This design comes from an exercise in tuning for small area, a short achievable clock period and few clock cycles per item on the open sky130 flow, not from production work. At most, simulation tests tie the RTL to the original design; equivalence was not proved. Some runs may be left out. An edit can pass the tests and still lose a function that they never use. For run 2, only the layout was checked, not whether the RTL still works.

Run 1, wires at chosen ports, followed through buffers:
Scale: 1 px per µm.
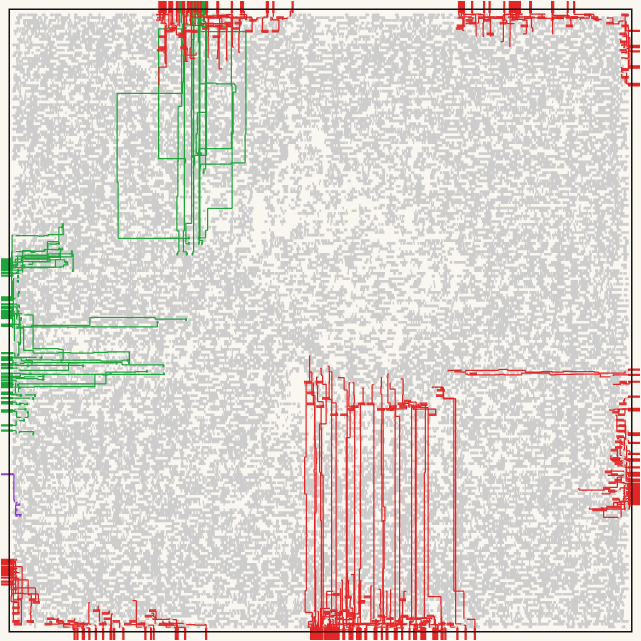
Run 1, floorplan with the power grid:
Pins as bars on the die edge.
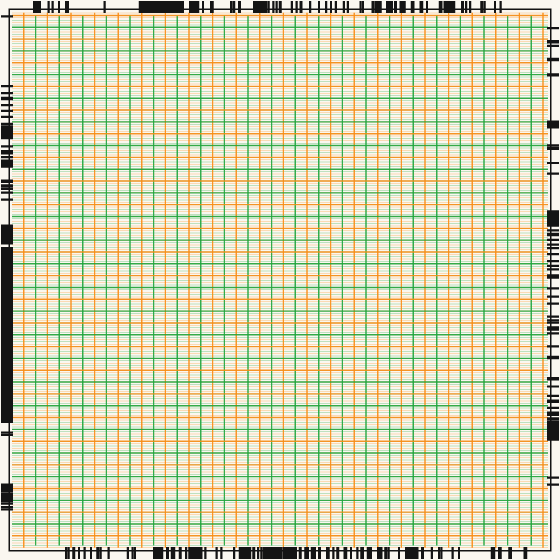
Run 1, met2 routing:
Scale: 1 px per µm.
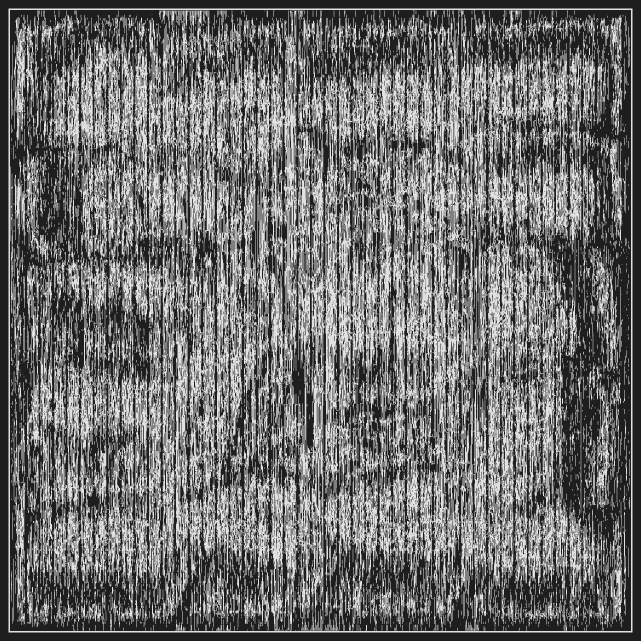
Run 1, routed clock nets over the placement:
Scale: 1 px per µm.
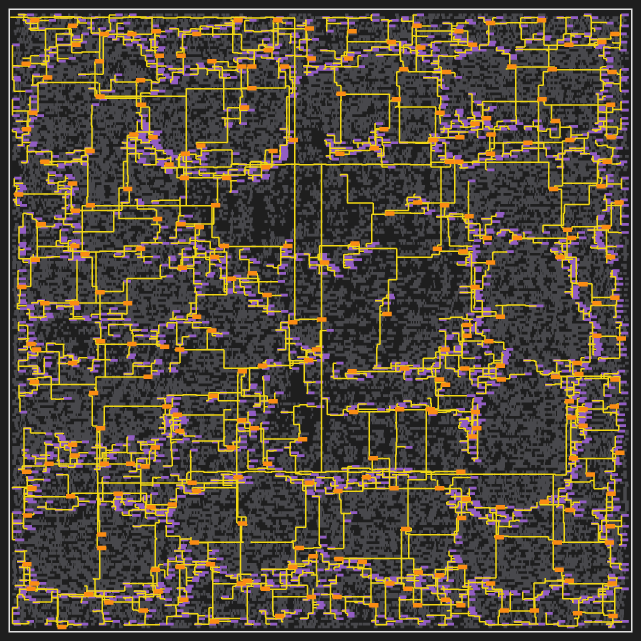
## design/flow/run.sh

```bash
#!/bin/bash
# synth_recipe.tcl (not shown) runs the flow's synth.tcl, then flattens the netlist and writes it again
# the make line also repeats each setting of config.mk as NAME=value (left out here)
make -C /OpenROAD-flow-scripts/flow DESIGN_CONFIG=/design/flow/config.mk WORK_HOME=/design/flow/orfs CLKGATE_MAP_FILE= SYNTH_SCRIPT=/design/flow/synth_recipe.tcl finish
```

## design/flow/config.mk

```make
export PLATFORM = sky130hd
export DESIGN_NAME = Calu_Covariance_Top
export DESIGN_NICKNAME = Calu_Covariance_Top
export VERILOG_FILES = /design/flow/design.v
export SDC_FILE = /design/flow/constraint.sdc
export NUM_CORES = 8
export LEC_CHECK = 0
export CAP_MARGIN = 20
export CORE_MARGIN = 2
export CORE_UTILIZATION = 55
export SETUP_SLACK_MARGIN = 5
export SLEW_MARGIN = 20
export SYNTH_HIERARCHICAL = 1
```

## design/flow/constraint.sdc

```tcl
create_clock -name core_clock -period 9.0 [get_ports {iclk}]
set_input_delay 1.8000 -clock core_clock [delete_from_list [all_inputs] [get_ports {iclk}]]
set_output_delay 1.8000 -clock core_clock [all_outputs]
set_load 0.01 [all_outputs]
```

## design/flow/design.v

```verilog
module pe_diag (
    input clk,
    input rst_n,
    input clr_pre,
    input [15:0] xqn,
    input [15:0] xin,
    output reg [32:0] acc
);
    reg clr;
    always @(posedge clk or negedge rst_n) begin
        if (!rst_n) begin
            clr <= 1'b0;
        end else begin
            clr <= clr_pre;
        end
    end
    wire n1;
    wire n2;
    wire n3;
    wire n4;
    wire n5;
    wire n6;
    wire n7;
    wire n8;
    wire n9;
    wire n10;
    wire n11;
    wire n12;
    wire n13;
    wire n14;
    wire n15;
    wire n16;
    wire n17;
    wire n18;
    wire n19;
    wire n20;
    wire n21;
    wire n22;
    wire n23;
    wire n24;
    wire n25;
    wire n26;
    wire n27;
    wire n28;
    wire n29;
    wire n30;
    wire n31;
    wire n32;
    wire n33;
    wire n34;
    wire n35;
    wire n36;
    wire n37;
    wire n38;
    wire n39;
    wire n40;
    wire n41;
    wire n42;
    wire n43;
    wire n44;
    wire n45;
    wire n46;
    wire n47;
    wire n48;
    wire n49;
    wire n50;
    wire n51;
    wire n52;
    wire n53;
    wire n54;
    wire n55;
    wire n56;
    wire n57;
    wire n58;
    wire n59;
    wire n60;
    wire n61;
    wire n62;
    wire n63;
    wire n64;
    wire n65;
    wire n66;
    wire n67;
    wire n68;
    wire n69;
    wire n70;
    wire n71;
    wire n72;
    wire n73;
    wire n74;
    wire n75;
    wire n76;
    wire n77;
    wire n78;
    wire n79;
    wire n80;
    wire n81;
    wire n82;
    wire n83;
    wire n84;
    wire n85;
    wire n86;
    wire n87;
    wire n88;
    wire n89;
    wire n90;
    wire n91;
    wire n92;
    wire n93;
    wire n94;
    wire n95;
    wire n96;
    wire n97;
    wire n98;
    wire n99;
    wire n100;
    wire n101;
    wire n102;
    wire n103;
    wire n104;
    wire n105;
    wire n106;
    wire n107;
    wire n108;
    wire n109;
    wire n110;
    wire n111;
    wire n112;
    wire n113;
    wire n114;
    wire n115;
    wire n116;
    wire n117;
    wire n118;
    wire n119;
    wire n120;
    wire n121;
    wire n122;
    wire n123;
    wire n124;
    wire n125;
    wire n126;
    wire n127;
    wire n128;
    wire n129;
    wire n130;
    wire n131;
    wire n132;
    wire n133;
    wire n134;
    wire n135;
    wire n136;
    wire n137;
    wire n138;
    wire n139;
    wire n140;
    wire n141;
    wire n142;
    wire n143;
    wire n144;
    wire n145;
    wire n146;
    wire n147;
    wire n148;
    wire n149;
    wire n150;
    wire n151;
    wire n152;
    wire n153;
    wire n154;
    wire n155;
    wire n156;
    wire n157;
    wire n158;
    wire n159;
    wire n160;
    wire n161;
    wire n162;
    wire n163;
    wire n164;
    wire n165;
    wire n166;
    wire n167;
    wire n168;
    wire n169;
    wire n170;
    wire n171;
    wire n172;
    wire n173;
    wire n174;
    wire n175;
    wire n176;
    wire n177;
    wire n178;
    wire n179;
    wire n180;
    wire n181;
    wire n182;
    wire n183;
    wire n184;
    wire n185;
    wire n186;
    wire n187;
    wire n188;
    wire n189;
    wire n190;
    wire n191;
    wire n192;
    wire n193;
    wire n194;
    wire n195;
    wire n196;
    wire n197;
    wire n198;
    wire n199;
    wire n200;
    wire n201;
    wire n202;
    wire n203;
    wire n204;
    wire n205;
    wire n206;
    wire n207;
    wire n208;
    wire n209;
    wire n210;
    wire n211;
    wire n212;
    wire n213;
    wire n214;
    wire n215;
    wire n216;
    wire n217;
    wire n218;
    wire n219;
    wire n220;
    wire n221;
    wire n222;
    wire n223;
    wire n224;
    wire n225;
    wire n226;
    wire n227;
    wire n228;
    wire n229;
    wire n230;
    wire n231;
    wire n232;
    wire n233;
    wire n234;
    wire n235;
    wire n236;
    wire n237;
    wire n238;
    wire n239;
    wire n240;
    wire n241;
    wire n242;
    wire n243;
    wire n244;
    wire n245;
    wire n246;
    wire n247;
    wire n248;
    wire n249;
    wire n250;
    wire n251;
    wire n252;
    wire n253;
    wire n254;
    wire n255;
    wire n256;
    wire n257;
    wire n258;
    wire n259;
    wire n260;
    wire n261;
    wire n262;
    wire n263;
    wire n264;
    wire n265;
    wire n266;
    wire n267;
    wire n268;
    wire n269;
    wire n270;
    wire n271;
    wire n272;
    wire n273;
    wire n274;
    wire n275;
    wire n276;
    wire n277;
    wire n278;
    wire n279;
    wire n280;
    wire n281;
    wire n282;
    wire n283;
    wire n284;
    wire n285;
    wire n286;
    wire n287;
    wire n288;
    wire n289;
    wire n290;
    wire n291;
    wire n292;
    wire n293;
    wire n294;
    wire n295;
    wire n296;
    wire n297;
    wire n298;
    wire n299;
    wire n300;
    wire n301;
    wire n302;
    wire n303;
    wire n304;
    wire n305;
    wire n306;
    wire n307;
    wire n308;
    wire n309;
    wire n310;
    wire n311;
    wire n312;
    wire n313;
    wire n314;
    wire n315;
    wire n316;
    wire n317;
    wire n318;
    wire n319;
    wire n320;
    wire n321;
    wire n322;
    wire n323;
    wire n324;
    wire n325;
    wire n326;
    wire n327;
    wire n328;
    wire n329;
    wire n330;
    wire n331;
    wire n332;
    wire n333;
    wire n334;
    wire n335;
    wire n336;
    wire n337;
    wire n338;
    wire n339;
    wire n340;
    wire n341;
    wire n342;
    wire n343;
    wire n344;
    wire n345;
    wire n346;
    wire n347;
    wire n348;
    wire n349;
    wire n350;
    wire n351;
    wire n352;
    wire n353;
    wire n354;
    wire n355;
    wire n356;
    wire n357;
    wire n358;
    wire n359;
    wire n360;
    wire n361;
    wire n362;
    wire n363;
    wire n364;
    wire n365;
    wire n366;
    wire n367;
    wire n368;
    wire n369;
    wire n370;
    wire n371;
    wire n372;
    wire n373;
    wire n374;
    wire n375;
    wire n376;
    wire n377;
    wire n378;
    wire n379;
    wire n380;
    wire n381;
    wire n382;
    wire n383;
    wire n384;
    wire n385;
    wire n386;
    wire n387;
    wire n388;
    wire n389;
    wire n390;
    wire n391;
    wire n392;
    wire n393;
    wire n394;
    wire n395;
    wire n396;
    wire n397;
    wire n398;
    wire n399;
    wire n400;
    wire n401;
    wire n402;
    wire n403;
    wire n404;
    wire n405;
    wire n406;
    wire n407;
    wire n408;
    wire n409;
    wire n410;
    wire n411;
    wire n412;
    wire n413;
    wire n414;
    wire n415;
    wire n416;
    wire n417;
    wire n418;
    wire n419;
    wire n420;
    wire n421;
    wire n422;
    wire n423;
    wire n424;
    wire n425;
    wire n426;
    wire n427;
    wire n428;
    wire n429;
    wire n430;
    wire n431;
    wire n432;
    wire n433;
    wire n434;
    wire n435;
    wire n436;
    wire n437;
    wire n438;
    wire n439;
    wire n440;
    wire n441;
    wire n442;
    wire n443;
    wire n444;
    wire n445;
    wire n446;
    wire n447;
    wire n448;
    wire n449;
    wire n450;
    wire n451;
    wire n452;
    wire n453;
    wire n454;
    wire n455;
    wire n456;
    cov_fa f2 (.a(~xqn[1]), .b(~xin[1]), .c(~(xqn[0] | xqn[1])), .s(n1), .co(n2));
    cov_ha h4 (.a(~(xqn[0] | xqn[2])), .b(~(xin[0] | xin[2])), .s(n3), .co(n4));
    cov_fa f6 (.a(~xqn[2]), .b(~xin[2]), .c(~(xqn[0] | xqn[3])), .s(n5), .co(n6));
    cov_fa f8 (.a(~(xqn[1] | xqn[2])), .b(~(xin[0] | xin[3])), .c(~(xin[1] | xin[2])), .s(n7), .co(n8));
    cov_ha h10 (.a(n4), .b(n5), .s(n9), .co(n10));
    cov_fa f12 (.a(~(xqn[0] | xqn[4])), .b(~(xqn[1] | xqn[3])), .c(~(xin[0] | xin[4])), .s(n11), .co(n12));
    cov_fa f14 (.a(~(xin[1] | xin[3])), .b(n6), .c(n8), .s(n13), .co(n14));
    cov_ha h16 (.a(n11), .b(n10), .s(n15), .co(n16));
    cov_fa f18 (.a(~xqn[3]), .b(~xin[3]), .c(~(xqn[0] | xqn[5])), .s(n17), .co(n18));
    cov_fa f20 (.a(~(xqn[1] | xqn[4])), .b(~(xqn[2] | xqn[3])), .c(~(xin[0] | xin[5])), .s(n19), .co(n20));
    cov_fa f22 (.a(~(xin[1] | xin[4])), .b(~(xin[2] | xin[3])), .c(n12), .s(n21), .co(n22));
    cov_fa f24 (.a(n17), .b(n19), .c(n14), .s(n23), .co(n24));
    cov_ha h26 (.a(n21), .b(n16), .s(n25), .co(n26));
    cov_fa f28 (.a(~(xqn[0] | xqn[6])), .b(~(xqn[1] | xqn[5])), .c(~(xqn[2] | xqn[4])), .s(n27), .co(n28));
    cov_fa f30 (.a(~(xin[0] | xin[6])), .b(~(xin[1] | xin[5])), .c(~(xin[2] | xin[4])), .s(n29), .co(n30));
    cov_fa f32 (.a(n18), .b(n20), .c(n27), .s(n31), .co(n32));
    cov_fa f34 (.a(n29), .b(n22), .c(n31), .s(n33), .co(n34));
    cov_ha h36 (.a(n26), .b(n24), .s(n35), .co(n36));
    cov_fa f38 (.a(~xqn[4]), .b(~xin[4]), .c(~(xqn[0] | xqn[7])), .s(n37), .co(n38));
    cov_fa f40 (.a(~(xqn[1] | xqn[6])), .b(~(xqn[2] | xqn[5])), .c(~(xqn[3] | xqn[4])), .s(n39), .co(n40));
    cov_fa f42 (.a(~(xin[0] | xin[7])), .b(~(xin[1] | xin[6])), .c(~(xin[2] | xin[5])), .s(n41), .co(n42));
    cov_fa f44 (.a(~(xin[3] | xin[4])), .b(n28), .c(n30), .s(n43), .co(n44));
    cov_fa f46 (.a(n37), .b(n39), .c(n41), .s(n45), .co(n46));
    cov_fa f48 (.a(n32), .b(n43), .c(n45), .s(n47), .co(n48));
    cov_ha h50 (.a(n34), .b(n47), .s(n49), .co(n50));
    cov_fa f52 (.a(~(xqn[0] | xqn[8])), .b(~(xqn[1] | xqn[7])), .c(~(xqn[2] | xqn[6])), .s(n51), .co(n52));
    cov_fa f54 (.a(~(xqn[3] | xqn[5])), .b(~(xin[0] | xin[8])), .c(~(xin[1] | xin[7])), .s(n53), .co(n54));
    cov_fa f56 (.a(~(xin[2] | xin[6])), .b(~(xin[3] | xin[5])), .c(n38), .s(n55), .co(n56));
    cov_fa f58 (.a(n40), .b(n42), .c(n51), .s(n57), .co(n58));
    cov_fa f60 (.a(n53), .b(n44), .c(n46), .s(n59), .co(n60));
    cov_fa f62 (.a(n55), .b(n57), .c(n48), .s(n61), .co(n62));
    cov_ha h64 (.a(n59), .b(n50), .s(n63), .co(n64));
    cov_fa f66 (.a(~xqn[5]), .b(~xin[5]), .c(~(xqn[0] | xqn[9])), .s(n65), .co(n66));
    cov_fa f68 (.a(~(xqn[1] | xqn[8])), .b(~(xqn[2] | xqn[7])), .c(~(xqn[3] | xqn[6])), .s(n67), .co(n68));
    cov_fa f70 (.a(~(xqn[4] | xqn[5])), .b(~(xin[0] | xin[9])), .c(~(xin[1] | xin[8])), .s(n69), .co(n70));
    cov_fa f72 (.a(~(xin[2] | xin[7])), .b(~(xin[3] | xin[6])), .c(~(xin[4] | xin[5])), .s(n71), .co(n72));
    cov_fa f74 (.a(n52), .b(n54), .c(n65), .s(n73), .co(n74));
    cov_fa f76 (.a(n67), .b(n69), .c(n71), .s(n75), .co(n76));
    cov_fa f78 (.a(n56), .b(n58), .c(n73), .s(n77), .co(n78));
    cov_fa f80 (.a(n75), .b(n60), .c(n77), .s(n79), .co(n80));
    cov_ha h82 (.a(n62), .b(n64), .s(n81), .co(n82));
    cov_fa f84 (.a(~(xqn[0] | xqn[10])), .b(~(xqn[1] | xqn[9])), .c(~(xqn[2] | xqn[8])), .s(n83), .co(n84));
    cov_fa f86 (.a(~(xqn[3] | xqn[7])), .b(~(xqn[4] | xqn[6])), .c(~(xin[0] | xin[10])), .s(n85), .co(n86));
    cov_fa f88 (.a(~(xin[1] | xin[9])), .b(~(xin[2] | xin[8])), .c(~(xin[3] | xin[7])), .s(n87), .co(n88));
    cov_fa f90 (.a(~(xin[4] | xin[6])), .b(n66), .c(n68), .s(n89), .co(n90));
    cov_fa f92 (.a(n70), .b(n72), .c(n83), .s(n91), .co(n92));
    cov_fa f94 (.a(n85), .b(n87), .c(n74), .s(n93), .co(n94));
    cov_fa f96 (.a(n76), .b(n89), .c(n91), .s(n95), .co(n96));
    cov_fa f98 (.a(n78), .b(n93), .c(n95), .s(n97), .co(n98));
    cov_ha h100 (.a(n80), .b(n97), .s(n99), .co(n100));
    cov_fa f102 (.a(~xqn[6]), .b(~xin[6]), .c(~(xqn[0] | xqn[11])), .s(n101), .co(n102));
    cov_fa f104 (.a(~(xqn[1] | xqn[10])), .b(~(xqn[2] | xqn[9])), .c(~(xqn[3] | xqn[8])), .s(n103), .co(n104));
    cov_fa f106 (.a(~(xqn[4] | xqn[7])), .b(~(xqn[5] | xqn[6])), .c(~(xin[0] | xin[11])), .s(n105), .co(n106));
    cov_fa f108 (.a(~(xin[1] | xin[10])), .b(~(xin[2] | xin[9])), .c(~(xin[3] | xin[8])), .s(n107), .co(n108));
    cov_fa f110 (.a(~(xin[4] | xin[7])), .b(~(xin[5] | xin[6])), .c(n84), .s(n109), .co(n110));
    cov_fa f112 (.a(n86), .b(n88), .c(n101), .s(n111), .co(n112));
    cov_fa f114 (.a(n103), .b(n105), .c(n107), .s(n113), .co(n114));
    cov_fa f116 (.a(n90), .b(n92), .c(n109), .s(n115), .co(n116));
    cov_fa f118 (.a(n111), .b(n113), .c(n94), .s(n117), .co(n118));
    cov_fa f120 (.a(n96), .b(n115), .c(n117), .s(n119), .co(n120));
    cov_ha h122 (.a(n98), .b(n100), .s(n121), .co(n122));
    cov_fa f124 (.a(~(xqn[0] | xqn[12])), .b(~(xqn[1] | xqn[11])), .c(~(xqn[2] | xqn[10])), .s(n123), .co(n124));
    cov_fa f126 (.a(~(xqn[3] | xqn[9])), .b(~(xqn[4] | xqn[8])), .c(~(xqn[5] | xqn[7])), .s(n125), .co(n126));
    cov_fa f128 (.a(~(xin[0] | xin[12])), .b(~(xin[1] | xin[11])), .c(~(xin[2] | xin[10])), .s(n127), .co(n128));
    cov_fa f130 (.a(~(xin[3] | xin[9])), .b(~(xin[4] | xin[8])), .c(~(xin[5] | xin[7])), .s(n129), .co(n130));
    cov_fa f132 (.a(n102), .b(n104), .c(n106), .s(n131), .co(n132));
    cov_fa f134 (.a(n108), .b(n123), .c(n125), .s(n133), .co(n134));
    cov_fa f136 (.a(n127), .b(n129), .c(n110), .s(n135), .co(n136));
    cov_fa f138 (.a(n112), .b(n114), .c(n131), .s(n137), .co(n138));
    cov_fa f140 (.a(n133), .b(n116), .c(n135), .s(n139), .co(n140));
    cov_fa f142 (.a(n137), .b(n118), .c(n139), .s(n141), .co(n142));
    cov_ha h144 (.a(n120), .b(n141), .s(n143), .co(n144));
    cov_fa f146 (.a(~xqn[7]), .b(~xin[7]), .c(~(xqn[0] | xqn[13])), .s(n145), .co(n146));
    cov_fa f148 (.a(~(xqn[1] | xqn[12])), .b(~(xqn[2] | xqn[11])), .c(~(xqn[3] | xqn[10])), .s(n147), .co(n148));
    cov_fa f150 (.a(~(xqn[4] | xqn[9])), .b(~(xqn[5] | xqn[8])), .c(~(xqn[6] | xqn[7])), .s(n149), .co(n150));
    cov_fa f152 (.a(~(xin[0] | xin[13])), .b(~(xin[1] | xin[12])), .c(~(xin[2] | xin[11])), .s(n151), .co(n152));
    cov_fa f154 (.a(~(xin[3] | xin[10])), .b(~(xin[4] | xin[9])), .c(~(xin[5] | xin[8])), .s(n153), .co(n154));
    cov_fa f156 (.a(~(xin[6] | xin[7])), .b(n124), .c(n126), .s(n155), .co(n156));
    cov_fa f158 (.a(n128), .b(n130), .c(n145), .s(n157), .co(n158));
    cov_fa f160 (.a(n147), .b(n149), .c(n151), .s(n159), .co(n160));
    cov_fa f162 (.a(n153), .b(n132), .c(n134), .s(n161), .co(n162));
    cov_fa f164 (.a(n155), .b(n157), .c(n159), .s(n163), .co(n164));
    cov_fa f166 (.a(n136), .b(n138), .c(n161), .s(n165), .co(n166));
    cov_fa f168 (.a(n163), .b(n140), .c(n165), .s(n167), .co(n168));
    cov_ha h170 (.a(n142), .b(n167), .s(n169), .co(n170));
    cov_fa f172 (.a(~(xqn[0] | xqn[14])), .b(~(xqn[1] | xqn[13])), .c(~(xqn[2] | xqn[12])), .s(n171), .co(n172));
    cov_fa f174 (.a(~(xqn[3] | xqn[11])), .b(~(xqn[4] | xqn[10])), .c(~(xqn[5] | xqn[9])), .s(n173), .co(n174));
    cov_fa f176 (.a(~(xqn[6] | xqn[8])), .b(~(xin[0] | xin[14])), .c(~(xin[1] | xin[13])), .s(n175), .co(n176));
    cov_fa f178 (.a(~(xin[2] | xin[12])), .b(~(xin[3] | xin[11])), .c(~(xin[4] | xin[10])), .s(n177), .co(n178));
    cov_fa f180 (.a(~(xin[5] | xin[9])), .b(~(xin[6] | xin[8])), .c(n146), .s(n179), .co(n180));
    cov_fa f182 (.a(n148), .b(n150), .c(n152), .s(n181), .co(n182));
    cov_fa f184 (.a(n154), .b(n171), .c(n173), .s(n183), .co(n184));
    cov_fa f186 (.a(n175), .b(n177), .c(n156), .s(n185), .co(n186));
    cov_fa f188 (.a(n158), .b(n160), .c(n179), .s(n187), .co(n188));
    cov_fa f190 (.a(n181), .b(n183), .c(n162), .s(n189), .co(n190));
    cov_fa f192 (.a(n185), .b(n164), .c(n187), .s(n191), .co(n192));
    cov_fa f194 (.a(n166), .b(n189), .c(n191), .s(n193), .co(n194));
    cov_ha h196 (.a(n168), .b(n193), .s(n195), .co(n196));
    cov_fa f198 (.a(~xqn[8]), .b(~xqn[15]), .c(~xin[8]), .s(n197), .co(n198));
    cov_fa f200 (.a(~xin[15]), .b(~(xqn[1] | xqn[14])), .c(~(xqn[2] | xqn[13])), .s(n199), .co(n200));
    cov_fa f202 (.a(~(xqn[3] | xqn[12])), .b(~(xqn[4] | xqn[11])), .c(~(xqn[5] | xqn[10])), .s(n201), .co(n202));
    cov_fa f204 (.a(~(xqn[6] | xqn[9])), .b(~(xqn[7] | xqn[8])), .c((xqn[0] & ~xqn[15])), .s(n203), .co(n204));
    cov_fa f206 (.a(~(xin[1] | xin[14])), .b(~(xin[2] | xin[13])), .c(~(xin[3] | xin[12])), .s(n205), .co(n206));
    cov_fa f208 (.a(~(xin[4] | xin[11])), .b(~(xin[5] | xin[10])), .c(~(xin[6] | xin[9])), .s(n207), .co(n208));
    cov_fa f210 (.a(~(xin[7] | xin[8])), .b((xin[0] & ~xin[15])), .c(n172), .s(n209), .co(n210));
    cov_fa f212 (.a(n174), .b(n176), .c(n178), .s(n211), .co(n212));
    cov_fa f214 (.a(n197), .b(n199), .c(n201), .s(n213), .co(n214));
    cov_fa f216 (.a(n203), .b(n205), .c(n207), .s(n215), .co(n216));
    cov_fa f218 (.a(n180), .b(n182), .c(n184), .s(n217), .co(n218));
    cov_fa f220 (.a(n209), .b(n211), .c(n213), .s(n219), .co(n220));
    cov_fa f222 (.a(n215), .b(n186), .c(n188), .s(n221), .co(n222));
    cov_fa f224 (.a(n217), .b(n219), .c(n190), .s(n223), .co(n224));
    cov_fa f226 (.a(n192), .b(n221), .c(n223), .s(n225), .co(n226));
    cov_ha h228 (.a(n194), .b(n196), .s(n227), .co(n228));
    cov_fa f230 (.a(~(xqn[2] | xqn[14])), .b(~(xqn[3] | xqn[13])), .c(~(xqn[4] | xqn[12])), .s(n229), .co(n230));
    cov_fa f232 (.a(~(xqn[5] | xqn[11])), .b(~(xqn[6] | xqn[10])), .c(~(xqn[7] | xqn[9])), .s(n231), .co(n232));
    cov_fa f234 (.a((xqn[1] & ~xqn[15])), .b(~(xin[2] | xin[14])), .c(~(xin[3] | xin[13])), .s(n233), .co(n234));
    cov_fa f236 (.a(~(xin[4] | xin[12])), .b(~(xin[5] | xin[11])), .c(~(xin[6] | xin[10])), .s(n235), .co(n236));
    cov_fa f238 (.a(~(xin[7] | xin[9])), .b((xin[1] & ~xin[15])), .c(n198), .s(n237), .co(n238));
    cov_fa f240 (.a(n200), .b(n202), .c(n204), .s(n239), .co(n240));
    cov_fa f242 (.a(n206), .b(n208), .c(n229), .s(n241), .co(n242));
    cov_fa f244 (.a(n231), .b(n233), .c(n235), .s(n243), .co(n244));
    cov_fa f246 (.a(n210), .b(n212), .c(n237), .s(n245), .co(n246));
    cov_fa f248 (.a(n214), .b(n216), .c(n239), .s(n247), .co(n248));
    cov_fa f250 (.a(n241), .b(n243), .c(n218), .s(n249), .co(n250));
    cov_fa f252 (.a(n245), .b(n220), .c(n247), .s(n251), .co(n252));
    cov_fa f254 (.a(n222), .b(n249), .c(n251), .s(n253), .co(n254));
    cov_fa f256 (.a(n224), .b(n253), .c(n226), .s(n255), .co(n256));
    cov_fa f258 (.a(~xqn[9]), .b(~xin[9]), .c(~(xqn[3] | xqn[14])), .s(n257), .co(n258));
    cov_fa f260 (.a(~(xqn[4] | xqn[13])), .b(~(xqn[5] | xqn[12])), .c(~(xqn[6] | xqn[11])), .s(n259), .co(n260));
    cov_fa f262 (.a(~(xqn[7] | xqn[10])), .b(~(xqn[8] | xqn[9])), .c((xqn[2] & ~xqn[15])), .s(n261), .co(n262));
    cov_fa f264 (.a(~(xin[3] | xin[14])), .b(~(xin[4] | xin[13])), .c(~(xin[5] | xin[12])), .s(n263), .co(n264));
    cov_fa f266 (.a(~(xin[6] | xin[11])), .b(~(xin[7] | xin[10])), .c(~(xin[8] | xin[9])), .s(n265), .co(n266));
    cov_fa f268 (.a((xin[2] & ~xin[15])), .b(n230), .c(n232), .s(n267), .co(n268));
    cov_fa f270 (.a(n234), .b(n236), .c(n257), .s(n269), .co(n270));
    cov_fa f272 (.a(n259), .b(n261), .c(n263), .s(n271), .co(n272));
    cov_fa f274 (.a(n265), .b(n238), .c(n240), .s(n273), .co(n274));
    cov_fa f276 (.a(n242), .b(n244), .c(n267), .s(n275), .co(n276));
    cov_fa f278 (.a(n269), .b(n271), .c(n246), .s(n277), .co(n278));
    cov_fa f280 (.a(n248), .b(n273), .c(n275), .s(n279), .co(n280));
    cov_fa f282 (.a(n250), .b(n277), .c(n252), .s(n281), .co(n282));
    cov_fa f284 (.a(n279), .b(n281), .c(n254), .s(n283), .co(n284));
    cov_fa f286 (.a(~(xqn[4] | xqn[14])), .b(~(xqn[5] | xqn[13])), .c(~(xqn[6] | xqn[12])), .s(n285), .co(n286));
    cov_fa f288 (.a(~(xqn[7] | xqn[11])), .b(~(xqn[8] | xqn[10])), .c((xqn[3] & ~xqn[15])), .s(n287), .co(n288));
    cov_fa f290 (.a(~(xin[4] | xin[14])), .b(~(xin[5] | xin[13])), .c(~(xin[6] | xin[12])), .s(n289), .co(n290));
    cov_fa f292 (.a(~(xin[7] | xin[11])), .b(~(xin[8] | xin[10])), .c((xin[3] & ~xin[15])), .s(n291), .co(n292));
    cov_fa f294 (.a(n258), .b(n260), .c(n262), .s(n293), .co(n294));
    cov_fa f296 (.a(n264), .b(n266), .c(n285), .s(n295), .co(n296));
    cov_fa f298 (.a(n287), .b(n289), .c(n291), .s(n297), .co(n298));
    cov_fa f300 (.a(n268), .b(n270), .c(n272), .s(n299), .co(n300));
    cov_fa f302 (.a(n293), .b(n295), .c(n297), .s(n301), .co(n302));
    cov_fa f304 (.a(n274), .b(n276), .c(n299), .s(n303), .co(n304));
    cov_fa f306 (.a(n301), .b(n278), .c(n280), .s(n305), .co(n306));
    cov_fa f308 (.a(n303), .b(n282), .c(n305), .s(n307), .co(n308));
    cov_fa f310 (.a(~xqn[10]), .b(~xin[10]), .c(~(xqn[5] | xqn[14])), .s(n309), .co(n310));
    cov_fa f312 (.a(~(xqn[6] | xqn[13])), .b(~(xqn[7] | xqn[12])), .c(~(xqn[8] | xqn[11])), .s(n311), .co(n312));
    cov_fa f314 (.a(~(xqn[9] | xqn[10])), .b((xqn[4] & ~xqn[15])), .c(~(xin[5] | xin[14])), .s(n313), .co(n314));
    cov_fa f316 (.a(~(xin[6] | xin[13])), .b(~(xin[7] | xin[12])), .c(~(xin[8] | xin[11])), .s(n315), .co(n316));
    cov_fa f318 (.a(~(xin[9] | xin[10])), .b((xin[4] & ~xin[15])), .c(n286), .s(n317), .co(n318));
    cov_fa f320 (.a(n288), .b(n290), .c(n292), .s(n319), .co(n320));
    cov_fa f322 (.a(n309), .b(n311), .c(n313), .s(n321), .co(n322));
    cov_fa f324 (.a(n315), .b(n294), .c(n296), .s(n323), .co(n324));
    cov_fa f326 (.a(n298), .b(n317), .c(n319), .s(n325), .co(n326));
    cov_fa f328 (.a(n321), .b(n300), .c(n302), .s(n327), .co(n328));
    cov_fa f330 (.a(n323), .b(n325), .c(n304), .s(n329), .co(n330));
    cov_fa f332 (.a(n327), .b(n306), .c(n329), .s(n331), .co(n332));
    cov_fa f334 (.a(~(xqn[6] | xqn[14])), .b(~(xqn[7] | xqn[13])), .c(~(xqn[8] | xqn[12])), .s(n333), .co(n334));
    cov_fa f336 (.a(~(xqn[9] | xqn[11])), .b((xqn[5] & ~xqn[15])), .c(~(xin[6] | xin[14])), .s(n335), .co(n336));
    cov_fa f338 (.a(~(xin[7] | xin[13])), .b(~(xin[8] | xin[12])), .c(~(xin[9] | xin[11])), .s(n337), .co(n338));
    cov_fa f340 (.a((xin[5] & ~xin[15])), .b(n310), .c(n312), .s(n339), .co(n340));
    cov_fa f342 (.a(n314), .b(n316), .c(n333), .s(n341), .co(n342));
    cov_fa f344 (.a(n335), .b(n337), .c(n318), .s(n343), .co(n344));
    cov_fa f346 (.a(n320), .b(n322), .c(n339), .s(n345), .co(n346));
    cov_fa f348 (.a(n341), .b(n324), .c(n326), .s(n347), .co(n348));
    cov_fa f350 (.a(n343), .b(n345), .c(n328), .s(n349), .co(n350));
    cov_fa f352 (.a(n347), .b(n330), .c(n349), .s(n351), .co(n352));
    cov_fa f354 (.a(~xqn[11]), .b(~xin[11]), .c(~(xqn[7] | xqn[14])), .s(n353), .co(n354));
    cov_fa f356 (.a(~(xqn[8] | xqn[13])), .b(~(xqn[9] | xqn[12])), .c(~(xqn[10] | xqn[11])), .s(n355), .co(n356));
    cov_fa f358 (.a((xqn[6] & ~xqn[15])), .b(~(xin[7] | xin[14])), .c(~(xin[8] | xin[13])), .s(n357), .co(n358));
    cov_fa f360 (.a(~(xin[9] | xin[12])), .b(~(xin[10] | xin[11])), .c((xin[6] & ~xin[15])), .s(n359), .co(n360));
    cov_fa f362 (.a(n334), .b(n336), .c(n338), .s(n361), .co(n362));
    cov_fa f364 (.a(n353), .b(n355), .c(n357), .s(n363), .co(n364));
    cov_fa f366 (.a(n359), .b(n340), .c(n342), .s(n365), .co(n366));
    cov_fa f368 (.a(n361), .b(n363), .c(n344), .s(n367), .co(n368));
    cov_fa f370 (.a(n346), .b(n365), .c(n348), .s(n369), .co(n370));
    cov_fa f372 (.a(n367), .b(n350), .c(n369), .s(n371), .co(n372));
    cov_fa f374 (.a(~(xqn[8] | xqn[14])), .b(~(xqn[9] | xqn[13])), .c(~(xqn[10] | xqn[12])), .s(n373), .co(n374));
    cov_fa f376 (.a((xqn[7] & ~xqn[15])), .b(~(xin[8] | xin[14])), .c(~(xin[9] | xin[13])), .s(n375), .co(n376));
    cov_fa f378 (.a(~(xin[10] | xin[12])), .b((xin[7] & ~xin[15])), .c(n354), .s(n377), .co(n378));
    cov_fa f380 (.a(n356), .b(n358), .c(n360), .s(n379), .co(n380));
    cov_fa f382 (.a(n373), .b(n375), .c(n362), .s(n381), .co(n382));
    cov_fa f384 (.a(n364), .b(n377), .c(n379), .s(n383), .co(n384));
    cov_fa f386 (.a(n366), .b(n381), .c(n383), .s(n385), .co(n386));
    cov_fa f388 (.a(n368), .b(n385), .c(n370), .s(n387), .co(n388));
    cov_fa f390 (.a(~xqn[12]), .b(~xin[12]), .c(~(xqn[9] | xqn[14])), .s(n389), .co(n390));
    cov_fa f392 (.a(~(xqn[10] | xqn[13])), .b(~(xqn[11] | xqn[12])), .c((xqn[8] & ~xqn[15])), .s(n391), .co(n392));
    cov_fa f394 (.a(~(xin[9] | xin[14])), .b(~(xin[10] | xin[13])), .c(~(xin[11] | xin[12])), .s(n393), .co(n394));
    cov_fa f396 (.a((xin[8] & ~xin[15])), .b(n374), .c(n376), .s(n395), .co(n396));
    cov_fa f398 (.a(n389), .b(n391), .c(n393), .s(n397), .co(n398));
    cov_fa f400 (.a(n378), .b(n380), .c(n395), .s(n399), .co(n400));
    cov_fa f402 (.a(n397), .b(n382), .c(n384), .s(n401), .co(n402));
    cov_fa f404 (.a(n399), .b(n386), .c(n401), .s(n403), .co(n404));
    cov_fa f406 (.a(~(xqn[10] | xqn[14])), .b(~(xqn[11] | xqn[13])), .c((xqn[9] & ~xqn[15])), .s(n405), .co(n406));
    cov_fa f408 (.a(~(xin[10] | xin[14])), .b(~(xin[11] | xin[13])), .c((xin[9] & ~xin[15])), .s(n407), .co(n408));
    cov_fa f410 (.a(n390), .b(n392), .c(n394), .s(n409), .co(n410));
    cov_fa f412 (.a(n405), .b(n407), .c(n396), .s(n411), .co(n412));
    cov_fa f414 (.a(n398), .b(n409), .c(n400), .s(n413), .co(n414));
    cov_fa f416 (.a(n411), .b(n402), .c(n413), .s(n415), .co(n416));
    cov_fa f418 (.a(~xqn[13]), .b(~xin[13]), .c(~(xqn[11] | xqn[14])), .s(n417), .co(n418));
    cov_fa f420 (.a(~(xqn[12] | xqn[13])), .b((xqn[10] & ~xqn[15])), .c(~(xin[11] | xin[14])), .s(n419), .co(n420));
    cov_fa f422 (.a(~(xin[12] | xin[13])), .b((xin[10] & ~xin[15])), .c(n406), .s(n421), .co(n422));
    cov_fa f424 (.a(n408), .b(n417), .c(n419), .s(n423), .co(n424));
    cov_fa f426 (.a(n410), .b(n421), .c(n423), .s(n425), .co(n426));
    cov_fa f428 (.a(n412), .b(n425), .c(n414), .s(n427), .co(n428));
    cov_fa f430 (.a(~(xqn[12] | xqn[14])), .b((xqn[11] & ~xqn[15])), .c(~(xin[12] | xin[14])), .s(n429), .co(n430));
    cov_fa f432 (.a((xin[11] & ~xin[15])), .b(n418), .c(n420), .s(n431), .co(n432));
    cov_fa f434 (.a(n429), .b(n422), .c(n424), .s(n433), .co(n434));
    cov_fa f436 (.a(n431), .b(n426), .c(n433), .s(n435), .co(n436));
    cov_fa f438 (.a(~xqn[14]), .b(~xin[14]), .c(~(xqn[13] | xqn[14])), .s(n437), .co(n438));
    cov_fa f440 (.a((xqn[12] & ~xqn[15])), .b(~(xin[13] | xin[14])), .c((xin[12] & ~xin[15])), .s(n439), .co(n440));
    cov_fa f442 (.a(n430), .b(n437), .c(n439), .s(n441), .co(n442));
    cov_fa f444 (.a(n432), .b(n441), .c(n434), .s(n443), .co(n444));
    cov_fa f446 (.a((xqn[13] & ~xqn[15])), .b((xin[13] & ~xin[15])), .c(n438), .s(n445), .co(n446));
    cov_fa f448 (.a(n440), .b(n442), .c(n445), .s(n447), .co(n448));
    cov_fa f450 (.a(~xqn[15]), .b(~xin[15]), .c((xqn[14] & ~xqn[15])), .s(n449), .co(n450));
    cov_fa f452 (.a((xin[14] & ~xin[15])), .b(n449), .c(n446), .s(n451), .co(n452));
    cov_fa f454 (.a(~xqn[15]), .b(~xin[15]), .c(n450), .s(n453), .co(n454));
    cov_ha h456 (.a(~xqn[15]), .b(~xin[15]), .s(n455), .co(n456));
    reg [32:0] ra, rb;
    always @(posedge clk) begin
        ra <= {n454, n452, n448, n444, n436, n428, n416, n404, n388, n372, n352, n332, n308, n284, n256, n228, n225, n170, n144, n122, n119, n82, n79, n61, n36, n33, n23, n13, n7, n2, ~(xin[0] | xin[1]), 1'b0, ~xqn[0]};
        rb <= {n455, n453, n451, n447, n443, n435, n427, n415, n403, n387, n371, n351, n331, n307, n283, n255, n227, n195, n169, n143, n121, n99, n81, n63, n49, n35, n25, n15, n9, n3, n1, 1'b0, ~xin[0]};
    end
    wire [32:0] fb = acc & {33{~clr}};
    wire [32:0] s2, c2;
    genvar j;
    generate for (j = 0; j < 33; j = j + 1) begin : g_csa
        cov_fa fs (.a(fb[j]), .b(ra[j]), .c(rb[j]), .s(s2[j]), .co(c2[j]));
    end endgenerate
    always @(posedge clk) acc <= s2 + {c2[31:0], 1'b0};
endmodule
module cov_fa (input a, input b, input c, output s, output co);
    assign s = a ^ b ^ c;
    assign co = (a & b) | (a & c) | (b & c);
endmodule
module cov_ha (input a, input b, output s, output co);
    assign s = a ^ b;
    assign co = a & b;
endmodule
module pe_offdiag (
    input clk,
    input rst_n,
    input clr_pre,
    input corr_pre,
    input [16:0] y1n,
    input [16:0] y2n,
    input [32:0] drn,
    input [32:0] dcn,
    output reg [32:0] acc
);
    reg clr;
    reg corr;
    always @(posedge clk or negedge rst_n) begin
        if (!rst_n) begin
            clr <= 1'b0;
            corr <= 1'b0;
        end else begin
            clr <= clr_pre;
            corr <= corr_pre;
        end
    end
    wire n1;
    wire n2;
    wire n3;
    wire n4;
    wire n5;
    wire n6;
    wire n7;
    wire n8;
    wire n9;
    wire n10;
    wire n11;
    wire n12;
    wire n13;
    wire n14;
    wire n15;
    wire n16;
    wire n17;
    wire n18;
    wire n19;
    wire n20;
    wire n21;
    wire n22;
    wire n23;
    wire n24;
    wire n25;
    wire n26;
    wire n27;
    wire n28;
    wire n29;
    wire n30;
    wire n31;
    wire n32;
    wire n33;
    wire n34;
    wire n35;
    wire n36;
    wire n37;
    wire n38;
    wire n39;
    wire n40;
    wire n41;
    wire n42;
    wire n43;
    wire n44;
    wire n45;
    wire n46;
    wire n47;
    wire n48;
    wire n49;
    wire n50;
    wire n51;
    wire n52;
    wire n53;
    wire n54;
    wire n55;
    wire n56;
    wire n57;
    wire n58;
    wire n59;
    wire n60;
    wire n61;
    wire n62;
    wire n63;
    wire n64;
    wire n65;
    wire n66;
    wire n67;
    wire n68;
    wire n69;
    wire n70;
    wire n71;
    wire n72;
    wire n73;
    wire n74;
    wire n75;
    wire n76;
    wire n77;
    wire n78;
    wire n79;
    wire n80;
    wire n81;
    wire n82;
    wire n83;
    wire n84;
    wire n85;
    wire n86;
    wire n87;
    wire n88;
    wire n89;
    wire n90;
    wire n91;
    wire n92;
    wire n93;
    wire n94;
    wire n95;
    wire n96;
    wire n97;
    wire n98;
    wire n99;
    wire n100;
    wire n101;
    wire n102;
    wire n103;
    wire n104;
    wire n105;
    wire n106;
    wire n107;
    wire n108;
    wire n109;
    wire n110;
    wire n111;
    wire n112;
    wire n113;
    wire n114;
    wire n115;
    wire n116;
    wire n117;
    wire n118;
    wire n119;
    wire n120;
    wire n121;
    wire n122;
    wire n123;
    wire n124;
    wire n125;
    wire n126;
    wire n127;
    wire n128;
    wire n129;
    wire n130;
    wire n131;
    wire n132;
    wire n133;
    wire n134;
    wire n135;
    wire n136;
    wire n137;
    wire n138;
    wire n139;
    wire n140;
    wire n141;
    wire n142;
    wire n143;
    wire n144;
    wire n145;
    wire n146;
    wire n147;
    wire n148;
    wire n149;
    wire n150;
    wire n151;
    wire n152;
    wire n153;
    wire n154;
    wire n155;
    wire n156;
    wire n157;
    wire n158;
    wire n159;
    wire n160;
    wire n161;
    wire n162;
    wire n163;
    wire n164;
    wire n165;
    wire n166;
    wire n167;
    wire n168;
    wire n169;
    wire n170;
    wire n171;
    wire n172;
    wire n173;
    wire n174;
    wire n175;
    wire n176;
    wire n177;
    wire n178;
    wire n179;
    wire n180;
    wire n181;
    wire n182;
    wire n183;
    wire n184;
    wire n185;
    wire n186;
    wire n187;
    wire n188;
    wire n189;
    wire n190;
    wire n191;
    wire n192;
    wire n193;
    wire n194;
    wire n195;
    wire n196;
    wire n197;
    wire n198;
    wire n199;
    wire n200;
    wire n201;
    wire n202;
    wire n203;
    wire n204;
    wire n205;
    wire n206;
    wire n207;
    wire n208;
    wire n209;
    wire n210;
    wire n211;
    wire n212;
    wire n213;
    wire n214;
    wire n215;
    wire n216;
    wire n217;
    wire n218;
    wire n219;
    wire n220;
    wire n221;
    wire n222;
    wire n223;
    wire n224;
    wire n225;
    wire n226;
    wire n227;
    wire n228;
    wire n229;
    wire n230;
    wire n231;
    wire n232;
    wire n233;
    wire n234;
    wire n235;
    wire n236;
    wire n237;
    wire n238;
    wire n239;
    wire n240;
    wire n241;
    wire n242;
    wire n243;
    wire n244;
    wire n245;
    wire n246;
    wire n247;
    wire n248;
    wire n249;
    wire n250;
    wire n251;
    wire n252;
    wire n253;
    wire n254;
    wire n255;
    wire n256;
    wire n257;
    wire n258;
    wire n259;
    wire n260;
    wire n261;
    wire n262;
    wire n263;
    wire n264;
    wire n265;
    wire n266;
    wire n267;
    wire n268;
    wire n269;
    wire n270;
    wire n271;
    wire n272;
    wire n273;
    wire n274;
    wire n275;
    wire n276;
    wire n277;
    wire n278;
    wire n279;
    wire n280;
    wire n281;
    wire n282;
    wire n283;
    wire n284;
    wire n285;
    wire n286;
    wire n287;
    wire n288;
    wire n289;
    wire n290;
    wire n291;
    wire n292;
    wire n293;
    wire n294;
    wire n295;
    wire n296;
    wire n297;
    wire n298;
    wire n299;
    wire n300;
    wire n301;
    wire n302;
    wire n303;
    wire n304;
    wire n305;
    wire n306;
    wire n307;
    wire n308;
    wire n309;
    wire n310;
    wire n311;
    wire n312;
    wire n313;
    wire n314;
    wire n315;
    wire n316;
    wire n317;
    wire n318;
    wire n319;
    wire n320;
    wire n321;
    wire n322;
    wire n323;
    wire n324;
    wire n325;
    wire n326;
    wire n327;
    wire n328;
    wire n329;
    wire n330;
    wire n331;
    wire n332;
    wire n333;
    wire n334;
    wire n335;
    wire n336;
    wire n337;
    wire n338;
    wire n339;
    wire n340;
    wire n341;
    wire n342;
    wire n343;
    wire n344;
    wire n345;
    wire n346;
    wire n347;
    wire n348;
    wire n349;
    wire n350;
    wire n351;
    wire n352;
    wire n353;
    wire n354;
    wire n355;
    wire n356;
    wire n357;
    wire n358;
    wire n359;
    wire n360;
    wire n361;
    wire n362;
    wire n363;
    wire n364;
    wire n365;
    wire n366;
    wire n367;
    wire n368;
    wire n369;
    wire n370;
    wire n371;
    wire n372;
    wire n373;
    wire n374;
    wire n375;
    wire n376;
    wire n377;
    wire n378;
    wire n379;
    wire n380;
    wire n381;
    wire n382;
    wire n383;
    wire n384;
    wire n385;
    wire n386;
    wire n387;
    wire n388;
    wire n389;
    wire n390;
    wire n391;
    wire n392;
    wire n393;
    wire n394;
    wire n395;
    wire n396;
    wire n397;
    wire n398;
    wire n399;
    wire n400;
    wire n401;
    wire n402;
    wire n403;
    wire n404;
    wire n405;
    wire n406;
    wire n407;
    wire n408;
    wire n409;
    wire n410;
    wire n411;
    wire n412;
    wire n413;
    wire n414;
    wire n415;
    wire n416;
    wire n417;
    wire n418;
    wire n419;
    wire n420;
    wire n421;
    wire n422;
    wire n423;
    wire n424;
    wire n425;
    wire n426;
    wire n427;
    wire n428;
    wire n429;
    wire n430;
    wire n431;
    wire n432;
    wire n433;
    wire n434;
    wire n435;
    wire n436;
    wire n437;
    wire n438;
    wire n439;
    wire n440;
    wire n441;
    wire n442;
    wire n443;
    wire n444;
    wire n445;
    wire n446;
    wire n447;
    wire n448;
    wire n449;
    wire n450;
    wire n451;
    wire n452;
    wire n453;
    wire n454;
    wire n455;
    wire n456;
    wire n457;
    wire n458;
    wire n459;
    wire n460;
    wire n461;
    wire n462;
    wire n463;
    wire n464;
    wire n465;
    wire n466;
    wire n467;
    wire n468;
    wire n469;
    wire n470;
    wire n471;
    wire n472;
    wire n473;
    wire n474;
    wire n475;
    wire n476;
    wire n477;
    wire n478;
    wire n479;
    wire n480;
    wire n481;
    wire n482;
    wire n483;
    wire n484;
    wire n485;
    wire n486;
    wire n487;
    wire n488;
    wire n489;
    wire n490;
    wire n491;
    wire n492;
    wire n493;
    wire n494;
    wire n495;
    wire n496;
    wire n497;
    wire n498;
    wire n499;
    wire n500;
    wire n501;
    wire n502;
    wire n503;
    wire n504;
    wire n505;
    wire n506;
    wire n507;
    wire n508;
    wire n509;
    wire n510;
    wire n511;
    wire n512;
    wire n513;
    wire n514;
    wire n515;
    wire n516;
    wire n517;
    wire n518;
    wire n519;
    wire n520;
    wire n521;
    wire n522;
    cov_ha h2 (.a((corr & drn[1])), .b((corr & dcn[1])), .s(n1), .co(n2));
    cov_fa f4 (.a(~y1n[1]), .b(~y2n[1]), .c((~(y1n[0] | y1n[1]) | (corr & drn[2]))), .s(n3), .co(n4));
    cov_ha h6 (.a((~(y2n[0] | y2n[1]) | (corr & dcn[2]))), .b(n2), .s(n5), .co(n6));
    cov_fa f8 (.a((~(y1n[0] | y1n[2]) | (corr & drn[3]))), .b((~(y2n[0] | y2n[2]) | (corr & dcn[3]))), .c(n4), .s(n7), .co(n8));
    cov_fa f10 (.a(~y1n[2]), .b(~y2n[2]), .c(~(y2n[0] | y2n[3])), .s(n9), .co(n10));
    cov_fa f12 (.a(~(y2n[1] | y2n[2])), .b((~(y1n[0] | y1n[3]) | (corr & drn[4]))), .c((~(y1n[1] | y1n[2]) | (corr & dcn[4]))), .s(n11), .co(n12));
    cov_ha h14 (.a(n9), .b(n11), .s(n13), .co(n14));
    cov_fa f16 (.a(~(y2n[0] | y2n[4])), .b(~(y2n[1] | y2n[3])), .c((~(y1n[0] | y1n[4]) | (corr & drn[5]))), .s(n15), .co(n16));
    cov_fa f18 (.a((~(y1n[1] | y1n[3]) | (corr & dcn[5]))), .b(n10), .c(n12), .s(n17), .co(n18));
    cov_ha h20 (.a(n15), .b(n14), .s(n19), .co(n20));
    cov_fa f22 (.a(~y1n[3]), .b(~y2n[3]), .c(~(y1n[2] | y1n[3])), .s(n21), .co(n22));
    cov_fa f24 (.a(~(y2n[0] | y2n[5])), .b(~(y2n[1] | y2n[4])), .c(~(y2n[2] | y2n[3])), .s(n23), .co(n24));
    cov_fa f26 (.a((~(y1n[0] | y1n[5]) | (corr & drn[6]))), .b((~(y1n[1] | y1n[4]) | (corr & dcn[6]))), .c(n21), .s(n25), .co(n26));
    cov_fa f28 (.a(n23), .b(n16), .c(n25), .s(n27), .co(n28));
    cov_ha h30 (.a(n18), .b(n20), .s(n29), .co(n30));
    cov_fa f32 (.a(~(y1n[2] | y1n[4])), .b(~(y2n[0] | y2n[6])), .c(~(y2n[1] | y2n[5])), .s(n31), .co(n32));
    cov_fa f34 (.a(~(y2n[2] | y2n[4])), .b((~(y1n[0] | y1n[6]) | (corr & drn[7]))), .c((~(y1n[1] | y1n[5]) | (corr & dcn[7]))), .s(n33), .co(n34));
    cov_fa f36 (.a(n22), .b(n24), .c(n31), .s(n35), .co(n36));
    cov_fa f38 (.a(n26), .b(n33), .c(n35), .s(n37), .co(n38));
    cov_ha h40 (.a(n28), .b(n37), .s(n39), .co(n40));
    cov_fa f42 (.a(~y1n[4]), .b(~y2n[4]), .c(~(y1n[2] | y1n[5])), .s(n41), .co(n42));
    cov_fa f44 (.a(~(y1n[3] | y1n[4])), .b(~(y2n[0] | y2n[7])), .c(~(y2n[1] | y2n[6])), .s(n43), .co(n44));
    cov_fa f46 (.a(~(y2n[2] | y2n[5])), .b(~(y2n[3] | y2n[4])), .c((~(y1n[0] | y1n[7]) | (corr & drn[8]))), .s(n45), .co(n46));
    cov_fa f48 (.a((~(y1n[1] | y1n[6]) | (corr & dcn[8]))), .b(n32), .c(n41), .s(n47), .co(n48));
    cov_fa f50 (.a(n43), .b(n34), .c(n36), .s(n49), .co(n50));
    cov_fa f52 (.a(n45), .b(n47), .c(n38), .s(n51), .co(n52));
    cov_ha h54 (.a(n49), .b(n40), .s(n53), .co(n54));
    cov_fa f56 (.a(~(y1n[2] | y1n[6])), .b(~(y1n[3] | y1n[5])), .c(~(y2n[0] | y2n[8])), .s(n55), .co(n56));
    cov_fa f58 (.a(~(y2n[1] | y2n[7])), .b(~(y2n[2] | y2n[6])), .c(~(y2n[3] | y2n[5])), .s(n57), .co(n58));
    cov_fa f60 (.a((~(y1n[0] | y1n[8]) | (corr & drn[9]))), .b((~(y1n[1] | y1n[7]) | (corr & dcn[9]))), .c(n42), .s(n59), .co(n60));
    cov_fa f62 (.a(n44), .b(n55), .c(n57), .s(n61), .co(n62));
    cov_fa f64 (.a(n46), .b(n48), .c(n59), .s(n63), .co(n64));
    cov_fa f66 (.a(n61), .b(n50), .c(n63), .s(n65), .co(n66));
    cov_ha h68 (.a(n52), .b(n65), .s(n67), .co(n68));
    cov_fa f70 (.a(~y1n[5]), .b(~y2n[5]), .c(~(y1n[2] | y1n[7])), .s(n69), .co(n70));
    cov_fa f72 (.a(~(y1n[3] | y1n[6])), .b(~(y1n[4] | y1n[5])), .c(~(y2n[0] | y2n[9])), .s(n71), .co(n72));
    cov_fa f74 (.a(~(y2n[1] | y2n[8])), .b(~(y2n[2] | y2n[7])), .c(~(y2n[3] | y2n[6])), .s(n73), .co(n74));
    cov_fa f76 (.a(~(y2n[4] | y2n[5])), .b((~(y1n[0] | y1n[9]) | (corr & drn[10]))), .c((~(y1n[1] | y1n[8]) | (corr & dcn[10]))), .s(n75), .co(n76));
    cov_fa f78 (.a(n56), .b(n58), .c(n69), .s(n77), .co(n78));
    cov_fa f80 (.a(n71), .b(n73), .c(n60), .s(n79), .co(n80));
    cov_fa f82 (.a(n62), .b(n75), .c(n77), .s(n81), .co(n82));
    cov_fa f84 (.a(n64), .b(n79), .c(n81), .s(n83), .co(n84));
    cov_ha h86 (.a(n66), .b(n83), .s(n85), .co(n86));
    cov_fa f88 (.a(~(y1n[2] | y1n[8])), .b(~(y1n[3] | y1n[7])), .c(~(y1n[4] | y1n[6])), .s(n87), .co(n88));
    cov_fa f90 (.a(~(y2n[0] | y2n[10])), .b(~(y2n[1] | y2n[9])), .c(~(y2n[2] | y2n[8])), .s(n89), .co(n90));
    cov_fa f92 (.a(~(y2n[3] | y2n[7])), .b(~(y2n[4] | y2n[6])), .c((~(y1n[0] | y1n[10]) | (corr & drn[11]))), .s(n91), .co(n92));
    cov_fa f94 (.a((~(y1n[1] | y1n[9]) | (corr & dcn[11]))), .b(n70), .c(n72), .s(n93), .co(n94));
    cov_fa f96 (.a(n74), .b(n87), .c(n89), .s(n95), .co(n96));
    cov_fa f98 (.a(n76), .b(n78), .c(n91), .s(n97), .co(n98));
    cov_fa f100 (.a(n93), .b(n95), .c(n80), .s(n99), .co(n100));
    cov_fa f102 (.a(n82), .b(n97), .c(n99), .s(n101), .co(n102));
    cov_ha h104 (.a(n84), .b(n86), .s(n103), .co(n104));
    cov_fa f106 (.a(~y1n[6]), .b(~y2n[6]), .c(~(y1n[2] | y1n[9])), .s(n105), .co(n106));
    cov_fa f108 (.a(~(y1n[3] | y1n[8])), .b(~(y1n[4] | y1n[7])), .c(~(y1n[5] | y1n[6])), .s(n107), .co(n108));
    cov_fa f110 (.a(~(y2n[0] | y2n[11])), .b(~(y2n[1] | y2n[10])), .c(~(y2n[2] | y2n[9])), .s(n109), .co(n110));
    cov_fa f112 (.a(~(y2n[3] | y2n[8])), .b(~(y2n[4] | y2n[7])), .c(~(y2n[5] | y2n[6])), .s(n111), .co(n112));
    cov_fa f114 (.a((~(y1n[0] | y1n[11]) | (corr & drn[12]))), .b((~(y1n[1] | y1n[10]) | (corr & dcn[12]))), .c(n88), .s(n113), .co(n114));
    cov_fa f116 (.a(n90), .b(n105), .c(n107), .s(n115), .co(n116));
    cov_fa f118 (.a(n109), .b(n111), .c(n92), .s(n117), .co(n118));
    cov_fa f120 (.a(n94), .b(n96), .c(n113), .s(n119), .co(n120));
    cov_fa f122 (.a(n115), .b(n98), .c(n117), .s(n121), .co(n122));
    cov_fa f124 (.a(n119), .b(n100), .c(n121), .s(n123), .co(n124));
    cov_ha h126 (.a(n102), .b(n123), .s(n125), .co(n126));
    cov_fa f128 (.a(~(y1n[2] | y1n[10])), .b(~(y1n[3] | y1n[9])), .c(~(y1n[4] | y1n[8])), .s(n127), .co(n128));
    cov_fa f130 (.a(~(y1n[5] | y1n[7])), .b(~(y2n[0] | y2n[12])), .c(~(y2n[1] | y2n[11])), .s(n129), .co(n130));
    cov_fa f132 (.a(~(y2n[2] | y2n[10])), .b(~(y2n[3] | y2n[9])), .c(~(y2n[4] | y2n[8])), .s(n131), .co(n132));
    cov_fa f134 (.a(~(y2n[5] | y2n[7])), .b((~(y1n[0] | y1n[12]) | (corr & drn[13]))), .c((~(y1n[1] | y1n[11]) | (corr & dcn[13]))), .s(n133), .co(n134));
    cov_fa f136 (.a(n106), .b(n108), .c(n110), .s(n135), .co(n136));
    cov_fa f138 (.a(n112), .b(n127), .c(n129), .s(n137), .co(n138));
    cov_fa f140 (.a(n131), .b(n114), .c(n116), .s(n139), .co(n140));
    cov_fa f142 (.a(n133), .b(n135), .c(n137), .s(n141), .co(n142));
    cov_fa f144 (.a(n118), .b(n120), .c(n139), .s(n143), .co(n144));
    cov_fa f146 (.a(n141), .b(n122), .c(n143), .s(n145), .co(n146));
    cov_ha h148 (.a(n124), .b(n145), .s(n147), .co(n148));
    cov_fa f150 (.a(~y1n[7]), .b(~y2n[7]), .c(~(y1n[2] | y1n[11])), .s(n149), .co(n150));
    cov_fa f152 (.a(~(y1n[3] | y1n[10])), .b(~(y1n[4] | y1n[9])), .c(~(y1n[5] | y1n[8])), .s(n151), .co(n152));
    cov_fa f154 (.a(~(y1n[6] | y1n[7])), .b(~(y2n[0] | y2n[13])), .c(~(y2n[1] | y2n[12])), .s(n153), .co(n154));
    cov_fa f156 (.a(~(y2n[2] | y2n[11])), .b(~(y2n[3] | y2n[10])), .c(~(y2n[4] | y2n[9])), .s(n155), .co(n156));
    cov_fa f158 (.a(~(y2n[5] | y2n[8])), .b(~(y2n[6] | y2n[7])), .c((~(y1n[0] | y1n[13]) | (corr & drn[14]))), .s(n157), .co(n158));
    cov_fa f160 (.a((~(y1n[1] | y1n[12]) | (corr & dcn[14]))), .b(n128), .c(n130), .s(n159), .co(n160));
    cov_fa f162 (.a(n132), .b(n149), .c(n151), .s(n161), .co(n162));
    cov_fa f164 (.a(n153), .b(n155), .c(n134), .s(n163), .co(n164));
    cov_fa f166 (.a(n136), .b(n138), .c(n157), .s(n165), .co(n166));
    cov_fa f168 (.a(n159), .b(n161), .c(n140), .s(n167), .co(n168));
    cov_fa f170 (.a(n163), .b(n142), .c(n165), .s(n169), .co(n170));
    cov_fa f172 (.a(n144), .b(n167), .c(n169), .s(n171), .co(n172));
    cov_ha h174 (.a(n146), .b(n171), .s(n173), .co(n174));
    cov_fa f176 (.a(~(y1n[2] | y1n[12])), .b(~(y1n[3] | y1n[11])), .c(~(y1n[4] | y1n[10])), .s(n175), .co(n176));
    cov_fa f178 (.a(~(y1n[5] | y1n[9])), .b(~(y1n[6] | y1n[8])), .c(~(y2n[0] | y2n[14])), .s(n177), .co(n178));
    cov_fa f180 (.a(~(y2n[1] | y2n[13])), .b(~(y2n[2] | y2n[12])), .c(~(y2n[3] | y2n[11])), .s(n179), .co(n180));
    cov_fa f182 (.a(~(y2n[4] | y2n[10])), .b(~(y2n[5] | y2n[9])), .c(~(y2n[6] | y2n[8])), .s(n181), .co(n182));
    cov_fa f184 (.a((~(y1n[0] | y1n[14]) | (corr & drn[15]))), .b((~(y1n[1] | y1n[13]) | (corr & dcn[15]))), .c(n150), .s(n183), .co(n184));
    cov_fa f186 (.a(n152), .b(n154), .c(n156), .s(n185), .co(n186));
    cov_fa f188 (.a(n175), .b(n177), .c(n179), .s(n187), .co(n188));
    cov_fa f190 (.a(n181), .b(n158), .c(n160), .s(n189), .co(n190));
    cov_fa f192 (.a(n162), .b(n183), .c(n185), .s(n191), .co(n192));
    cov_fa f194 (.a(n187), .b(n164), .c(n166), .s(n193), .co(n194));
    cov_fa f196 (.a(n189), .b(n191), .c(n168), .s(n195), .co(n196));
    cov_fa f198 (.a(n170), .b(n193), .c(n195), .s(n197), .co(n198));
    cov_ha h200 (.a(n172), .b(n174), .s(n199), .co(n200));
    cov_fa f202 (.a(~y1n[8]), .b(~y2n[8]), .c(~(y1n[2] | y1n[13])), .s(n201), .co(n202));
    cov_fa f204 (.a(~(y1n[3] | y1n[12])), .b(~(y1n[4] | y1n[11])), .c(~(y1n[5] | y1n[10])), .s(n203), .co(n204));
    cov_fa f206 (.a(~(y1n[6] | y1n[9])), .b(~(y1n[7] | y1n[8])), .c(~(y2n[0] | y2n[15])), .s(n205), .co(n206));
    cov_fa f208 (.a(~(y2n[1] | y2n[14])), .b(~(y2n[2] | y2n[13])), .c(~(y2n[3] | y2n[12])), .s(n207), .co(n208));
    cov_fa f210 (.a(~(y2n[4] | y2n[11])), .b(~(y2n[5] | y2n[10])), .c(~(y2n[6] | y2n[9])), .s(n209), .co(n210));
    cov_fa f212 (.a(~(y2n[7] | y2n[8])), .b((~(y1n[0] | y1n[15]) | (corr & drn[16]))), .c((~(y1n[1] | y1n[14]) | (corr & dcn[16]))), .s(n211), .co(n212));
    cov_fa f214 (.a(n176), .b(n178), .c(n180), .s(n213), .co(n214));
    cov_fa f216 (.a(n182), .b(n201), .c(n203), .s(n215), .co(n216));
    cov_fa f218 (.a(n205), .b(n207), .c(n209), .s(n217), .co(n218));
    cov_fa f220 (.a(n184), .b(n186), .c(n188), .s(n219), .co(n220));
    cov_fa f222 (.a(n211), .b(n213), .c(n215), .s(n221), .co(n222));
    cov_fa f224 (.a(n217), .b(n190), .c(n192), .s(n223), .co(n224));
    cov_fa f226 (.a(n219), .b(n221), .c(n194), .s(n225), .co(n226));
    cov_fa f228 (.a(n223), .b(n196), .c(n225), .s(n227), .co(n228));
    cov_ha h230 (.a(n198), .b(n227), .s(n229), .co(n230));
    cov_fa f232 (.a(~y1n[16]), .b(~y2n[16]), .c(~(y1n[3] | y1n[13])), .s(n231), .co(n232));
    cov_fa f234 (.a(~(y1n[4] | y1n[12])), .b(~(y1n[5] | y1n[11])), .c(~(y1n[6] | y1n[10])), .s(n233), .co(n234));
    cov_fa f236 (.a(~(y1n[7] | y1n[9])), .b((y1n[0] & ~y1n[16])), .c(~(y2n[1] | y2n[15])), .s(n235), .co(n236));
    cov_fa f238 (.a(~(y2n[2] | y2n[14])), .b(~(y2n[3] | y2n[13])), .c(~(y2n[4] | y2n[12])), .s(n237), .co(n238));
    cov_fa f240 (.a(~(y2n[5] | y2n[11])), .b(~(y2n[6] | y2n[10])), .c(~(y2n[7] | y2n[9])), .s(n239), .co(n240));
    cov_fa f242 (.a((y2n[0] & ~y2n[16])), .b((~(y1n[1] | y1n[15]) | (corr & drn[17]))), .c((~(y1n[2] | y1n[14]) | (corr & dcn[17]))), .s(n241), .co(n242));
    cov_fa f244 (.a(n202), .b(n204), .c(n206), .s(n243), .co(n244));
    cov_fa f246 (.a(n208), .b(n210), .c(n231), .s(n245), .co(n246));
    cov_fa f248 (.a(n233), .b(n235), .c(n237), .s(n247), .co(n248));
    cov_fa f250 (.a(n239), .b(n212), .c(n214), .s(n249), .co(n250));
    cov_fa f252 (.a(n216), .b(n218), .c(n241), .s(n251), .co(n252));
    cov_fa f254 (.a(n243), .b(n245), .c(n247), .s(n253), .co(n254));
    cov_fa f256 (.a(n220), .b(n249), .c(n222), .s(n255), .co(n256));
    cov_fa f258 (.a(n251), .b(n253), .c(n224), .s(n257), .co(n258));
    cov_fa f260 (.a(n255), .b(n226), .c(n257), .s(n259), .co(n260));
    cov_ha h262 (.a(n228), .b(n259), .s(n261), .co(n262));
    cov_fa f264 (.a(~y1n[9]), .b(~y2n[9]), .c(~(y1n[4] | y1n[13])), .s(n263), .co(n264));
    cov_fa f266 (.a(~(y1n[5] | y1n[12])), .b(~(y1n[6] | y1n[11])), .c(~(y1n[7] | y1n[10])), .s(n265), .co(n266));
    cov_fa f268 (.a(~(y1n[8] | y1n[9])), .b((y1n[1] & ~y1n[16])), .c(~(y2n[2] | y2n[15])), .s(n267), .co(n268));
    cov_fa f270 (.a(~(y2n[3] | y2n[14])), .b(~(y2n[4] | y2n[13])), .c(~(y2n[5] | y2n[12])), .s(n269), .co(n270));
    cov_fa f272 (.a(~(y2n[6] | y2n[11])), .b(~(y2n[7] | y2n[10])), .c(~(y2n[8] | y2n[9])), .s(n271), .co(n272));
    cov_fa f274 (.a((y2n[1] & ~y2n[16])), .b((~(y1n[2] | y1n[15]) | (corr & drn[18]))), .c((~(y1n[3] | y1n[14]) | (corr & dcn[18]))), .s(n273), .co(n274));
    cov_fa f276 (.a(n232), .b(n234), .c(n236), .s(n275), .co(n276));
    cov_fa f278 (.a(n238), .b(n240), .c(n263), .s(n277), .co(n278));
    cov_fa f280 (.a(n265), .b(n267), .c(n269), .s(n279), .co(n280));
    cov_fa f282 (.a(n271), .b(n242), .c(n244), .s(n281), .co(n282));
    cov_fa f284 (.a(n246), .b(n248), .c(n273), .s(n283), .co(n284));
    cov_fa f286 (.a(n275), .b(n277), .c(n279), .s(n285), .co(n286));
    cov_fa f288 (.a(n250), .b(n252), .c(n281), .s(n287), .co(n288));
    cov_fa f290 (.a(n254), .b(n283), .c(n285), .s(n289), .co(n290));
    cov_fa f292 (.a(n256), .b(n287), .c(n289), .s(n291), .co(n292));
    cov_fa f294 (.a(n258), .b(n291), .c(n260), .s(n293), .co(n294));
    cov_fa f296 (.a(~(y1n[5] | y1n[13])), .b(~(y1n[6] | y1n[12])), .c(~(y1n[7] | y1n[11])), .s(n295), .co(n296));
    cov_fa f298 (.a(~(y1n[8] | y1n[10])), .b((y1n[2] & ~y1n[16])), .c(~(y2n[3] | y2n[15])), .s(n297), .co(n298));
    cov_fa f300 (.a(~(y2n[4] | y2n[14])), .b(~(y2n[5] | y2n[13])), .c(~(y2n[6] | y2n[12])), .s(n299), .co(n300));
    cov_fa f302 (.a(~(y2n[7] | y2n[11])), .b(~(y2n[8] | y2n[10])), .c((y2n[2] & ~y2n[16])), .s(n301), .co(n302));
    cov_fa f304 (.a((~(y1n[3] | y1n[15]) | (corr & drn[19]))), .b((~(y1n[4] | y1n[14]) | (corr & dcn[19]))), .c(n264), .s(n303), .co(n304));
    cov_fa f306 (.a(n266), .b(n268), .c(n270), .s(n305), .co(n306));
    cov_fa f308 (.a(n272), .b(n295), .c(n297), .s(n307), .co(n308));
    cov_fa f310 (.a(n299), .b(n301), .c(n274), .s(n309), .co(n310));
    cov_fa f312 (.a(n276), .b(n278), .c(n280), .s(n311), .co(n312));
    cov_fa f314 (.a(n303), .b(n305), .c(n307), .s(n313), .co(n314));
    cov_fa f316 (.a(n282), .b(n284), .c(n309), .s(n315), .co(n316));
    cov_fa f318 (.a(n286), .b(n311), .c(n313), .s(n317), .co(n318));
    cov_fa f320 (.a(n288), .b(n315), .c(n290), .s(n319), .co(n320));
    cov_fa f322 (.a(n317), .b(n292), .c(n319), .s(n321), .co(n322));
    cov_fa f324 (.a(~y1n[10]), .b(~y2n[10]), .c(~(y1n[6] | y1n[13])), .s(n323), .co(n324));
    cov_fa f326 (.a(~(y1n[7] | y1n[12])), .b(~(y1n[8] | y1n[11])), .c(~(y1n[9] | y1n[10])), .s(n325), .co(n326));
    cov_fa f328 (.a((y1n[3] & ~y1n[16])), .b(~(y2n[4] | y2n[15])), .c(~(y2n[5] | y2n[14])), .s(n327), .co(n328));
    cov_fa f330 (.a(~(y2n[6] | y2n[13])), .b(~(y2n[7] | y2n[12])), .c(~(y2n[8] | y2n[11])), .s(n329), .co(n330));
    cov_fa f332 (.a(~(y2n[9] | y2n[10])), .b((y2n[3] & ~y2n[16])), .c((~(y1n[4] | y1n[15]) | (corr & drn[20]))), .s(n331), .co(n332));
    cov_fa f334 (.a((~(y1n[5] | y1n[14]) | (corr & dcn[20]))), .b(n296), .c(n298), .s(n333), .co(n334));
    cov_fa f336 (.a(n300), .b(n302), .c(n323), .s(n335), .co(n336));
    cov_fa f338 (.a(n325), .b(n327), .c(n329), .s(n337), .co(n338));
    cov_fa f340 (.a(n304), .b(n306), .c(n308), .s(n339), .co(n340));
    cov_fa f342 (.a(n331), .b(n333), .c(n335), .s(n341), .co(n342));
    cov_fa f344 (.a(n337), .b(n310), .c(n312), .s(n343), .co(n344));
    cov_fa f346 (.a(n314), .b(n339), .c(n341), .s(n345), .co(n346));
    cov_fa f348 (.a(n316), .b(n343), .c(n318), .s(n347), .co(n348));
    cov_fa f350 (.a(n345), .b(n320), .c(n347), .s(n349), .co(n350));
    cov_fa f352 (.a(~(y1n[7] | y1n[13])), .b(~(y1n[8] | y1n[12])), .c(~(y1n[9] | y1n[11])), .s(n351), .co(n352));
    cov_fa f354 (.a((y1n[4] & ~y1n[16])), .b(~(y2n[5] | y2n[15])), .c(~(y2n[6] | y2n[14])), .s(n353), .co(n354));
    cov_fa f356 (.a(~(y2n[7] | y2n[13])), .b(~(y2n[8] | y2n[12])), .c(~(y2n[9] | y2n[11])), .s(n355), .co(n356));
    cov_fa f358 (.a((y2n[4] & ~y2n[16])), .b((~(y1n[5] | y1n[15]) | (corr & drn[21]))), .c((~(y1n[6] | y1n[14]) | (corr & dcn[21]))), .s(n357), .co(n358));
    cov_fa f360 (.a(n324), .b(n326), .c(n328), .s(n359), .co(n360));
    cov_fa f362 (.a(n330), .b(n351), .c(n353), .s(n361), .co(n362));
    cov_fa f364 (.a(n355), .b(n332), .c(n334), .s(n363), .co(n364));
    cov_fa f366 (.a(n336), .b(n338), .c(n357), .s(n365), .co(n366));
    cov_fa f368 (.a(n359), .b(n361), .c(n340), .s(n367), .co(n368));
    cov_fa f370 (.a(n363), .b(n342), .c(n365), .s(n369), .co(n370));
    cov_fa f372 (.a(n344), .b(n367), .c(n346), .s(n371), .co(n372));
    cov_fa f374 (.a(n369), .b(n348), .c(n371), .s(n373), .co(n374));
    cov_fa f376 (.a(~y1n[11]), .b(~y2n[11]), .c(~(y1n[8] | y1n[13])), .s(n375), .co(n376));
    cov_fa f378 (.a(~(y1n[9] | y1n[12])), .b(~(y1n[10] | y1n[11])), .c((y1n[5] & ~y1n[16])), .s(n377), .co(n378));
    cov_fa f380 (.a(~(y2n[6] | y2n[15])), .b(~(y2n[7] | y2n[14])), .c(~(y2n[8] | y2n[13])), .s(n379), .co(n380));
    cov_fa f382 (.a(~(y2n[9] | y2n[12])), .b(~(y2n[10] | y2n[11])), .c((y2n[5] & ~y2n[16])), .s(n381), .co(n382));
    cov_fa f384 (.a((~(y1n[6] | y1n[15]) | (corr & drn[22]))), .b((~(y1n[7] | y1n[14]) | (corr & dcn[22]))), .c(n352), .s(n383), .co(n384));
    cov_fa f386 (.a(n354), .b(n356), .c(n375), .s(n385), .co(n386));
    cov_fa f388 (.a(n377), .b(n379), .c(n381), .s(n387), .co(n388));
    cov_fa f390 (.a(n358), .b(n360), .c(n362), .s(n389), .co(n390));
    cov_fa f392 (.a(n383), .b(n385), .c(n387), .s(n391), .co(n392));
    cov_fa f394 (.a(n364), .b(n366), .c(n389), .s(n393), .co(n394));
    cov_fa f396 (.a(n391), .b(n368), .c(n370), .s(n395), .co(n396));
    cov_fa f398 (.a(n393), .b(n395), .c(n372), .s(n397), .co(n398));
    cov_fa f400 (.a(~(y1n[9] | y1n[13])), .b(~(y1n[10] | y1n[12])), .c((y1n[6] & ~y1n[16])), .s(n399), .co(n400));
    cov_fa f402 (.a(~(y2n[7] | y2n[15])), .b(~(y2n[8] | y2n[14])), .c(~(y2n[9] | y2n[13])), .s(n401), .co(n402));
    cov_fa f404 (.a(~(y2n[10] | y2n[12])), .b((y2n[6] & ~y2n[16])), .c((~(y1n[7] | y1n[15]) | (corr & drn[23]))), .s(n403), .co(n404));
    cov_fa f406 (.a((~(y1n[8] | y1n[14]) | (corr & dcn[23]))), .b(n376), .c(n378), .s(n405), .co(n406));
    cov_fa f408 (.a(n380), .b(n382), .c(n399), .s(n407), .co(n408));
    cov_fa f410 (.a(n401), .b(n384), .c(n386), .s(n409), .co(n410));
    cov_fa f412 (.a(n388), .b(n403), .c(n405), .s(n411), .co(n412));
    cov_fa f414 (.a(n407), .b(n390), .c(n392), .s(n413), .co(n414));
    cov_fa f416 (.a(n409), .b(n411), .c(n394), .s(n415), .co(n416));
    cov_fa f418 (.a(n413), .b(n396), .c(n415), .s(n417), .co(n418));
    cov_fa f420 (.a(~y1n[12]), .b(~y2n[12]), .c(~(y1n[10] | y1n[13])), .s(n419), .co(n420));
    cov_fa f422 (.a(~(y1n[11] | y1n[12])), .b((y1n[7] & ~y1n[16])), .c(~(y2n[8] | y2n[15])), .s(n421), .co(n422));
    cov_fa f424 (.a(~(y2n[9] | y2n[14])), .b(~(y2n[10] | y2n[13])), .c(~(y2n[11] | y2n[12])), .s(n423), .co(n424));
    cov_fa f426 (.a((y2n[7] & ~y2n[16])), .b((~(y1n[8] | y1n[15]) | (corr & drn[24]))), .c((~(y1n[9] | y1n[14]) | (corr & dcn[24]))), .s(n425), .co(n426));
    cov_fa f428 (.a(n400), .b(n402), .c(n419), .s(n427), .co(n428));
    cov_fa f430 (.a(n421), .b(n423), .c(n404), .s(n429), .co(n430));
    cov_fa f432 (.a(n406), .b(n408), .c(n425), .s(n431), .co(n432));
    cov_fa f434 (.a(n427), .b(n410), .c(n412), .s(n433), .co(n434));
    cov_fa f436 (.a(n429), .b(n431), .c(n414), .s(n435), .co(n436));
    cov_fa f438 (.a(n433), .b(n416), .c(n435), .s(n437), .co(n438));
    cov_fa f440 (.a(~(y1n[11] | y1n[13])), .b((y1n[8] & ~y1n[16])), .c(~(y2n[9] | y2n[15])), .s(n439), .co(n440));
    cov_fa f442 (.a(~(y2n[10] | y2n[14])), .b(~(y2n[11] | y2n[13])), .c((y2n[8] & ~y2n[16])), .s(n441), .co(n442));
    cov_fa f444 (.a((~(y1n[9] | y1n[15]) | (corr & drn[25]))), .b((~(y1n[10] | y1n[14]) | (corr & dcn[25]))), .c(n420), .s(n443), .co(n444));
    cov_fa f446 (.a(n422), .b(n424), .c(n439), .s(n445), .co(n446));
    cov_fa f448 (.a(n441), .b(n426), .c(n428), .s(n447), .co(n448));
    cov_fa f450 (.a(n443), .b(n445), .c(n430), .s(n449), .co(n450));
    cov_fa f452 (.a(n432), .b(n447), .c(n434), .s(n451), .co(n452));
    cov_fa f454 (.a(n449), .b(n436), .c(n451), .s(n453), .co(n454));
    cov_fa f456 (.a(~y1n[13]), .b(~y2n[13]), .c(~(y1n[12] | y1n[13])), .s(n455), .co(n456));
    cov_fa f458 (.a((y1n[9] & ~y1n[16])), .b(~(y2n[10] | y2n[15])), .c(~(y2n[11] | y2n[14])), .s(n457), .co(n458));
    cov_fa f460 (.a(~(y2n[12] | y2n[13])), .b((y2n[9] & ~y2n[16])), .c((~(y1n[10] | y1n[15]) | (corr & drn[26]))), .s(n459), .co(n460));
    cov_fa f462 (.a((~(y1n[11] | y1n[14]) | (corr & dcn[26]))), .b(n440), .c(n442), .s(n461), .co(n462));
    cov_fa f464 (.a(n455), .b(n457), .c(n444), .s(n463), .co(n464));
    cov_fa f466 (.a(n446), .b(n459), .c(n461), .s(n465), .co(n466));
    cov_fa f468 (.a(n448), .b(n463), .c(n465), .s(n467), .co(n468));
    cov_fa f470 (.a(n450), .b(n467), .c(n452), .s(n469), .co(n470));
    cov_fa f472 (.a((y1n[10] & ~y1n[16])), .b(~(y2n[11] | y2n[15])), .c(~(y2n[12] | y2n[14])), .s(n471), .co(n472));
    cov_fa f474 (.a((y2n[10] & ~y2n[16])), .b((~(y1n[11] | y1n[15]) | (corr & drn[27]))), .c((~(y1n[12] | y1n[14]) | (corr & dcn[27]))), .s(n473), .co(n474));
    cov_fa f476 (.a(n456), .b(n458), .c(n471), .s(n475), .co(n476));
    cov_fa f478 (.a(n460), .b(n462), .c(n473), .s(n477), .co(n478));
    cov_fa f480 (.a(n475), .b(n464), .c(n466), .s(n479), .co(n480));
    cov_fa f482 (.a(n477), .b(n468), .c(n479), .s(n481), .co(n482));
    cov_fa f484 (.a(~y1n[14]), .b(~y2n[14]), .c((y1n[11] & ~y1n[16])), .s(n483), .co(n484));
    cov_fa f486 (.a(~(y2n[12] | y2n[15])), .b(~(y2n[13] | y2n[14])), .c((y2n[11] & ~y2n[16])), .s(n485), .co(n486));
    cov_fa f488 (.a((~(y1n[12] | y1n[15]) | (corr & drn[28]))), .b((~(y1n[13] | y1n[14]) | (corr & dcn[28]))), .c(n472), .s(n487), .co(n488));
    cov_fa f490 (.a(n483), .b(n485), .c(n474), .s(n489), .co(n490));
    cov_fa f492 (.a(n476), .b(n487), .c(n478), .s(n491), .co(n492));
    cov_fa f494 (.a(n489), .b(n480), .c(n491), .s(n493), .co(n494));
    cov_fa f496 (.a((y1n[12] & ~y1n[16])), .b((y2n[12] & ~y2n[16])), .c((~(y1n[13] | y1n[15]) | (corr & drn[29]))), .s(n495), .co(n496));
    cov_fa f498 (.a((~(y2n[13] | y2n[15]) | (corr & dcn[29]))), .b(n484), .c(n486), .s(n497), .co(n498));
    cov_fa f500 (.a(n488), .b(n495), .c(n497), .s(n499), .co(n500));
    cov_fa f502 (.a(n490), .b(n499), .c(n492), .s(n501), .co(n502));
    cov_fa f504 (.a(~y1n[15]), .b(~y2n[15]), .c((y1n[13] & ~y1n[16])), .s(n503), .co(n504));
    cov_fa f506 (.a((y2n[13] & ~y2n[16])), .b((~(y1n[14] | y1n[15]) | (corr & drn[30]))), .c((~(y2n[14] | y2n[15]) | (corr & dcn[30]))), .s(n505), .co(n506));
    cov_fa f508 (.a(n503), .b(n496), .c(n498), .s(n507), .co(n508));
    cov_fa f510 (.a(n505), .b(n500), .c(n507), .s(n509), .co(n510));
    cov_fa f512 (.a((y1n[14] & ~y1n[16])), .b((y2n[14] & ~y2n[16])), .c((corr & drn[31])), .s(n511), .co(n512));
    cov_fa f514 (.a((corr & dcn[31])), .b(n504), .c(n506), .s(n513), .co(n514));
    cov_fa f516 (.a(n511), .b(n508), .c(n513), .s(n515), .co(n516));
    cov_fa f518 (.a((y1n[15] & ~y1n[16])), .b((y2n[15] & ~y2n[16])), .c((~y1n[16] | (corr & drn[32]))), .s(n517), .co(n518));
    cov_fa f520 (.a((~y2n[16] | (corr & dcn[32]))), .b(n512), .c(n517), .s(n519), .co(n520));
    cov_ha h522 (.a(n514), .b(n519), .s(n521), .co(n522));
    reg [32:0] ra, rb;
    always @(posedge clk) begin
        ra <= {n516, n510, n502, n494, n482, n470, n454, n438, n418, n398, n374, n350, n322, n294, n262, n230, n200, n197, n148, n126, n104, n101, n68, n54, n51, n30, n27, n17, n8, n6, n3, (corr & 1'b1), (~y1n[0] | (corr & drn[0]))};
        rb <= {n521, n515, n509, n501, n493, n481, n469, n453, n437, n417, n397, n373, n349, n321, n293, n261, n229, n199, n173, n147, n125, n103, n85, n67, n53, n39, n29, n19, n13, n7, n5, n1, (~y2n[0] | (corr & dcn[0]))};
    end
    wire [32:0] fb = acc & {33{~clr}};
    wire [32:0] s2, c2;
    genvar j;
    generate for (j = 0; j < 33; j = j + 1) begin : g_csa
        cov_fa fs (.a(fb[j]), .b(ra[j]), .c(rb[j]), .s(s2[j]), .co(c2[j]));
    end endgenerate
    always @(posedge clk) acc <= s2 + {c2[31:0], 1'b0};
endmodule
module Calu_Covariance_Top #(
    parameter N           = 4,
    parameter DATA_WIDTH  = 16,
    parameter ACC_WIDTH   = 32,
    parameter SAMPLES_NUM = 128,
    parameter DONE_WAIT_CYCLES = 10
)(
    input  wire                       iclk,
    input  wire                       irst_n,
    input  wire                       istart,
    input  wire                       idata_valid,
    input  wire [N*DATA_WIDTH-1:0]    idata_i,
    input  wire [N*DATA_WIDTH-1:0]    idata_q,
    output wire [N*ACC_WIDTH-1:0]           oresult_diag,
    output wire [(N*(N-1)/2)*ACC_WIDTH-1:0] oresult_upper_q,
    output wire [(N*(N-1)/2)*ACC_WIDTH-1:0] oresult_upper_i,
    output wire                       oresult_valid,
    output wire                       ocalu_done
);
    localparam [2:0] S_IDLE = 3'd0, S_SKIP = 3'd1, S_COLL = 3'd2, S_P1 = 3'd3,
                     S_P2   = 3'd4, S_P3   = 3'd5, S_P4   = 3'd6, S_DONE = 3'd7;
    reg [2:0] st;
    reg [6:0] cnt;
    reg [3:0] dcnt;
    reg       done_r;
    wire idle  = (st == S_IDLE) || (st == S_DONE && dcnt == 4'd10);
    wire take  = (st == S_COLL) && idata_valid;
    wire start = idle && istart;
    always @(posedge iclk or negedge irst_n) begin
        if (!irst_n) begin
            st <= S_IDLE;
            cnt <= 7'd0;
            dcnt <= 4'd0;
            done_r <= 1'b0;
        end else begin
            if (start) begin
                st <= S_SKIP;
                done_r <= 1'b0;
            end else begin
                case (st)
                    S_SKIP: begin st <= S_COLL; cnt <= 7'd0; end
                    S_COLL: if (idata_valid) begin
                                cnt <= cnt + 7'd1;
                                if (cnt == 7'd127) st <= S_P1;
                            end
                    S_P1:   st <= S_P2;
                    S_P2:   st <= S_P3;
                    S_P3:   st <= S_P4;
                    S_P4:   begin st <= S_DONE; dcnt <= 4'd0; done_r <= 1'b1; end
                    S_DONE: begin
                                dcnt <= dcnt + 4'd1;
                                if (dcnt == 4'd10) begin st <= S_IDLE; done_r <= 1'b0; end
                            end
                    default: st <= S_IDLE;
                endcase
            end
        end
    end
    assign ocalu_done = done_r;
    assign oresult_valid = done_r;
    wire clr_pre  = (st == S_SKIP);
    wire corr_pre = (st == S_P2);
    reg [15:0] xq [0:3];
    reg [15:0] xi [0:3];
    wire [15:0] q [0:3];
    wire [15:0] i [0:3];
    genvar k;
    generate
        for (k = 0; k < 4; k = k + 1) begin : g_in
            always @(posedge iclk) begin
                xq[k] <= ~(idata_q[16*k +: 16] & {16{take}});
                xi[k] <= ~(idata_i[16*k +: 16] & {16{take}});
            end
            assign q[k] = ~xq[k];
            assign i[k] = ~xi[k];
        end
    endgenerate
    reg [16:0] ya0, yb0, yc0, yd0;
    always @(posedge iclk) begin
        ya0 <= ~({q[0][15], q[0]} + {q[1][15], q[1]});
        yb0 <= ~({i[0][15], i[0]} + {i[1][15], i[1]});
        yc0 <= ~({q[0][15], q[0]} - {i[1][15], i[1]});
        yd0 <= ~({i[0][15], i[0]} + {q[1][15], q[1]});
    end
    reg [16:0] ya1, yb1, yc1, yd1;
    always @(posedge iclk) begin
        ya1 <= ~({q[0][15], q[0]} + {q[2][15], q[2]});
        yb1 <= ~({i[0][15], i[0]} + {i[2][15], i[2]});
        yc1 <= ~({q[0][15], q[0]} - {i[2][15], i[2]});
        yd1 <= ~({i[0][15], i[0]} + {q[2][15], q[2]});
    end
    reg [16:0] ya2, yb2, yc2, yd2;
    always @(posedge iclk) begin
        ya2 <= ~({q[0][15], q[0]} + {q[3][15], q[3]});
        yb2 <= ~({i[0][15], i[0]} + {i[3][15], i[3]});
        yc2 <= ~({q[0][15], q[0]} - {i[3][15], i[3]});
        yd2 <= ~({i[0][15], i[0]} + {q[3][15], q[3]});
    end
    reg [16:0] ya3, yb3, yc3, yd3;
    always @(posedge iclk) begin
        ya3 <= ~({q[1][15], q[1]} + {q[2][15], q[2]});
        yb3 <= ~({i[1][15], i[1]} + {i[2][15], i[2]});
        yc3 <= ~({q[1][15], q[1]} - {i[2][15], i[2]});
        yd3 <= ~({i[1][15], i[1]} + {q[2][15], q[2]});
    end
    reg [16:0] ya4, yb4, yc4, yd4;
    always @(posedge iclk) begin
        ya4 <= ~({q[1][15], q[1]} + {q[3][15], q[3]});
        yb4 <= ~({i[1][15], i[1]} + {i[3][15], i[3]});
        yc4 <= ~({q[1][15], q[1]} - {i[3][15], i[3]});
        yd4 <= ~({i[1][15], i[1]} + {q[3][15], q[3]});
    end
    reg [16:0] ya5, yb5, yc5, yd5;
    always @(posedge iclk) begin
        ya5 <= ~({q[2][15], q[2]} + {q[3][15], q[3]});
        yb5 <= ~({i[2][15], i[2]} + {i[3][15], i[3]});
        yc5 <= ~({q[2][15], q[2]} - {i[3][15], i[3]});
        yd5 <= ~({i[2][15], i[2]} + {q[3][15], q[3]});
    end
    wire [32:0] d0;
    wire [32:0] dn0 = ~d0;
    pe_diag u_d0 (.clk(iclk), .rst_n(irst_n), .clr_pre(clr_pre), .xqn(xq[0]), .xin(xi[0]), .acc(d0));
    wire [32:0] d1;
    wire [32:0] dn1 = ~d1;
    pe_diag u_d1 (.clk(iclk), .rst_n(irst_n), .clr_pre(clr_pre), .xqn(xq[1]), .xin(xi[1]), .acc(d1));
    wire [32:0] d2;
    wire [32:0] dn2 = ~d2;
    pe_diag u_d2 (.clk(iclk), .rst_n(irst_n), .clr_pre(clr_pre), .xqn(xq[2]), .xin(xi[2]), .acc(d2));
    wire [32:0] d3;
    wire [32:0] dn3 = ~d3;
    pe_diag u_d3 (.clk(iclk), .rst_n(irst_n), .clr_pre(clr_pre), .xqn(xq[3]), .xin(xi[3]), .acc(d3));
    wire [32:0] re0, im0;
    pe_offdiag u_re0 (.clk(iclk), .rst_n(irst_n), .clr_pre(clr_pre), .corr_pre(corr_pre), .y1n(ya0), .y2n(yb0), .drn(dn0), .dcn(dn1), .acc(re0));
    pe_offdiag u_im0 (.clk(iclk), .rst_n(irst_n), .clr_pre(clr_pre), .corr_pre(corr_pre), .y1n(yc0), .y2n(yd0), .drn(dn0), .dcn(dn1), .acc(im0));
    wire [32:0] re1, im1;
    pe_offdiag u_re1 (.clk(iclk), .rst_n(irst_n), .clr_pre(clr_pre), .corr_pre(corr_pre), .y1n(ya1), .y2n(yb1), .drn(dn0), .dcn(dn2), .acc(re1));
    pe_offdiag u_im1 (.clk(iclk), .rst_n(irst_n), .clr_pre(clr_pre), .corr_pre(corr_pre), .y1n(yc1), .y2n(yd1), .drn(dn0), .dcn(dn2), .acc(im1));
    wire [32:0] re2, im2;
    pe_offdiag u_re2 (.clk(iclk), .rst_n(irst_n), .clr_pre(clr_pre), .corr_pre(corr_pre), .y1n(ya2), .y2n(yb2), .drn(dn0), .dcn(dn3), .acc(re2));
    pe_offdiag u_im2 (.clk(iclk), .rst_n(irst_n), .clr_pre(clr_pre), .corr_pre(corr_pre), .y1n(yc2), .y2n(yd2), .drn(dn0), .dcn(dn3), .acc(im2));
    wire [32:0] re3, im3;
    pe_offdiag u_re3 (.clk(iclk), .rst_n(irst_n), .clr_pre(clr_pre), .corr_pre(corr_pre), .y1n(ya3), .y2n(yb3), .drn(dn1), .dcn(dn2), .acc(re3));
    pe_offdiag u_im3 (.clk(iclk), .rst_n(irst_n), .clr_pre(clr_pre), .corr_pre(corr_pre), .y1n(yc3), .y2n(yd3), .drn(dn1), .dcn(dn2), .acc(im3));
    wire [32:0] re4, im4;
    pe_offdiag u_re4 (.clk(iclk), .rst_n(irst_n), .clr_pre(clr_pre), .corr_pre(corr_pre), .y1n(ya4), .y2n(yb4), .drn(dn1), .dcn(dn3), .acc(re4));
    pe_offdiag u_im4 (.clk(iclk), .rst_n(irst_n), .clr_pre(clr_pre), .corr_pre(corr_pre), .y1n(yc4), .y2n(yd4), .drn(dn1), .dcn(dn3), .acc(im4));
    wire [32:0] re5, im5;
    pe_offdiag u_re5 (.clk(iclk), .rst_n(irst_n), .clr_pre(clr_pre), .corr_pre(corr_pre), .y1n(ya5), .y2n(yb5), .drn(dn2), .dcn(dn3), .acc(re5));
    pe_offdiag u_im5 (.clk(iclk), .rst_n(irst_n), .clr_pre(clr_pre), .corr_pre(corr_pre), .y1n(yc5), .y2n(yd5), .drn(dn2), .dcn(dn3), .acc(im5));
    assign oresult_diag[0 +: 32] = {{7{d0[31]}}, d0[31:7]};
    assign oresult_diag[32 +: 32] = {{7{d1[31]}}, d1[31:7]};
    assign oresult_diag[64 +: 32] = {{7{d2[31]}}, d2[31:7]};
    assign oresult_diag[96 +: 32] = {{7{d3[31]}}, d3[31:7]};
    assign oresult_upper_q[0 +: 32] = {{7{re0[32]}}, re0[32:8]};
    assign oresult_upper_i[0 +: 32] = {{7{im0[32]}}, im0[32:8]};
    assign oresult_upper_q[32 +: 32] = {{7{re1[32]}}, re1[32:8]};
    assign oresult_upper_i[32 +: 32] = {{7{im1[32]}}, im1[32:8]};
    assign oresult_upper_q[64 +: 32] = {{7{re2[32]}}, re2[32:8]};
    assign oresult_upper_i[64 +: 32] = {{7{im2[32]}}, im2[32:8]};
    assign oresult_upper_q[96 +: 32] = {{7{re3[32]}}, re3[32:8]};
    assign oresult_upper_i[96 +: 32] = {{7{im3[32]}}, im3[32:8]};
    assign oresult_upper_q[128 +: 32] = {{7{re4[32]}}, re4[32:8]};
    assign oresult_upper_i[128 +: 32] = {{7{im4[32]}}, im4[32:8]};
    assign oresult_upper_q[160 +: 32] = {{7{re5[32]}}, re5[32:8]};
    assign oresult_upper_i[160 +: 32] = {{7{im5[32]}}, im5[32:8]};
endmodule
```

==> impl_metrics.yaml, run 1 <==
final_layout:
  multi_input_gates: 16300
  multi_input_area_um2: 157800
  synthToLayoutAreaGrowth_pct: 10.86
  dominant_cells: "multi-input gates"
  clkbuf_count: 348
  sh_seq_area_pct: 19.15
  final_util_pct: 61.26
  drive_above_1_share_pct: 7.383
synthesis:
  synth_edf_count: 0
  ys.flop_type: "dfxtp_1"
  synthArstFlopShare_pct: 1.995
  synthAdderAreaFrac_pct: 48.43
  synth_top_family_by_area: "adder cells"
  synth_compound_area_share_pct: 9.880
routing:
  drtIter0Drc: 18060
  routed.top_layer: "met5"
  antenna_left: 0
  viasPerCell: 6.309
  wl_met2_um: 338600
placed_design:
  post-place-ws_ns: 4.551
cts:
  cts.repair.resized: 497
  ctsRootBufferMaster: "clkbuf_16"
  cts_buffers: 270
floorplan:
  tap_cells: 5016
  rows: 226
critical_path:
  path_class: "flip-flop to flip-flop"
  crit_end: "u_re1.rb[15]"
  path_cells: "inv_1 > buf_4 > nand2_1 > o21ai_0 > fa_1 > fa_1 > fa_1 > fa_1 > ha_1 > ha_1"
  cp_data_arrival_time_ns: 4.88
  cpMaxStageDelayCell: "fa_1"
  end_kind: "flip-flop"
  rrSetupSlack_ns: 4.95
  crit_buf_inv: 2
sta:
  finalSetupViolCount: 0
  fmax_mhz: 247.2
  finClkSkew_ns: 0.05864
  fin_ws_ns: 4.955
grt:
  grt_use_met1_pct: 53.84
  grt_pass1_vias: 165500
status:
  status: "finished clean"
Testbench counts for the RTL of run 1, summed over its fixed seeds: cycles 18,352, frames 128.
-- 'wires at chosen ports, followed through buffers' (at the start) --
green -> idata_q  # direction input, edge 49 west, 15 north, end cells 64, buffers 64, wire 6340 µm
red -> oresult_upper_i  # direction output, edge 80 south, 56 north, 42 east, 14 west, end cells 150, buffers 192, wire 11800 µm
purple -> istart  # direction input, edge west, end cells 4, buffers 1, wire 54.2 µm
I/O pin total: 646
Port-buffer cells: 645

-- 'floorplan with the power grid' (at the start) --
green -> VDD
orange -> VSS
met1 rails = 227
met4 straps = 45
rows = 226
signal pins = 646
met5 straps = 45
core area: 378900 µm²
Die Ht: 621.0 µm
die span in x: 621.0 µm

-- 'met2 routing' (at the start) --
share of all routed wire = 41%
longest straight run = 173 µm
main direction = vertical
wire length on this layer = 339 mm
final wirelength: 835200 µm
via count: 165500
met2 usage in global routing: 58.09%

-- 'routed clock nets over the placement' (at the start) --
orange -> clock-net drivers  # count 270
purple -> flip-flops  # count 2155
yellow -> clock wires  # length 33.8 mm
routed clock nets = 271
clock latency on the worst-skew pair: 1.00 ns

==> run 2: too many edits to list; what changed since run 1 <==
design/flow/design.v: 1705 -> 1236 lines; modules unchanged: 2
  pe_diag: edited, 713 -> 489 lines
  cov_fx: new, 6 lines
  cov_xor2: new, 3 lines
  cov_maj3: new, 3 lines
  pe_offdiag: edited, 818 -> 559 lines
  Calu_Covariance_Top: edited, 166 -> 168 lines
==> module cov_xor2 as of run 2 <==
module cov_xor2 (input a, input b, output y);
    assign y = a ^ b;
endmodule
==> module cov_maj3 as of run 2 <==
module cov_maj3 (input a, input b, input c, output y);
    assign y = (a & b) | (a & c) | (b & c);
endmodule
==> module cov_fx as of run 2 <==
module cov_fx (input a, input b, input c, output s, output co);
    wire x;
    cov_xor2 u_x (.a(a), .b(b), .y(x));
    cov_xor2 u_s (.a(x), .b(c), .y(s));
    cov_maj3 u_c (.a(a), .b(b), .c(c), .y(co));
endmodule
==> module Calu_Covariance_Top as of run 2 <==
module Calu_Covariance_Top #(
    parameter N           = 4,
    parameter DATA_WIDTH  = 16,
    parameter ACC_WIDTH   = 32,
    parameter SAMPLES_NUM = 128,
    parameter DONE_WAIT_CYCLES = 10
)(
    input  wire                       iclk,
    input  wire                       irst_n,
    input  wire                       istart,
    input  wire                       idata_valid,
    input  wire [N*DATA_WIDTH-1:0]    idata_i,
    input  wire [N*DATA_WIDTH-1:0]    idata_q,
    output wire [N*ACC_WIDTH-1:0]           oresult_diag,
    output wire [(N*(N-1)/2)*ACC_WIDTH-1:0] oresult_upper_q,
    output wire [(N*(N-1)/2)*ACC_WIDTH-1:0] oresult_upper_i,
    output wire                       oresult_valid,
    output wire                       ocalu_done
);
    localparam [2:0] S_IDLE = 3'd0, S_SKIP = 3'd1, S_COLL = 3'd2, S_P1 = 3'd3,
                     S_P2   = 3'd4, S_P3   = 3'd5, S_P4   = 3'd6, S_DONE = 3'd7;
    reg [2:0] st;
    reg [6:0] cnt;
    reg [3:0] dcnt;
    reg       done_r;
    reg       coll;       
    wire idle  = (st == S_IDLE) || (st == S_DONE && dcnt == 4'd10);
    wire take  = coll && idata_valid;
    wire start = idle && istart;
    always @(posedge iclk or negedge irst_n) begin
        if (!irst_n) begin
            st <= S_IDLE;
            cnt <= 7'd0;
            dcnt <= 4'd0;
            done_r <= 1'b0;
            coll <= 1'b0;
        end else begin
            if (start) begin
                st <= S_SKIP;
                done_r <= 1'b0;
            end else begin
                case (st)
                    S_SKIP: begin st <= S_COLL; cnt <= 7'd0; coll <= 1'b1; end
                    S_COLL: if (idata_valid) begin
                                cnt <= cnt + 7'd1;
                                if (cnt == 7'd127) begin st <= S_P1; coll <= 1'b0; end
                            end
                    S_P1:   st <= S_P2;
                    S_P2:   st <= S_P3;
                    S_P3:   st <= S_P4;
                    S_P4:   begin st <= S_DONE; dcnt <= 4'd0; done_r <= 1'b1; end
                    S_DONE: begin
                                dcnt <= dcnt + 4'd1;
                                if (dcnt == 4'd10) begin st <= S_IDLE; done_r <= 1'b0; end
                            end
                    default: st <= S_IDLE;
                endcase
            end
        end
    end
    assign ocalu_done = done_r;
    assign oresult_valid = done_r;
    wire clr_pre  = (st == S_SKIP);
    wire corr_pre = (st == S_P2);
    reg [15:0] xq [0:3];
    reg [15:0] xi [0:3];
    wire [15:0] q [0:3];
    wire [15:0] i [0:3];
    genvar k;
    generate
        for (k = 0; k < 4; k = k + 1) begin : g_in
            always @(posedge iclk) begin
                xq[k] <= ~(idata_q[16*k +: 16] & {16{take}});
                xi[k] <= ~(idata_i[16*k +: 16] & {16{take}});
            end
            assign q[k] = ~xq[k];
            assign i[k] = ~xi[k];
        end
    endgenerate
    reg [16:0] ya0, yb0, yc0, yd0;
    always @(posedge iclk) begin
        ya0 <= ~({q[0][15], q[0]} + {q[1][15], q[1]});
        yb0 <= ~({i[0][15], i[0]} + {i[1][15], i[1]});
        yc0 <= ~({q[0][15], q[0]} - {i[1][15], i[1]});
        yd0 <= ~({i[0][15], i[0]} + {q[1][15], q[1]});
    end
    reg [16:0] ya1, yb1, yc1, yd1;
    always @(posedge iclk) begin
        ya1 <= ~({q[0][15], q[0]} + {q[2][15], q[2]});
        yb1 <= ~({i[0][15], i[0]} + {i[2][15], i[2]});
        yc1 <= ~({q[0][15], q[0]} - {i[2][15], i[2]});
        yd1 <= ~({i[0][15], i[0]} + {q[2][15], q[2]});
    end
    reg [16:0] ya2, yb2, yc2, yd2;
    always @(posedge iclk) begin
        ya2 <= ~({q[0][15], q[0]} + {q[3][15], q[3]});
        yb2 <= ~({i[0][15], i[0]} + {i[3][15], i[3]});
        yc2 <= ~({q[0][15], q[0]} - {i[3][15], i[3]});
        yd2 <= ~({i[0][15], i[0]} + {q[3][15], q[3]});
    end
    reg [16:0] ya3, yb3, yc3, yd3;
    always @(posedge iclk) begin
        ya3 <= ~({q[1][15], q[1]} + {q[2][15], q[2]});
        yb3 <= ~({i[1][15], i[1]} + {i[2][15], i[2]});
        yc3 <= ~({q[1][15], q[1]} - {i[2][15], i[2]});
        yd3 <= ~({i[1][15], i[1]} + {q[2][15], q[2]});
    end
    reg [16:0] ya4, yb4, yc4, yd4;
    always @(posedge iclk) begin
        ya4 <= ~({q[1][15], q[1]} + {q[3][15], q[3]});
        yb4 <= ~({i[1][15], i[1]} + {i[3][15], i[3]});
        yc4 <= ~({q[1][15], q[1]} - {i[3][15], i[3]});
        yd4 <= ~({i[1][15], i[1]} + {q[3][15], q[3]});
    end
    reg [16:0] ya5, yb5, yc5, yd5;
    always @(posedge iclk) begin
        ya5 <= ~({q[2][15], q[2]} + {q[3][15], q[3]});
        yb5 <= ~({i[2][15], i[2]} + {i[3][15], i[3]});
        yc5 <= ~({q[2][15], q[2]} - {i[3][15], i[3]});
        yd5 <= ~({i[2][15], i[2]} + {q[3][15], q[3]});
    end
    wire [32:0] d0;
    wire [32:0] dn0 = ~d0;
    pe_diag u_d0 (.clk(iclk), .rst_n(irst_n), .clr_pre(clr_pre), .xqn(xq[0]), .xin(xi[0]), .acc(d0));
    wire [32:0] d1;
    wire [32:0] dn1 = ~d1;
    pe_diag u_d1 (.clk(iclk), .rst_n(irst_n), .clr_pre(clr_pre), .xqn(xq[1]), .xin(xi[1]), .acc(d1));
    wire [32:0] d2;
    wire [32:0] dn2 = ~d2;
    pe_diag u_d2 (.clk(iclk), .rst_n(irst_n), .clr_pre(clr_pre), .xqn(xq[2]), .xin(xi[2]), .acc(d2));
    wire [32:0] d3;
    wire [32:0] dn3 = ~d3;
    pe_diag u_d3 (.clk(iclk), .rst_n(irst_n), .clr_pre(clr_pre), .xqn(xq[3]), .xin(xi[3]), .acc(d3));
    wire [32:0] re0, im0;
    pe_offdiag u_re0 (.clk(iclk), .rst_n(irst_n), .clr_pre(clr_pre), .corr_pre(corr_pre), .y1n(ya0), .y2n(yb0), .drn(dn0), .dcn(dn1), .acc(re0));
    pe_offdiag u_im0 (.clk(iclk), .rst_n(irst_n), .clr_pre(clr_pre), .corr_pre(corr_pre), .y1n(yc0), .y2n(yd0), .drn(dn0), .dcn(dn1), .acc(im0));
    wire [32:0] re1, im1;
    pe_offdiag u_re1 (.clk(iclk), .rst_n(irst_n), .clr_pre(clr_pre), .corr_pre(corr_pre), .y1n(ya1), .y2n(yb1), .drn(dn0), .dcn(dn2), .acc(re1));
    pe_offdiag u_im1 (.clk(iclk), .rst_n(irst_n), .clr_pre(clr_pre), .corr_pre(corr_pre), .y1n(yc1), .y2n(yd1), .drn(dn0), .dcn(dn2), .acc(im1));
    wire [32:0] re2, im2;
    pe_offdiag u_re2 (.clk(iclk), .rst_n(irst_n), .clr_pre(clr_pre), .corr_pre(corr_pre), .y1n(ya2), .y2n(yb2), .drn(dn0), .dcn(dn3), .acc(re2));
    pe_offdiag u_im2 (.clk(iclk), .rst_n(irst_n), .clr_pre(clr_pre), .corr_pre(corr_pre), .y1n(yc2), .y2n(yd2), .drn(dn0), .dcn(dn3), .acc(im2));
    wire [32:0] re3, im3;
    pe_offdiag u_re3 (.clk(iclk), .rst_n(irst_n), .clr_pre(clr_pre), .corr_pre(corr_pre), .y1n(ya3), .y2n(yb3), .drn(dn1), .dcn(dn2), .acc(re3));
    pe_offdiag u_im3 (.clk(iclk), .rst_n(irst_n), .clr_pre(clr_pre), .corr_pre(corr_pre), .y1n(yc3), .y2n(yd3), .drn(dn1), .dcn(dn2), .acc(im3));
    wire [32:0] re4, im4;
    pe_offdiag u_re4 (.clk(iclk), .rst_n(irst_n), .clr_pre(clr_pre), .corr_pre(corr_pre), .y1n(ya4), .y2n(yb4), .drn(dn1), .dcn(dn3), .acc(re4));
    pe_offdiag u_im4 (.clk(iclk), .rst_n(irst_n), .clr_pre(clr_pre), .corr_pre(corr_pre), .y1n(yc4), .y2n(yd4), .drn(dn1), .dcn(dn3), .acc(im4));
    wire [32:0] re5, im5;
    pe_offdiag u_re5 (.clk(iclk), .rst_n(irst_n), .clr_pre(clr_pre), .corr_pre(corr_pre), .y1n(ya5), .y2n(yb5), .drn(dn2), .dcn(dn3), .acc(re5));
    pe_offdiag u_im5 (.clk(iclk), .rst_n(irst_n), .clr_pre(clr_pre), .corr_pre(corr_pre), .y1n(yc5), .y2n(yd5), .drn(dn2), .dcn(dn3), .acc(im5));
    assign oresult_diag[0 +: 32] = {{7{d0[31]}}, d0[31:7]};
    assign oresult_diag[32 +: 32] = {{7{d1[31]}}, d1[31:7]};
    assign oresult_diag[64 +: 32] = {{7{d2[31]}}, d2[31:7]};
    assign oresult_diag[96 +: 32] = {{7{d3[31]}}, d3[31:7]};
    assign oresult_upper_q[0 +: 32] = {{7{re0[32]}}, re0[32:8]};
    assign oresult_upper_i[0 +: 32] = {{7{im0[32]}}, im0[32:8]};
    assign oresult_upper_q[32 +: 32] = {{7{re1[32]}}, re1[32:8]};
    assign oresult_upper_i[32 +: 32] = {{7{im1[32]}}, im1[32:8]};
    assign oresult_upper_q[64 +: 32] = {{7{re2[32]}}, re2[32:8]};
    assign oresult_upper_i[64 +: 32] = {{7{im2[32]}}, im2[32:8]};
    assign oresult_upper_q[96 +: 32] = {{7{re3[32]}}, re3[32:8]};
    assign oresult_upper_i[96 +: 32] = {{7{im3[32]}}, im3[32:8]};
    assign oresult_upper_q[128 +: 32] = {{7{re4[32]}}, re4[32:8]};
    assign oresult_upper_i[128 +: 32] = {{7{im4[32]}}, im4[32:8]};
    assign oresult_upper_q[160 +: 32] = {{7{re5[32]}}, re5[32:8]};
    assign oresult_upper_i[160 +: 32] = {{7{im5[32]}}, im5[32:8]};
endmodule
==> design/flow/flow/run.sh (new file) <==
#!/bin/bash
# Own layout flow: the standard layout (standard.sh, unchanged synthesis,
# floorplan, power grid, placement, CTS and routing), run with extra make
# settings on the command line:
#   SETUP_SLACK_MARGIN   timing repair aims for this much setup slack
#   BUFFER_PORTS_ARGS    port buffers are buf_4 cells, not delay buffers
#   MATCH_CELL_FOOTPRINT repair may swap a cell for any cell of the same function
# The clock period and constraints are the standard flow's (constraint.sdc).
# make's full output goes to flow_make.log in this folder; ORFS's per-step
# logs stay under orfs/logs/.
set -euo pipefail
EXTRA="SETUP_SLACK_MARGIN=${FLOW_SETUP_MARGIN:-5.6} 'BUFFER_PORTS_ARGS=-buffer_cell sky130_fd_sc_hd__buf_4' MATCH_CELL_FOOTPRINT=0"
sed "s|CLKGATE_MAP_FILE= |CLKGATE_MAP_FILE= ${EXTRA} |" standard.sh > flow_standard.sh
grep -q "SETUP_SLACK_MARGIN=" flow_standard.sh
bash flow_standard.sh > flow_make.log 2>&1
test -s out/final.def
==> design/flow/standard.sh (new file) <==
#!/bin/bash
# synth_recipe.tcl (not shown) runs the flow's synth.tcl, then flattens the netlist and writes it again
# the make line also repeats each setting of config.mk as NAME=value (left out here)
make -C /OpenROAD-flow-scripts/flow DESIGN_CONFIG=/design/flow/config.mk WORK_HOME=/design/flow/orfs CLKGATE_MAP_FILE= SYNTH_SCRIPT=/design/flow/synth_recipe.tcl "${@:-finish}"
--- a/design/flow/config.mk
+++ b/design/flow/config.mk
@@ -8,6 +8,8 @@
 export CAP_MARGIN = 20
 export CORE_MARGIN = 2
-export CORE_UTILIZATION = 55
-export SETUP_SLACK_MARGIN = 5
+export CORE_UTILIZATION = 60
+export CTS_CLUSTER_DIAMETER = 120
+export CTS_CLUSTER_SIZE = 20
+export PLACE_DENSITY = 0.68
 export SLEW_MARGIN = 20
 export SYNTH_HIERARCHICAL = 1
removed: design/flow/run.sh
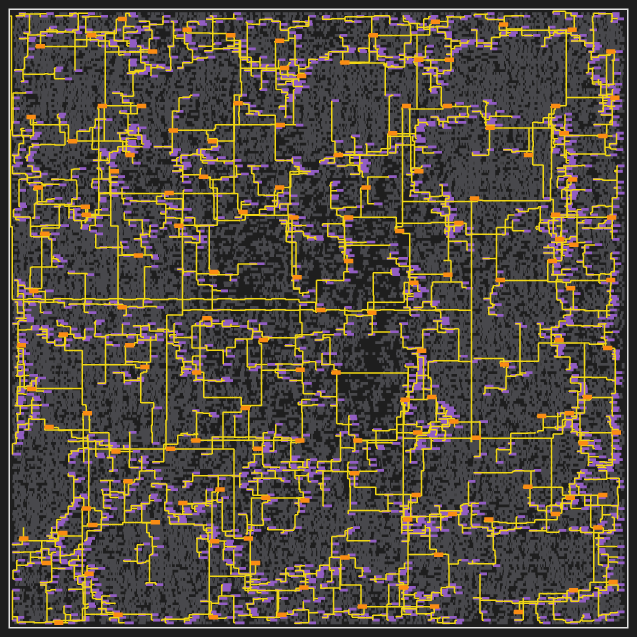
Run 2: routed clock nets over the placement
Scale: 1 px per µm.
yellow -> clock wires  # length 31.4 mm
orange -> clock-net drivers  # count 143
purple -> flip-flops  # count 2156
routed clock nets = 144
clock latency on the worst-skew pair: 0.96 ns
Clock Skew: 0.06069 ns

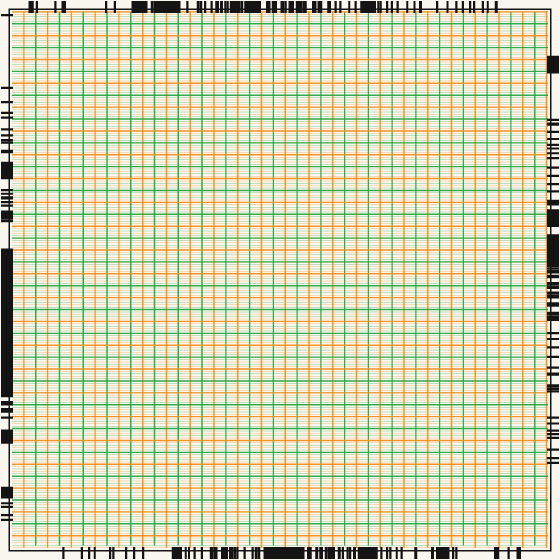
Run 2: floorplan with the power grid
Pins as bars on the die edge.
orange -> VSS
green -> VDD
met1 rails = 226
rows = 225
met4 straps = 45
met5 straps = 45
signal pins = 646

==> impl_metrics.yaml, run 2 <==
floorplan:
  die_h_um: 616.9
  rows: 225
  coreArea_um2: 374700
  die_w_um: 616.9
  start_util_pct: 60.15
  io_pins: 646
critical_path:
  rrSetupSlack_ns: 5.44
  crit_end: "u_re0.acc[30]"
  end_kind: "flip-flop"
  crit_buf_inv: 3
  path_cells: "buf_12 > buf_4 > nor2b_2 > fa_1 > ha_2 > nand2_1 > nor3b_4 > inv_1 > o311ai_4 > o2bb2ai_4 > o41ai_4 > xor2_1"
  cpMaxStageDelayCell: "o311ai_4"
  cp_data_arrival_time_ns: 4.43
  path_class: "flip-flop to flip-flop"
  setup.worst_path.start: "u_re0.clr"
routing:
  routed.top_layer: "met5"
  drtIter0Drc: 22750
  antenna_left: 0
  wl_met2_um: 369000
synthesis:
  synthArstFlopShare_pct: 2.041
  synthAdderAreaFrac_pct: 37.85
  synth_edf_count: 0
  synth_compound_area_share_pct: 9.057
final_layout:
  drive_above_1_share_pct: 23.99
  final_util_pct: 69.50
  multi_input_gates: 19930
  dominant_cells: "multi-input gates"
  clkbuf_count: 172
  multi_input_area_um2: 179400
  sh_seq_area_pct: 17.28
sta:
  finalSetupViolCount: 0
  fin_ws_ns: 5.437
placed_design:
  post-place-ws_ns: 4.731
  portBuffers: 645
cts:
  cts_buffers: 143
  ctsRootBufferMaster: "clkbuf_16"
  cts.repair.resized: 1155
grt:
  grt_pass1_vias: 181300
  grt_use_met1_pct: 57.21
status:
  status: "finished clean"
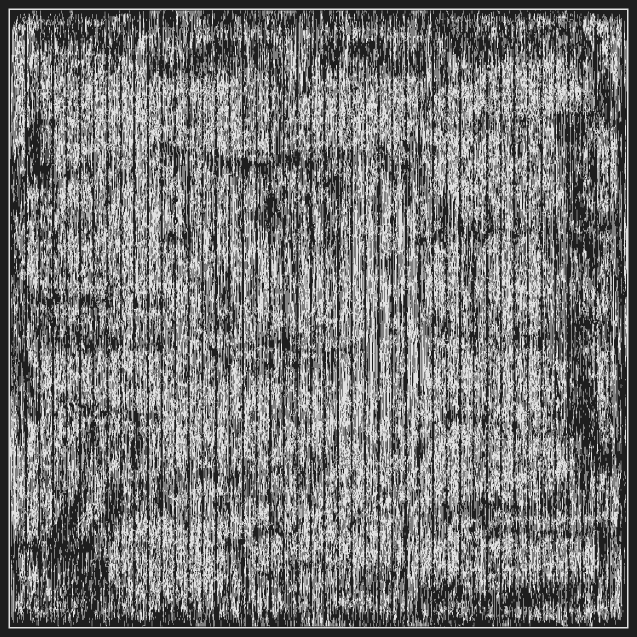
Run 2: met2 routing
Scale: 1 px per µm.
main direction = vertical
longest straight run = 256 µm
share of all routed wire = 40%
wire length on this layer = 369 mm
final wirelength: 919500 µm
via count: 195000
met2 usage in global routing: 62.40%

-- what the ideal ports hide --
The flow's constraints put no driver on any port. The routed layouts listed below were extracted and timed again, unchanged, in two steps.
Step 1 sets driving cells, clkbuf_16 on the clock port and buf_2 on the other inputs (assumed; they add their load-dependent delay and slew).
Step 2 adds t to the input delays and takes it off the output delays; t is the mean of the earliest and latest rising clock arrival at the registers after step 1. Input paths then give back, and output paths get back, about the clock's delay inside the block.
Three values: ideal, step 1, step 2; two values: the first two.
run | t, ns | slack for setup (ns) | latest minus earliest clock arrival (ns) | slew at the worst register clock pin (ns)
run 1 | 1.089 | 4.955 / 4.862 / 4.551 | 0.073 / 0.073 | 0.07 / 0.07
run 2 | 1.054 | 5.437 / 5.437 / 4.716 | 0.065 / 0.065 | 0.10 / 0.10
After both steps every run listed still meets setup and hold. The setup slack of run 2, which loses most, moves by 0.000 ns with the drivers and by -0.721 ns with both steps.
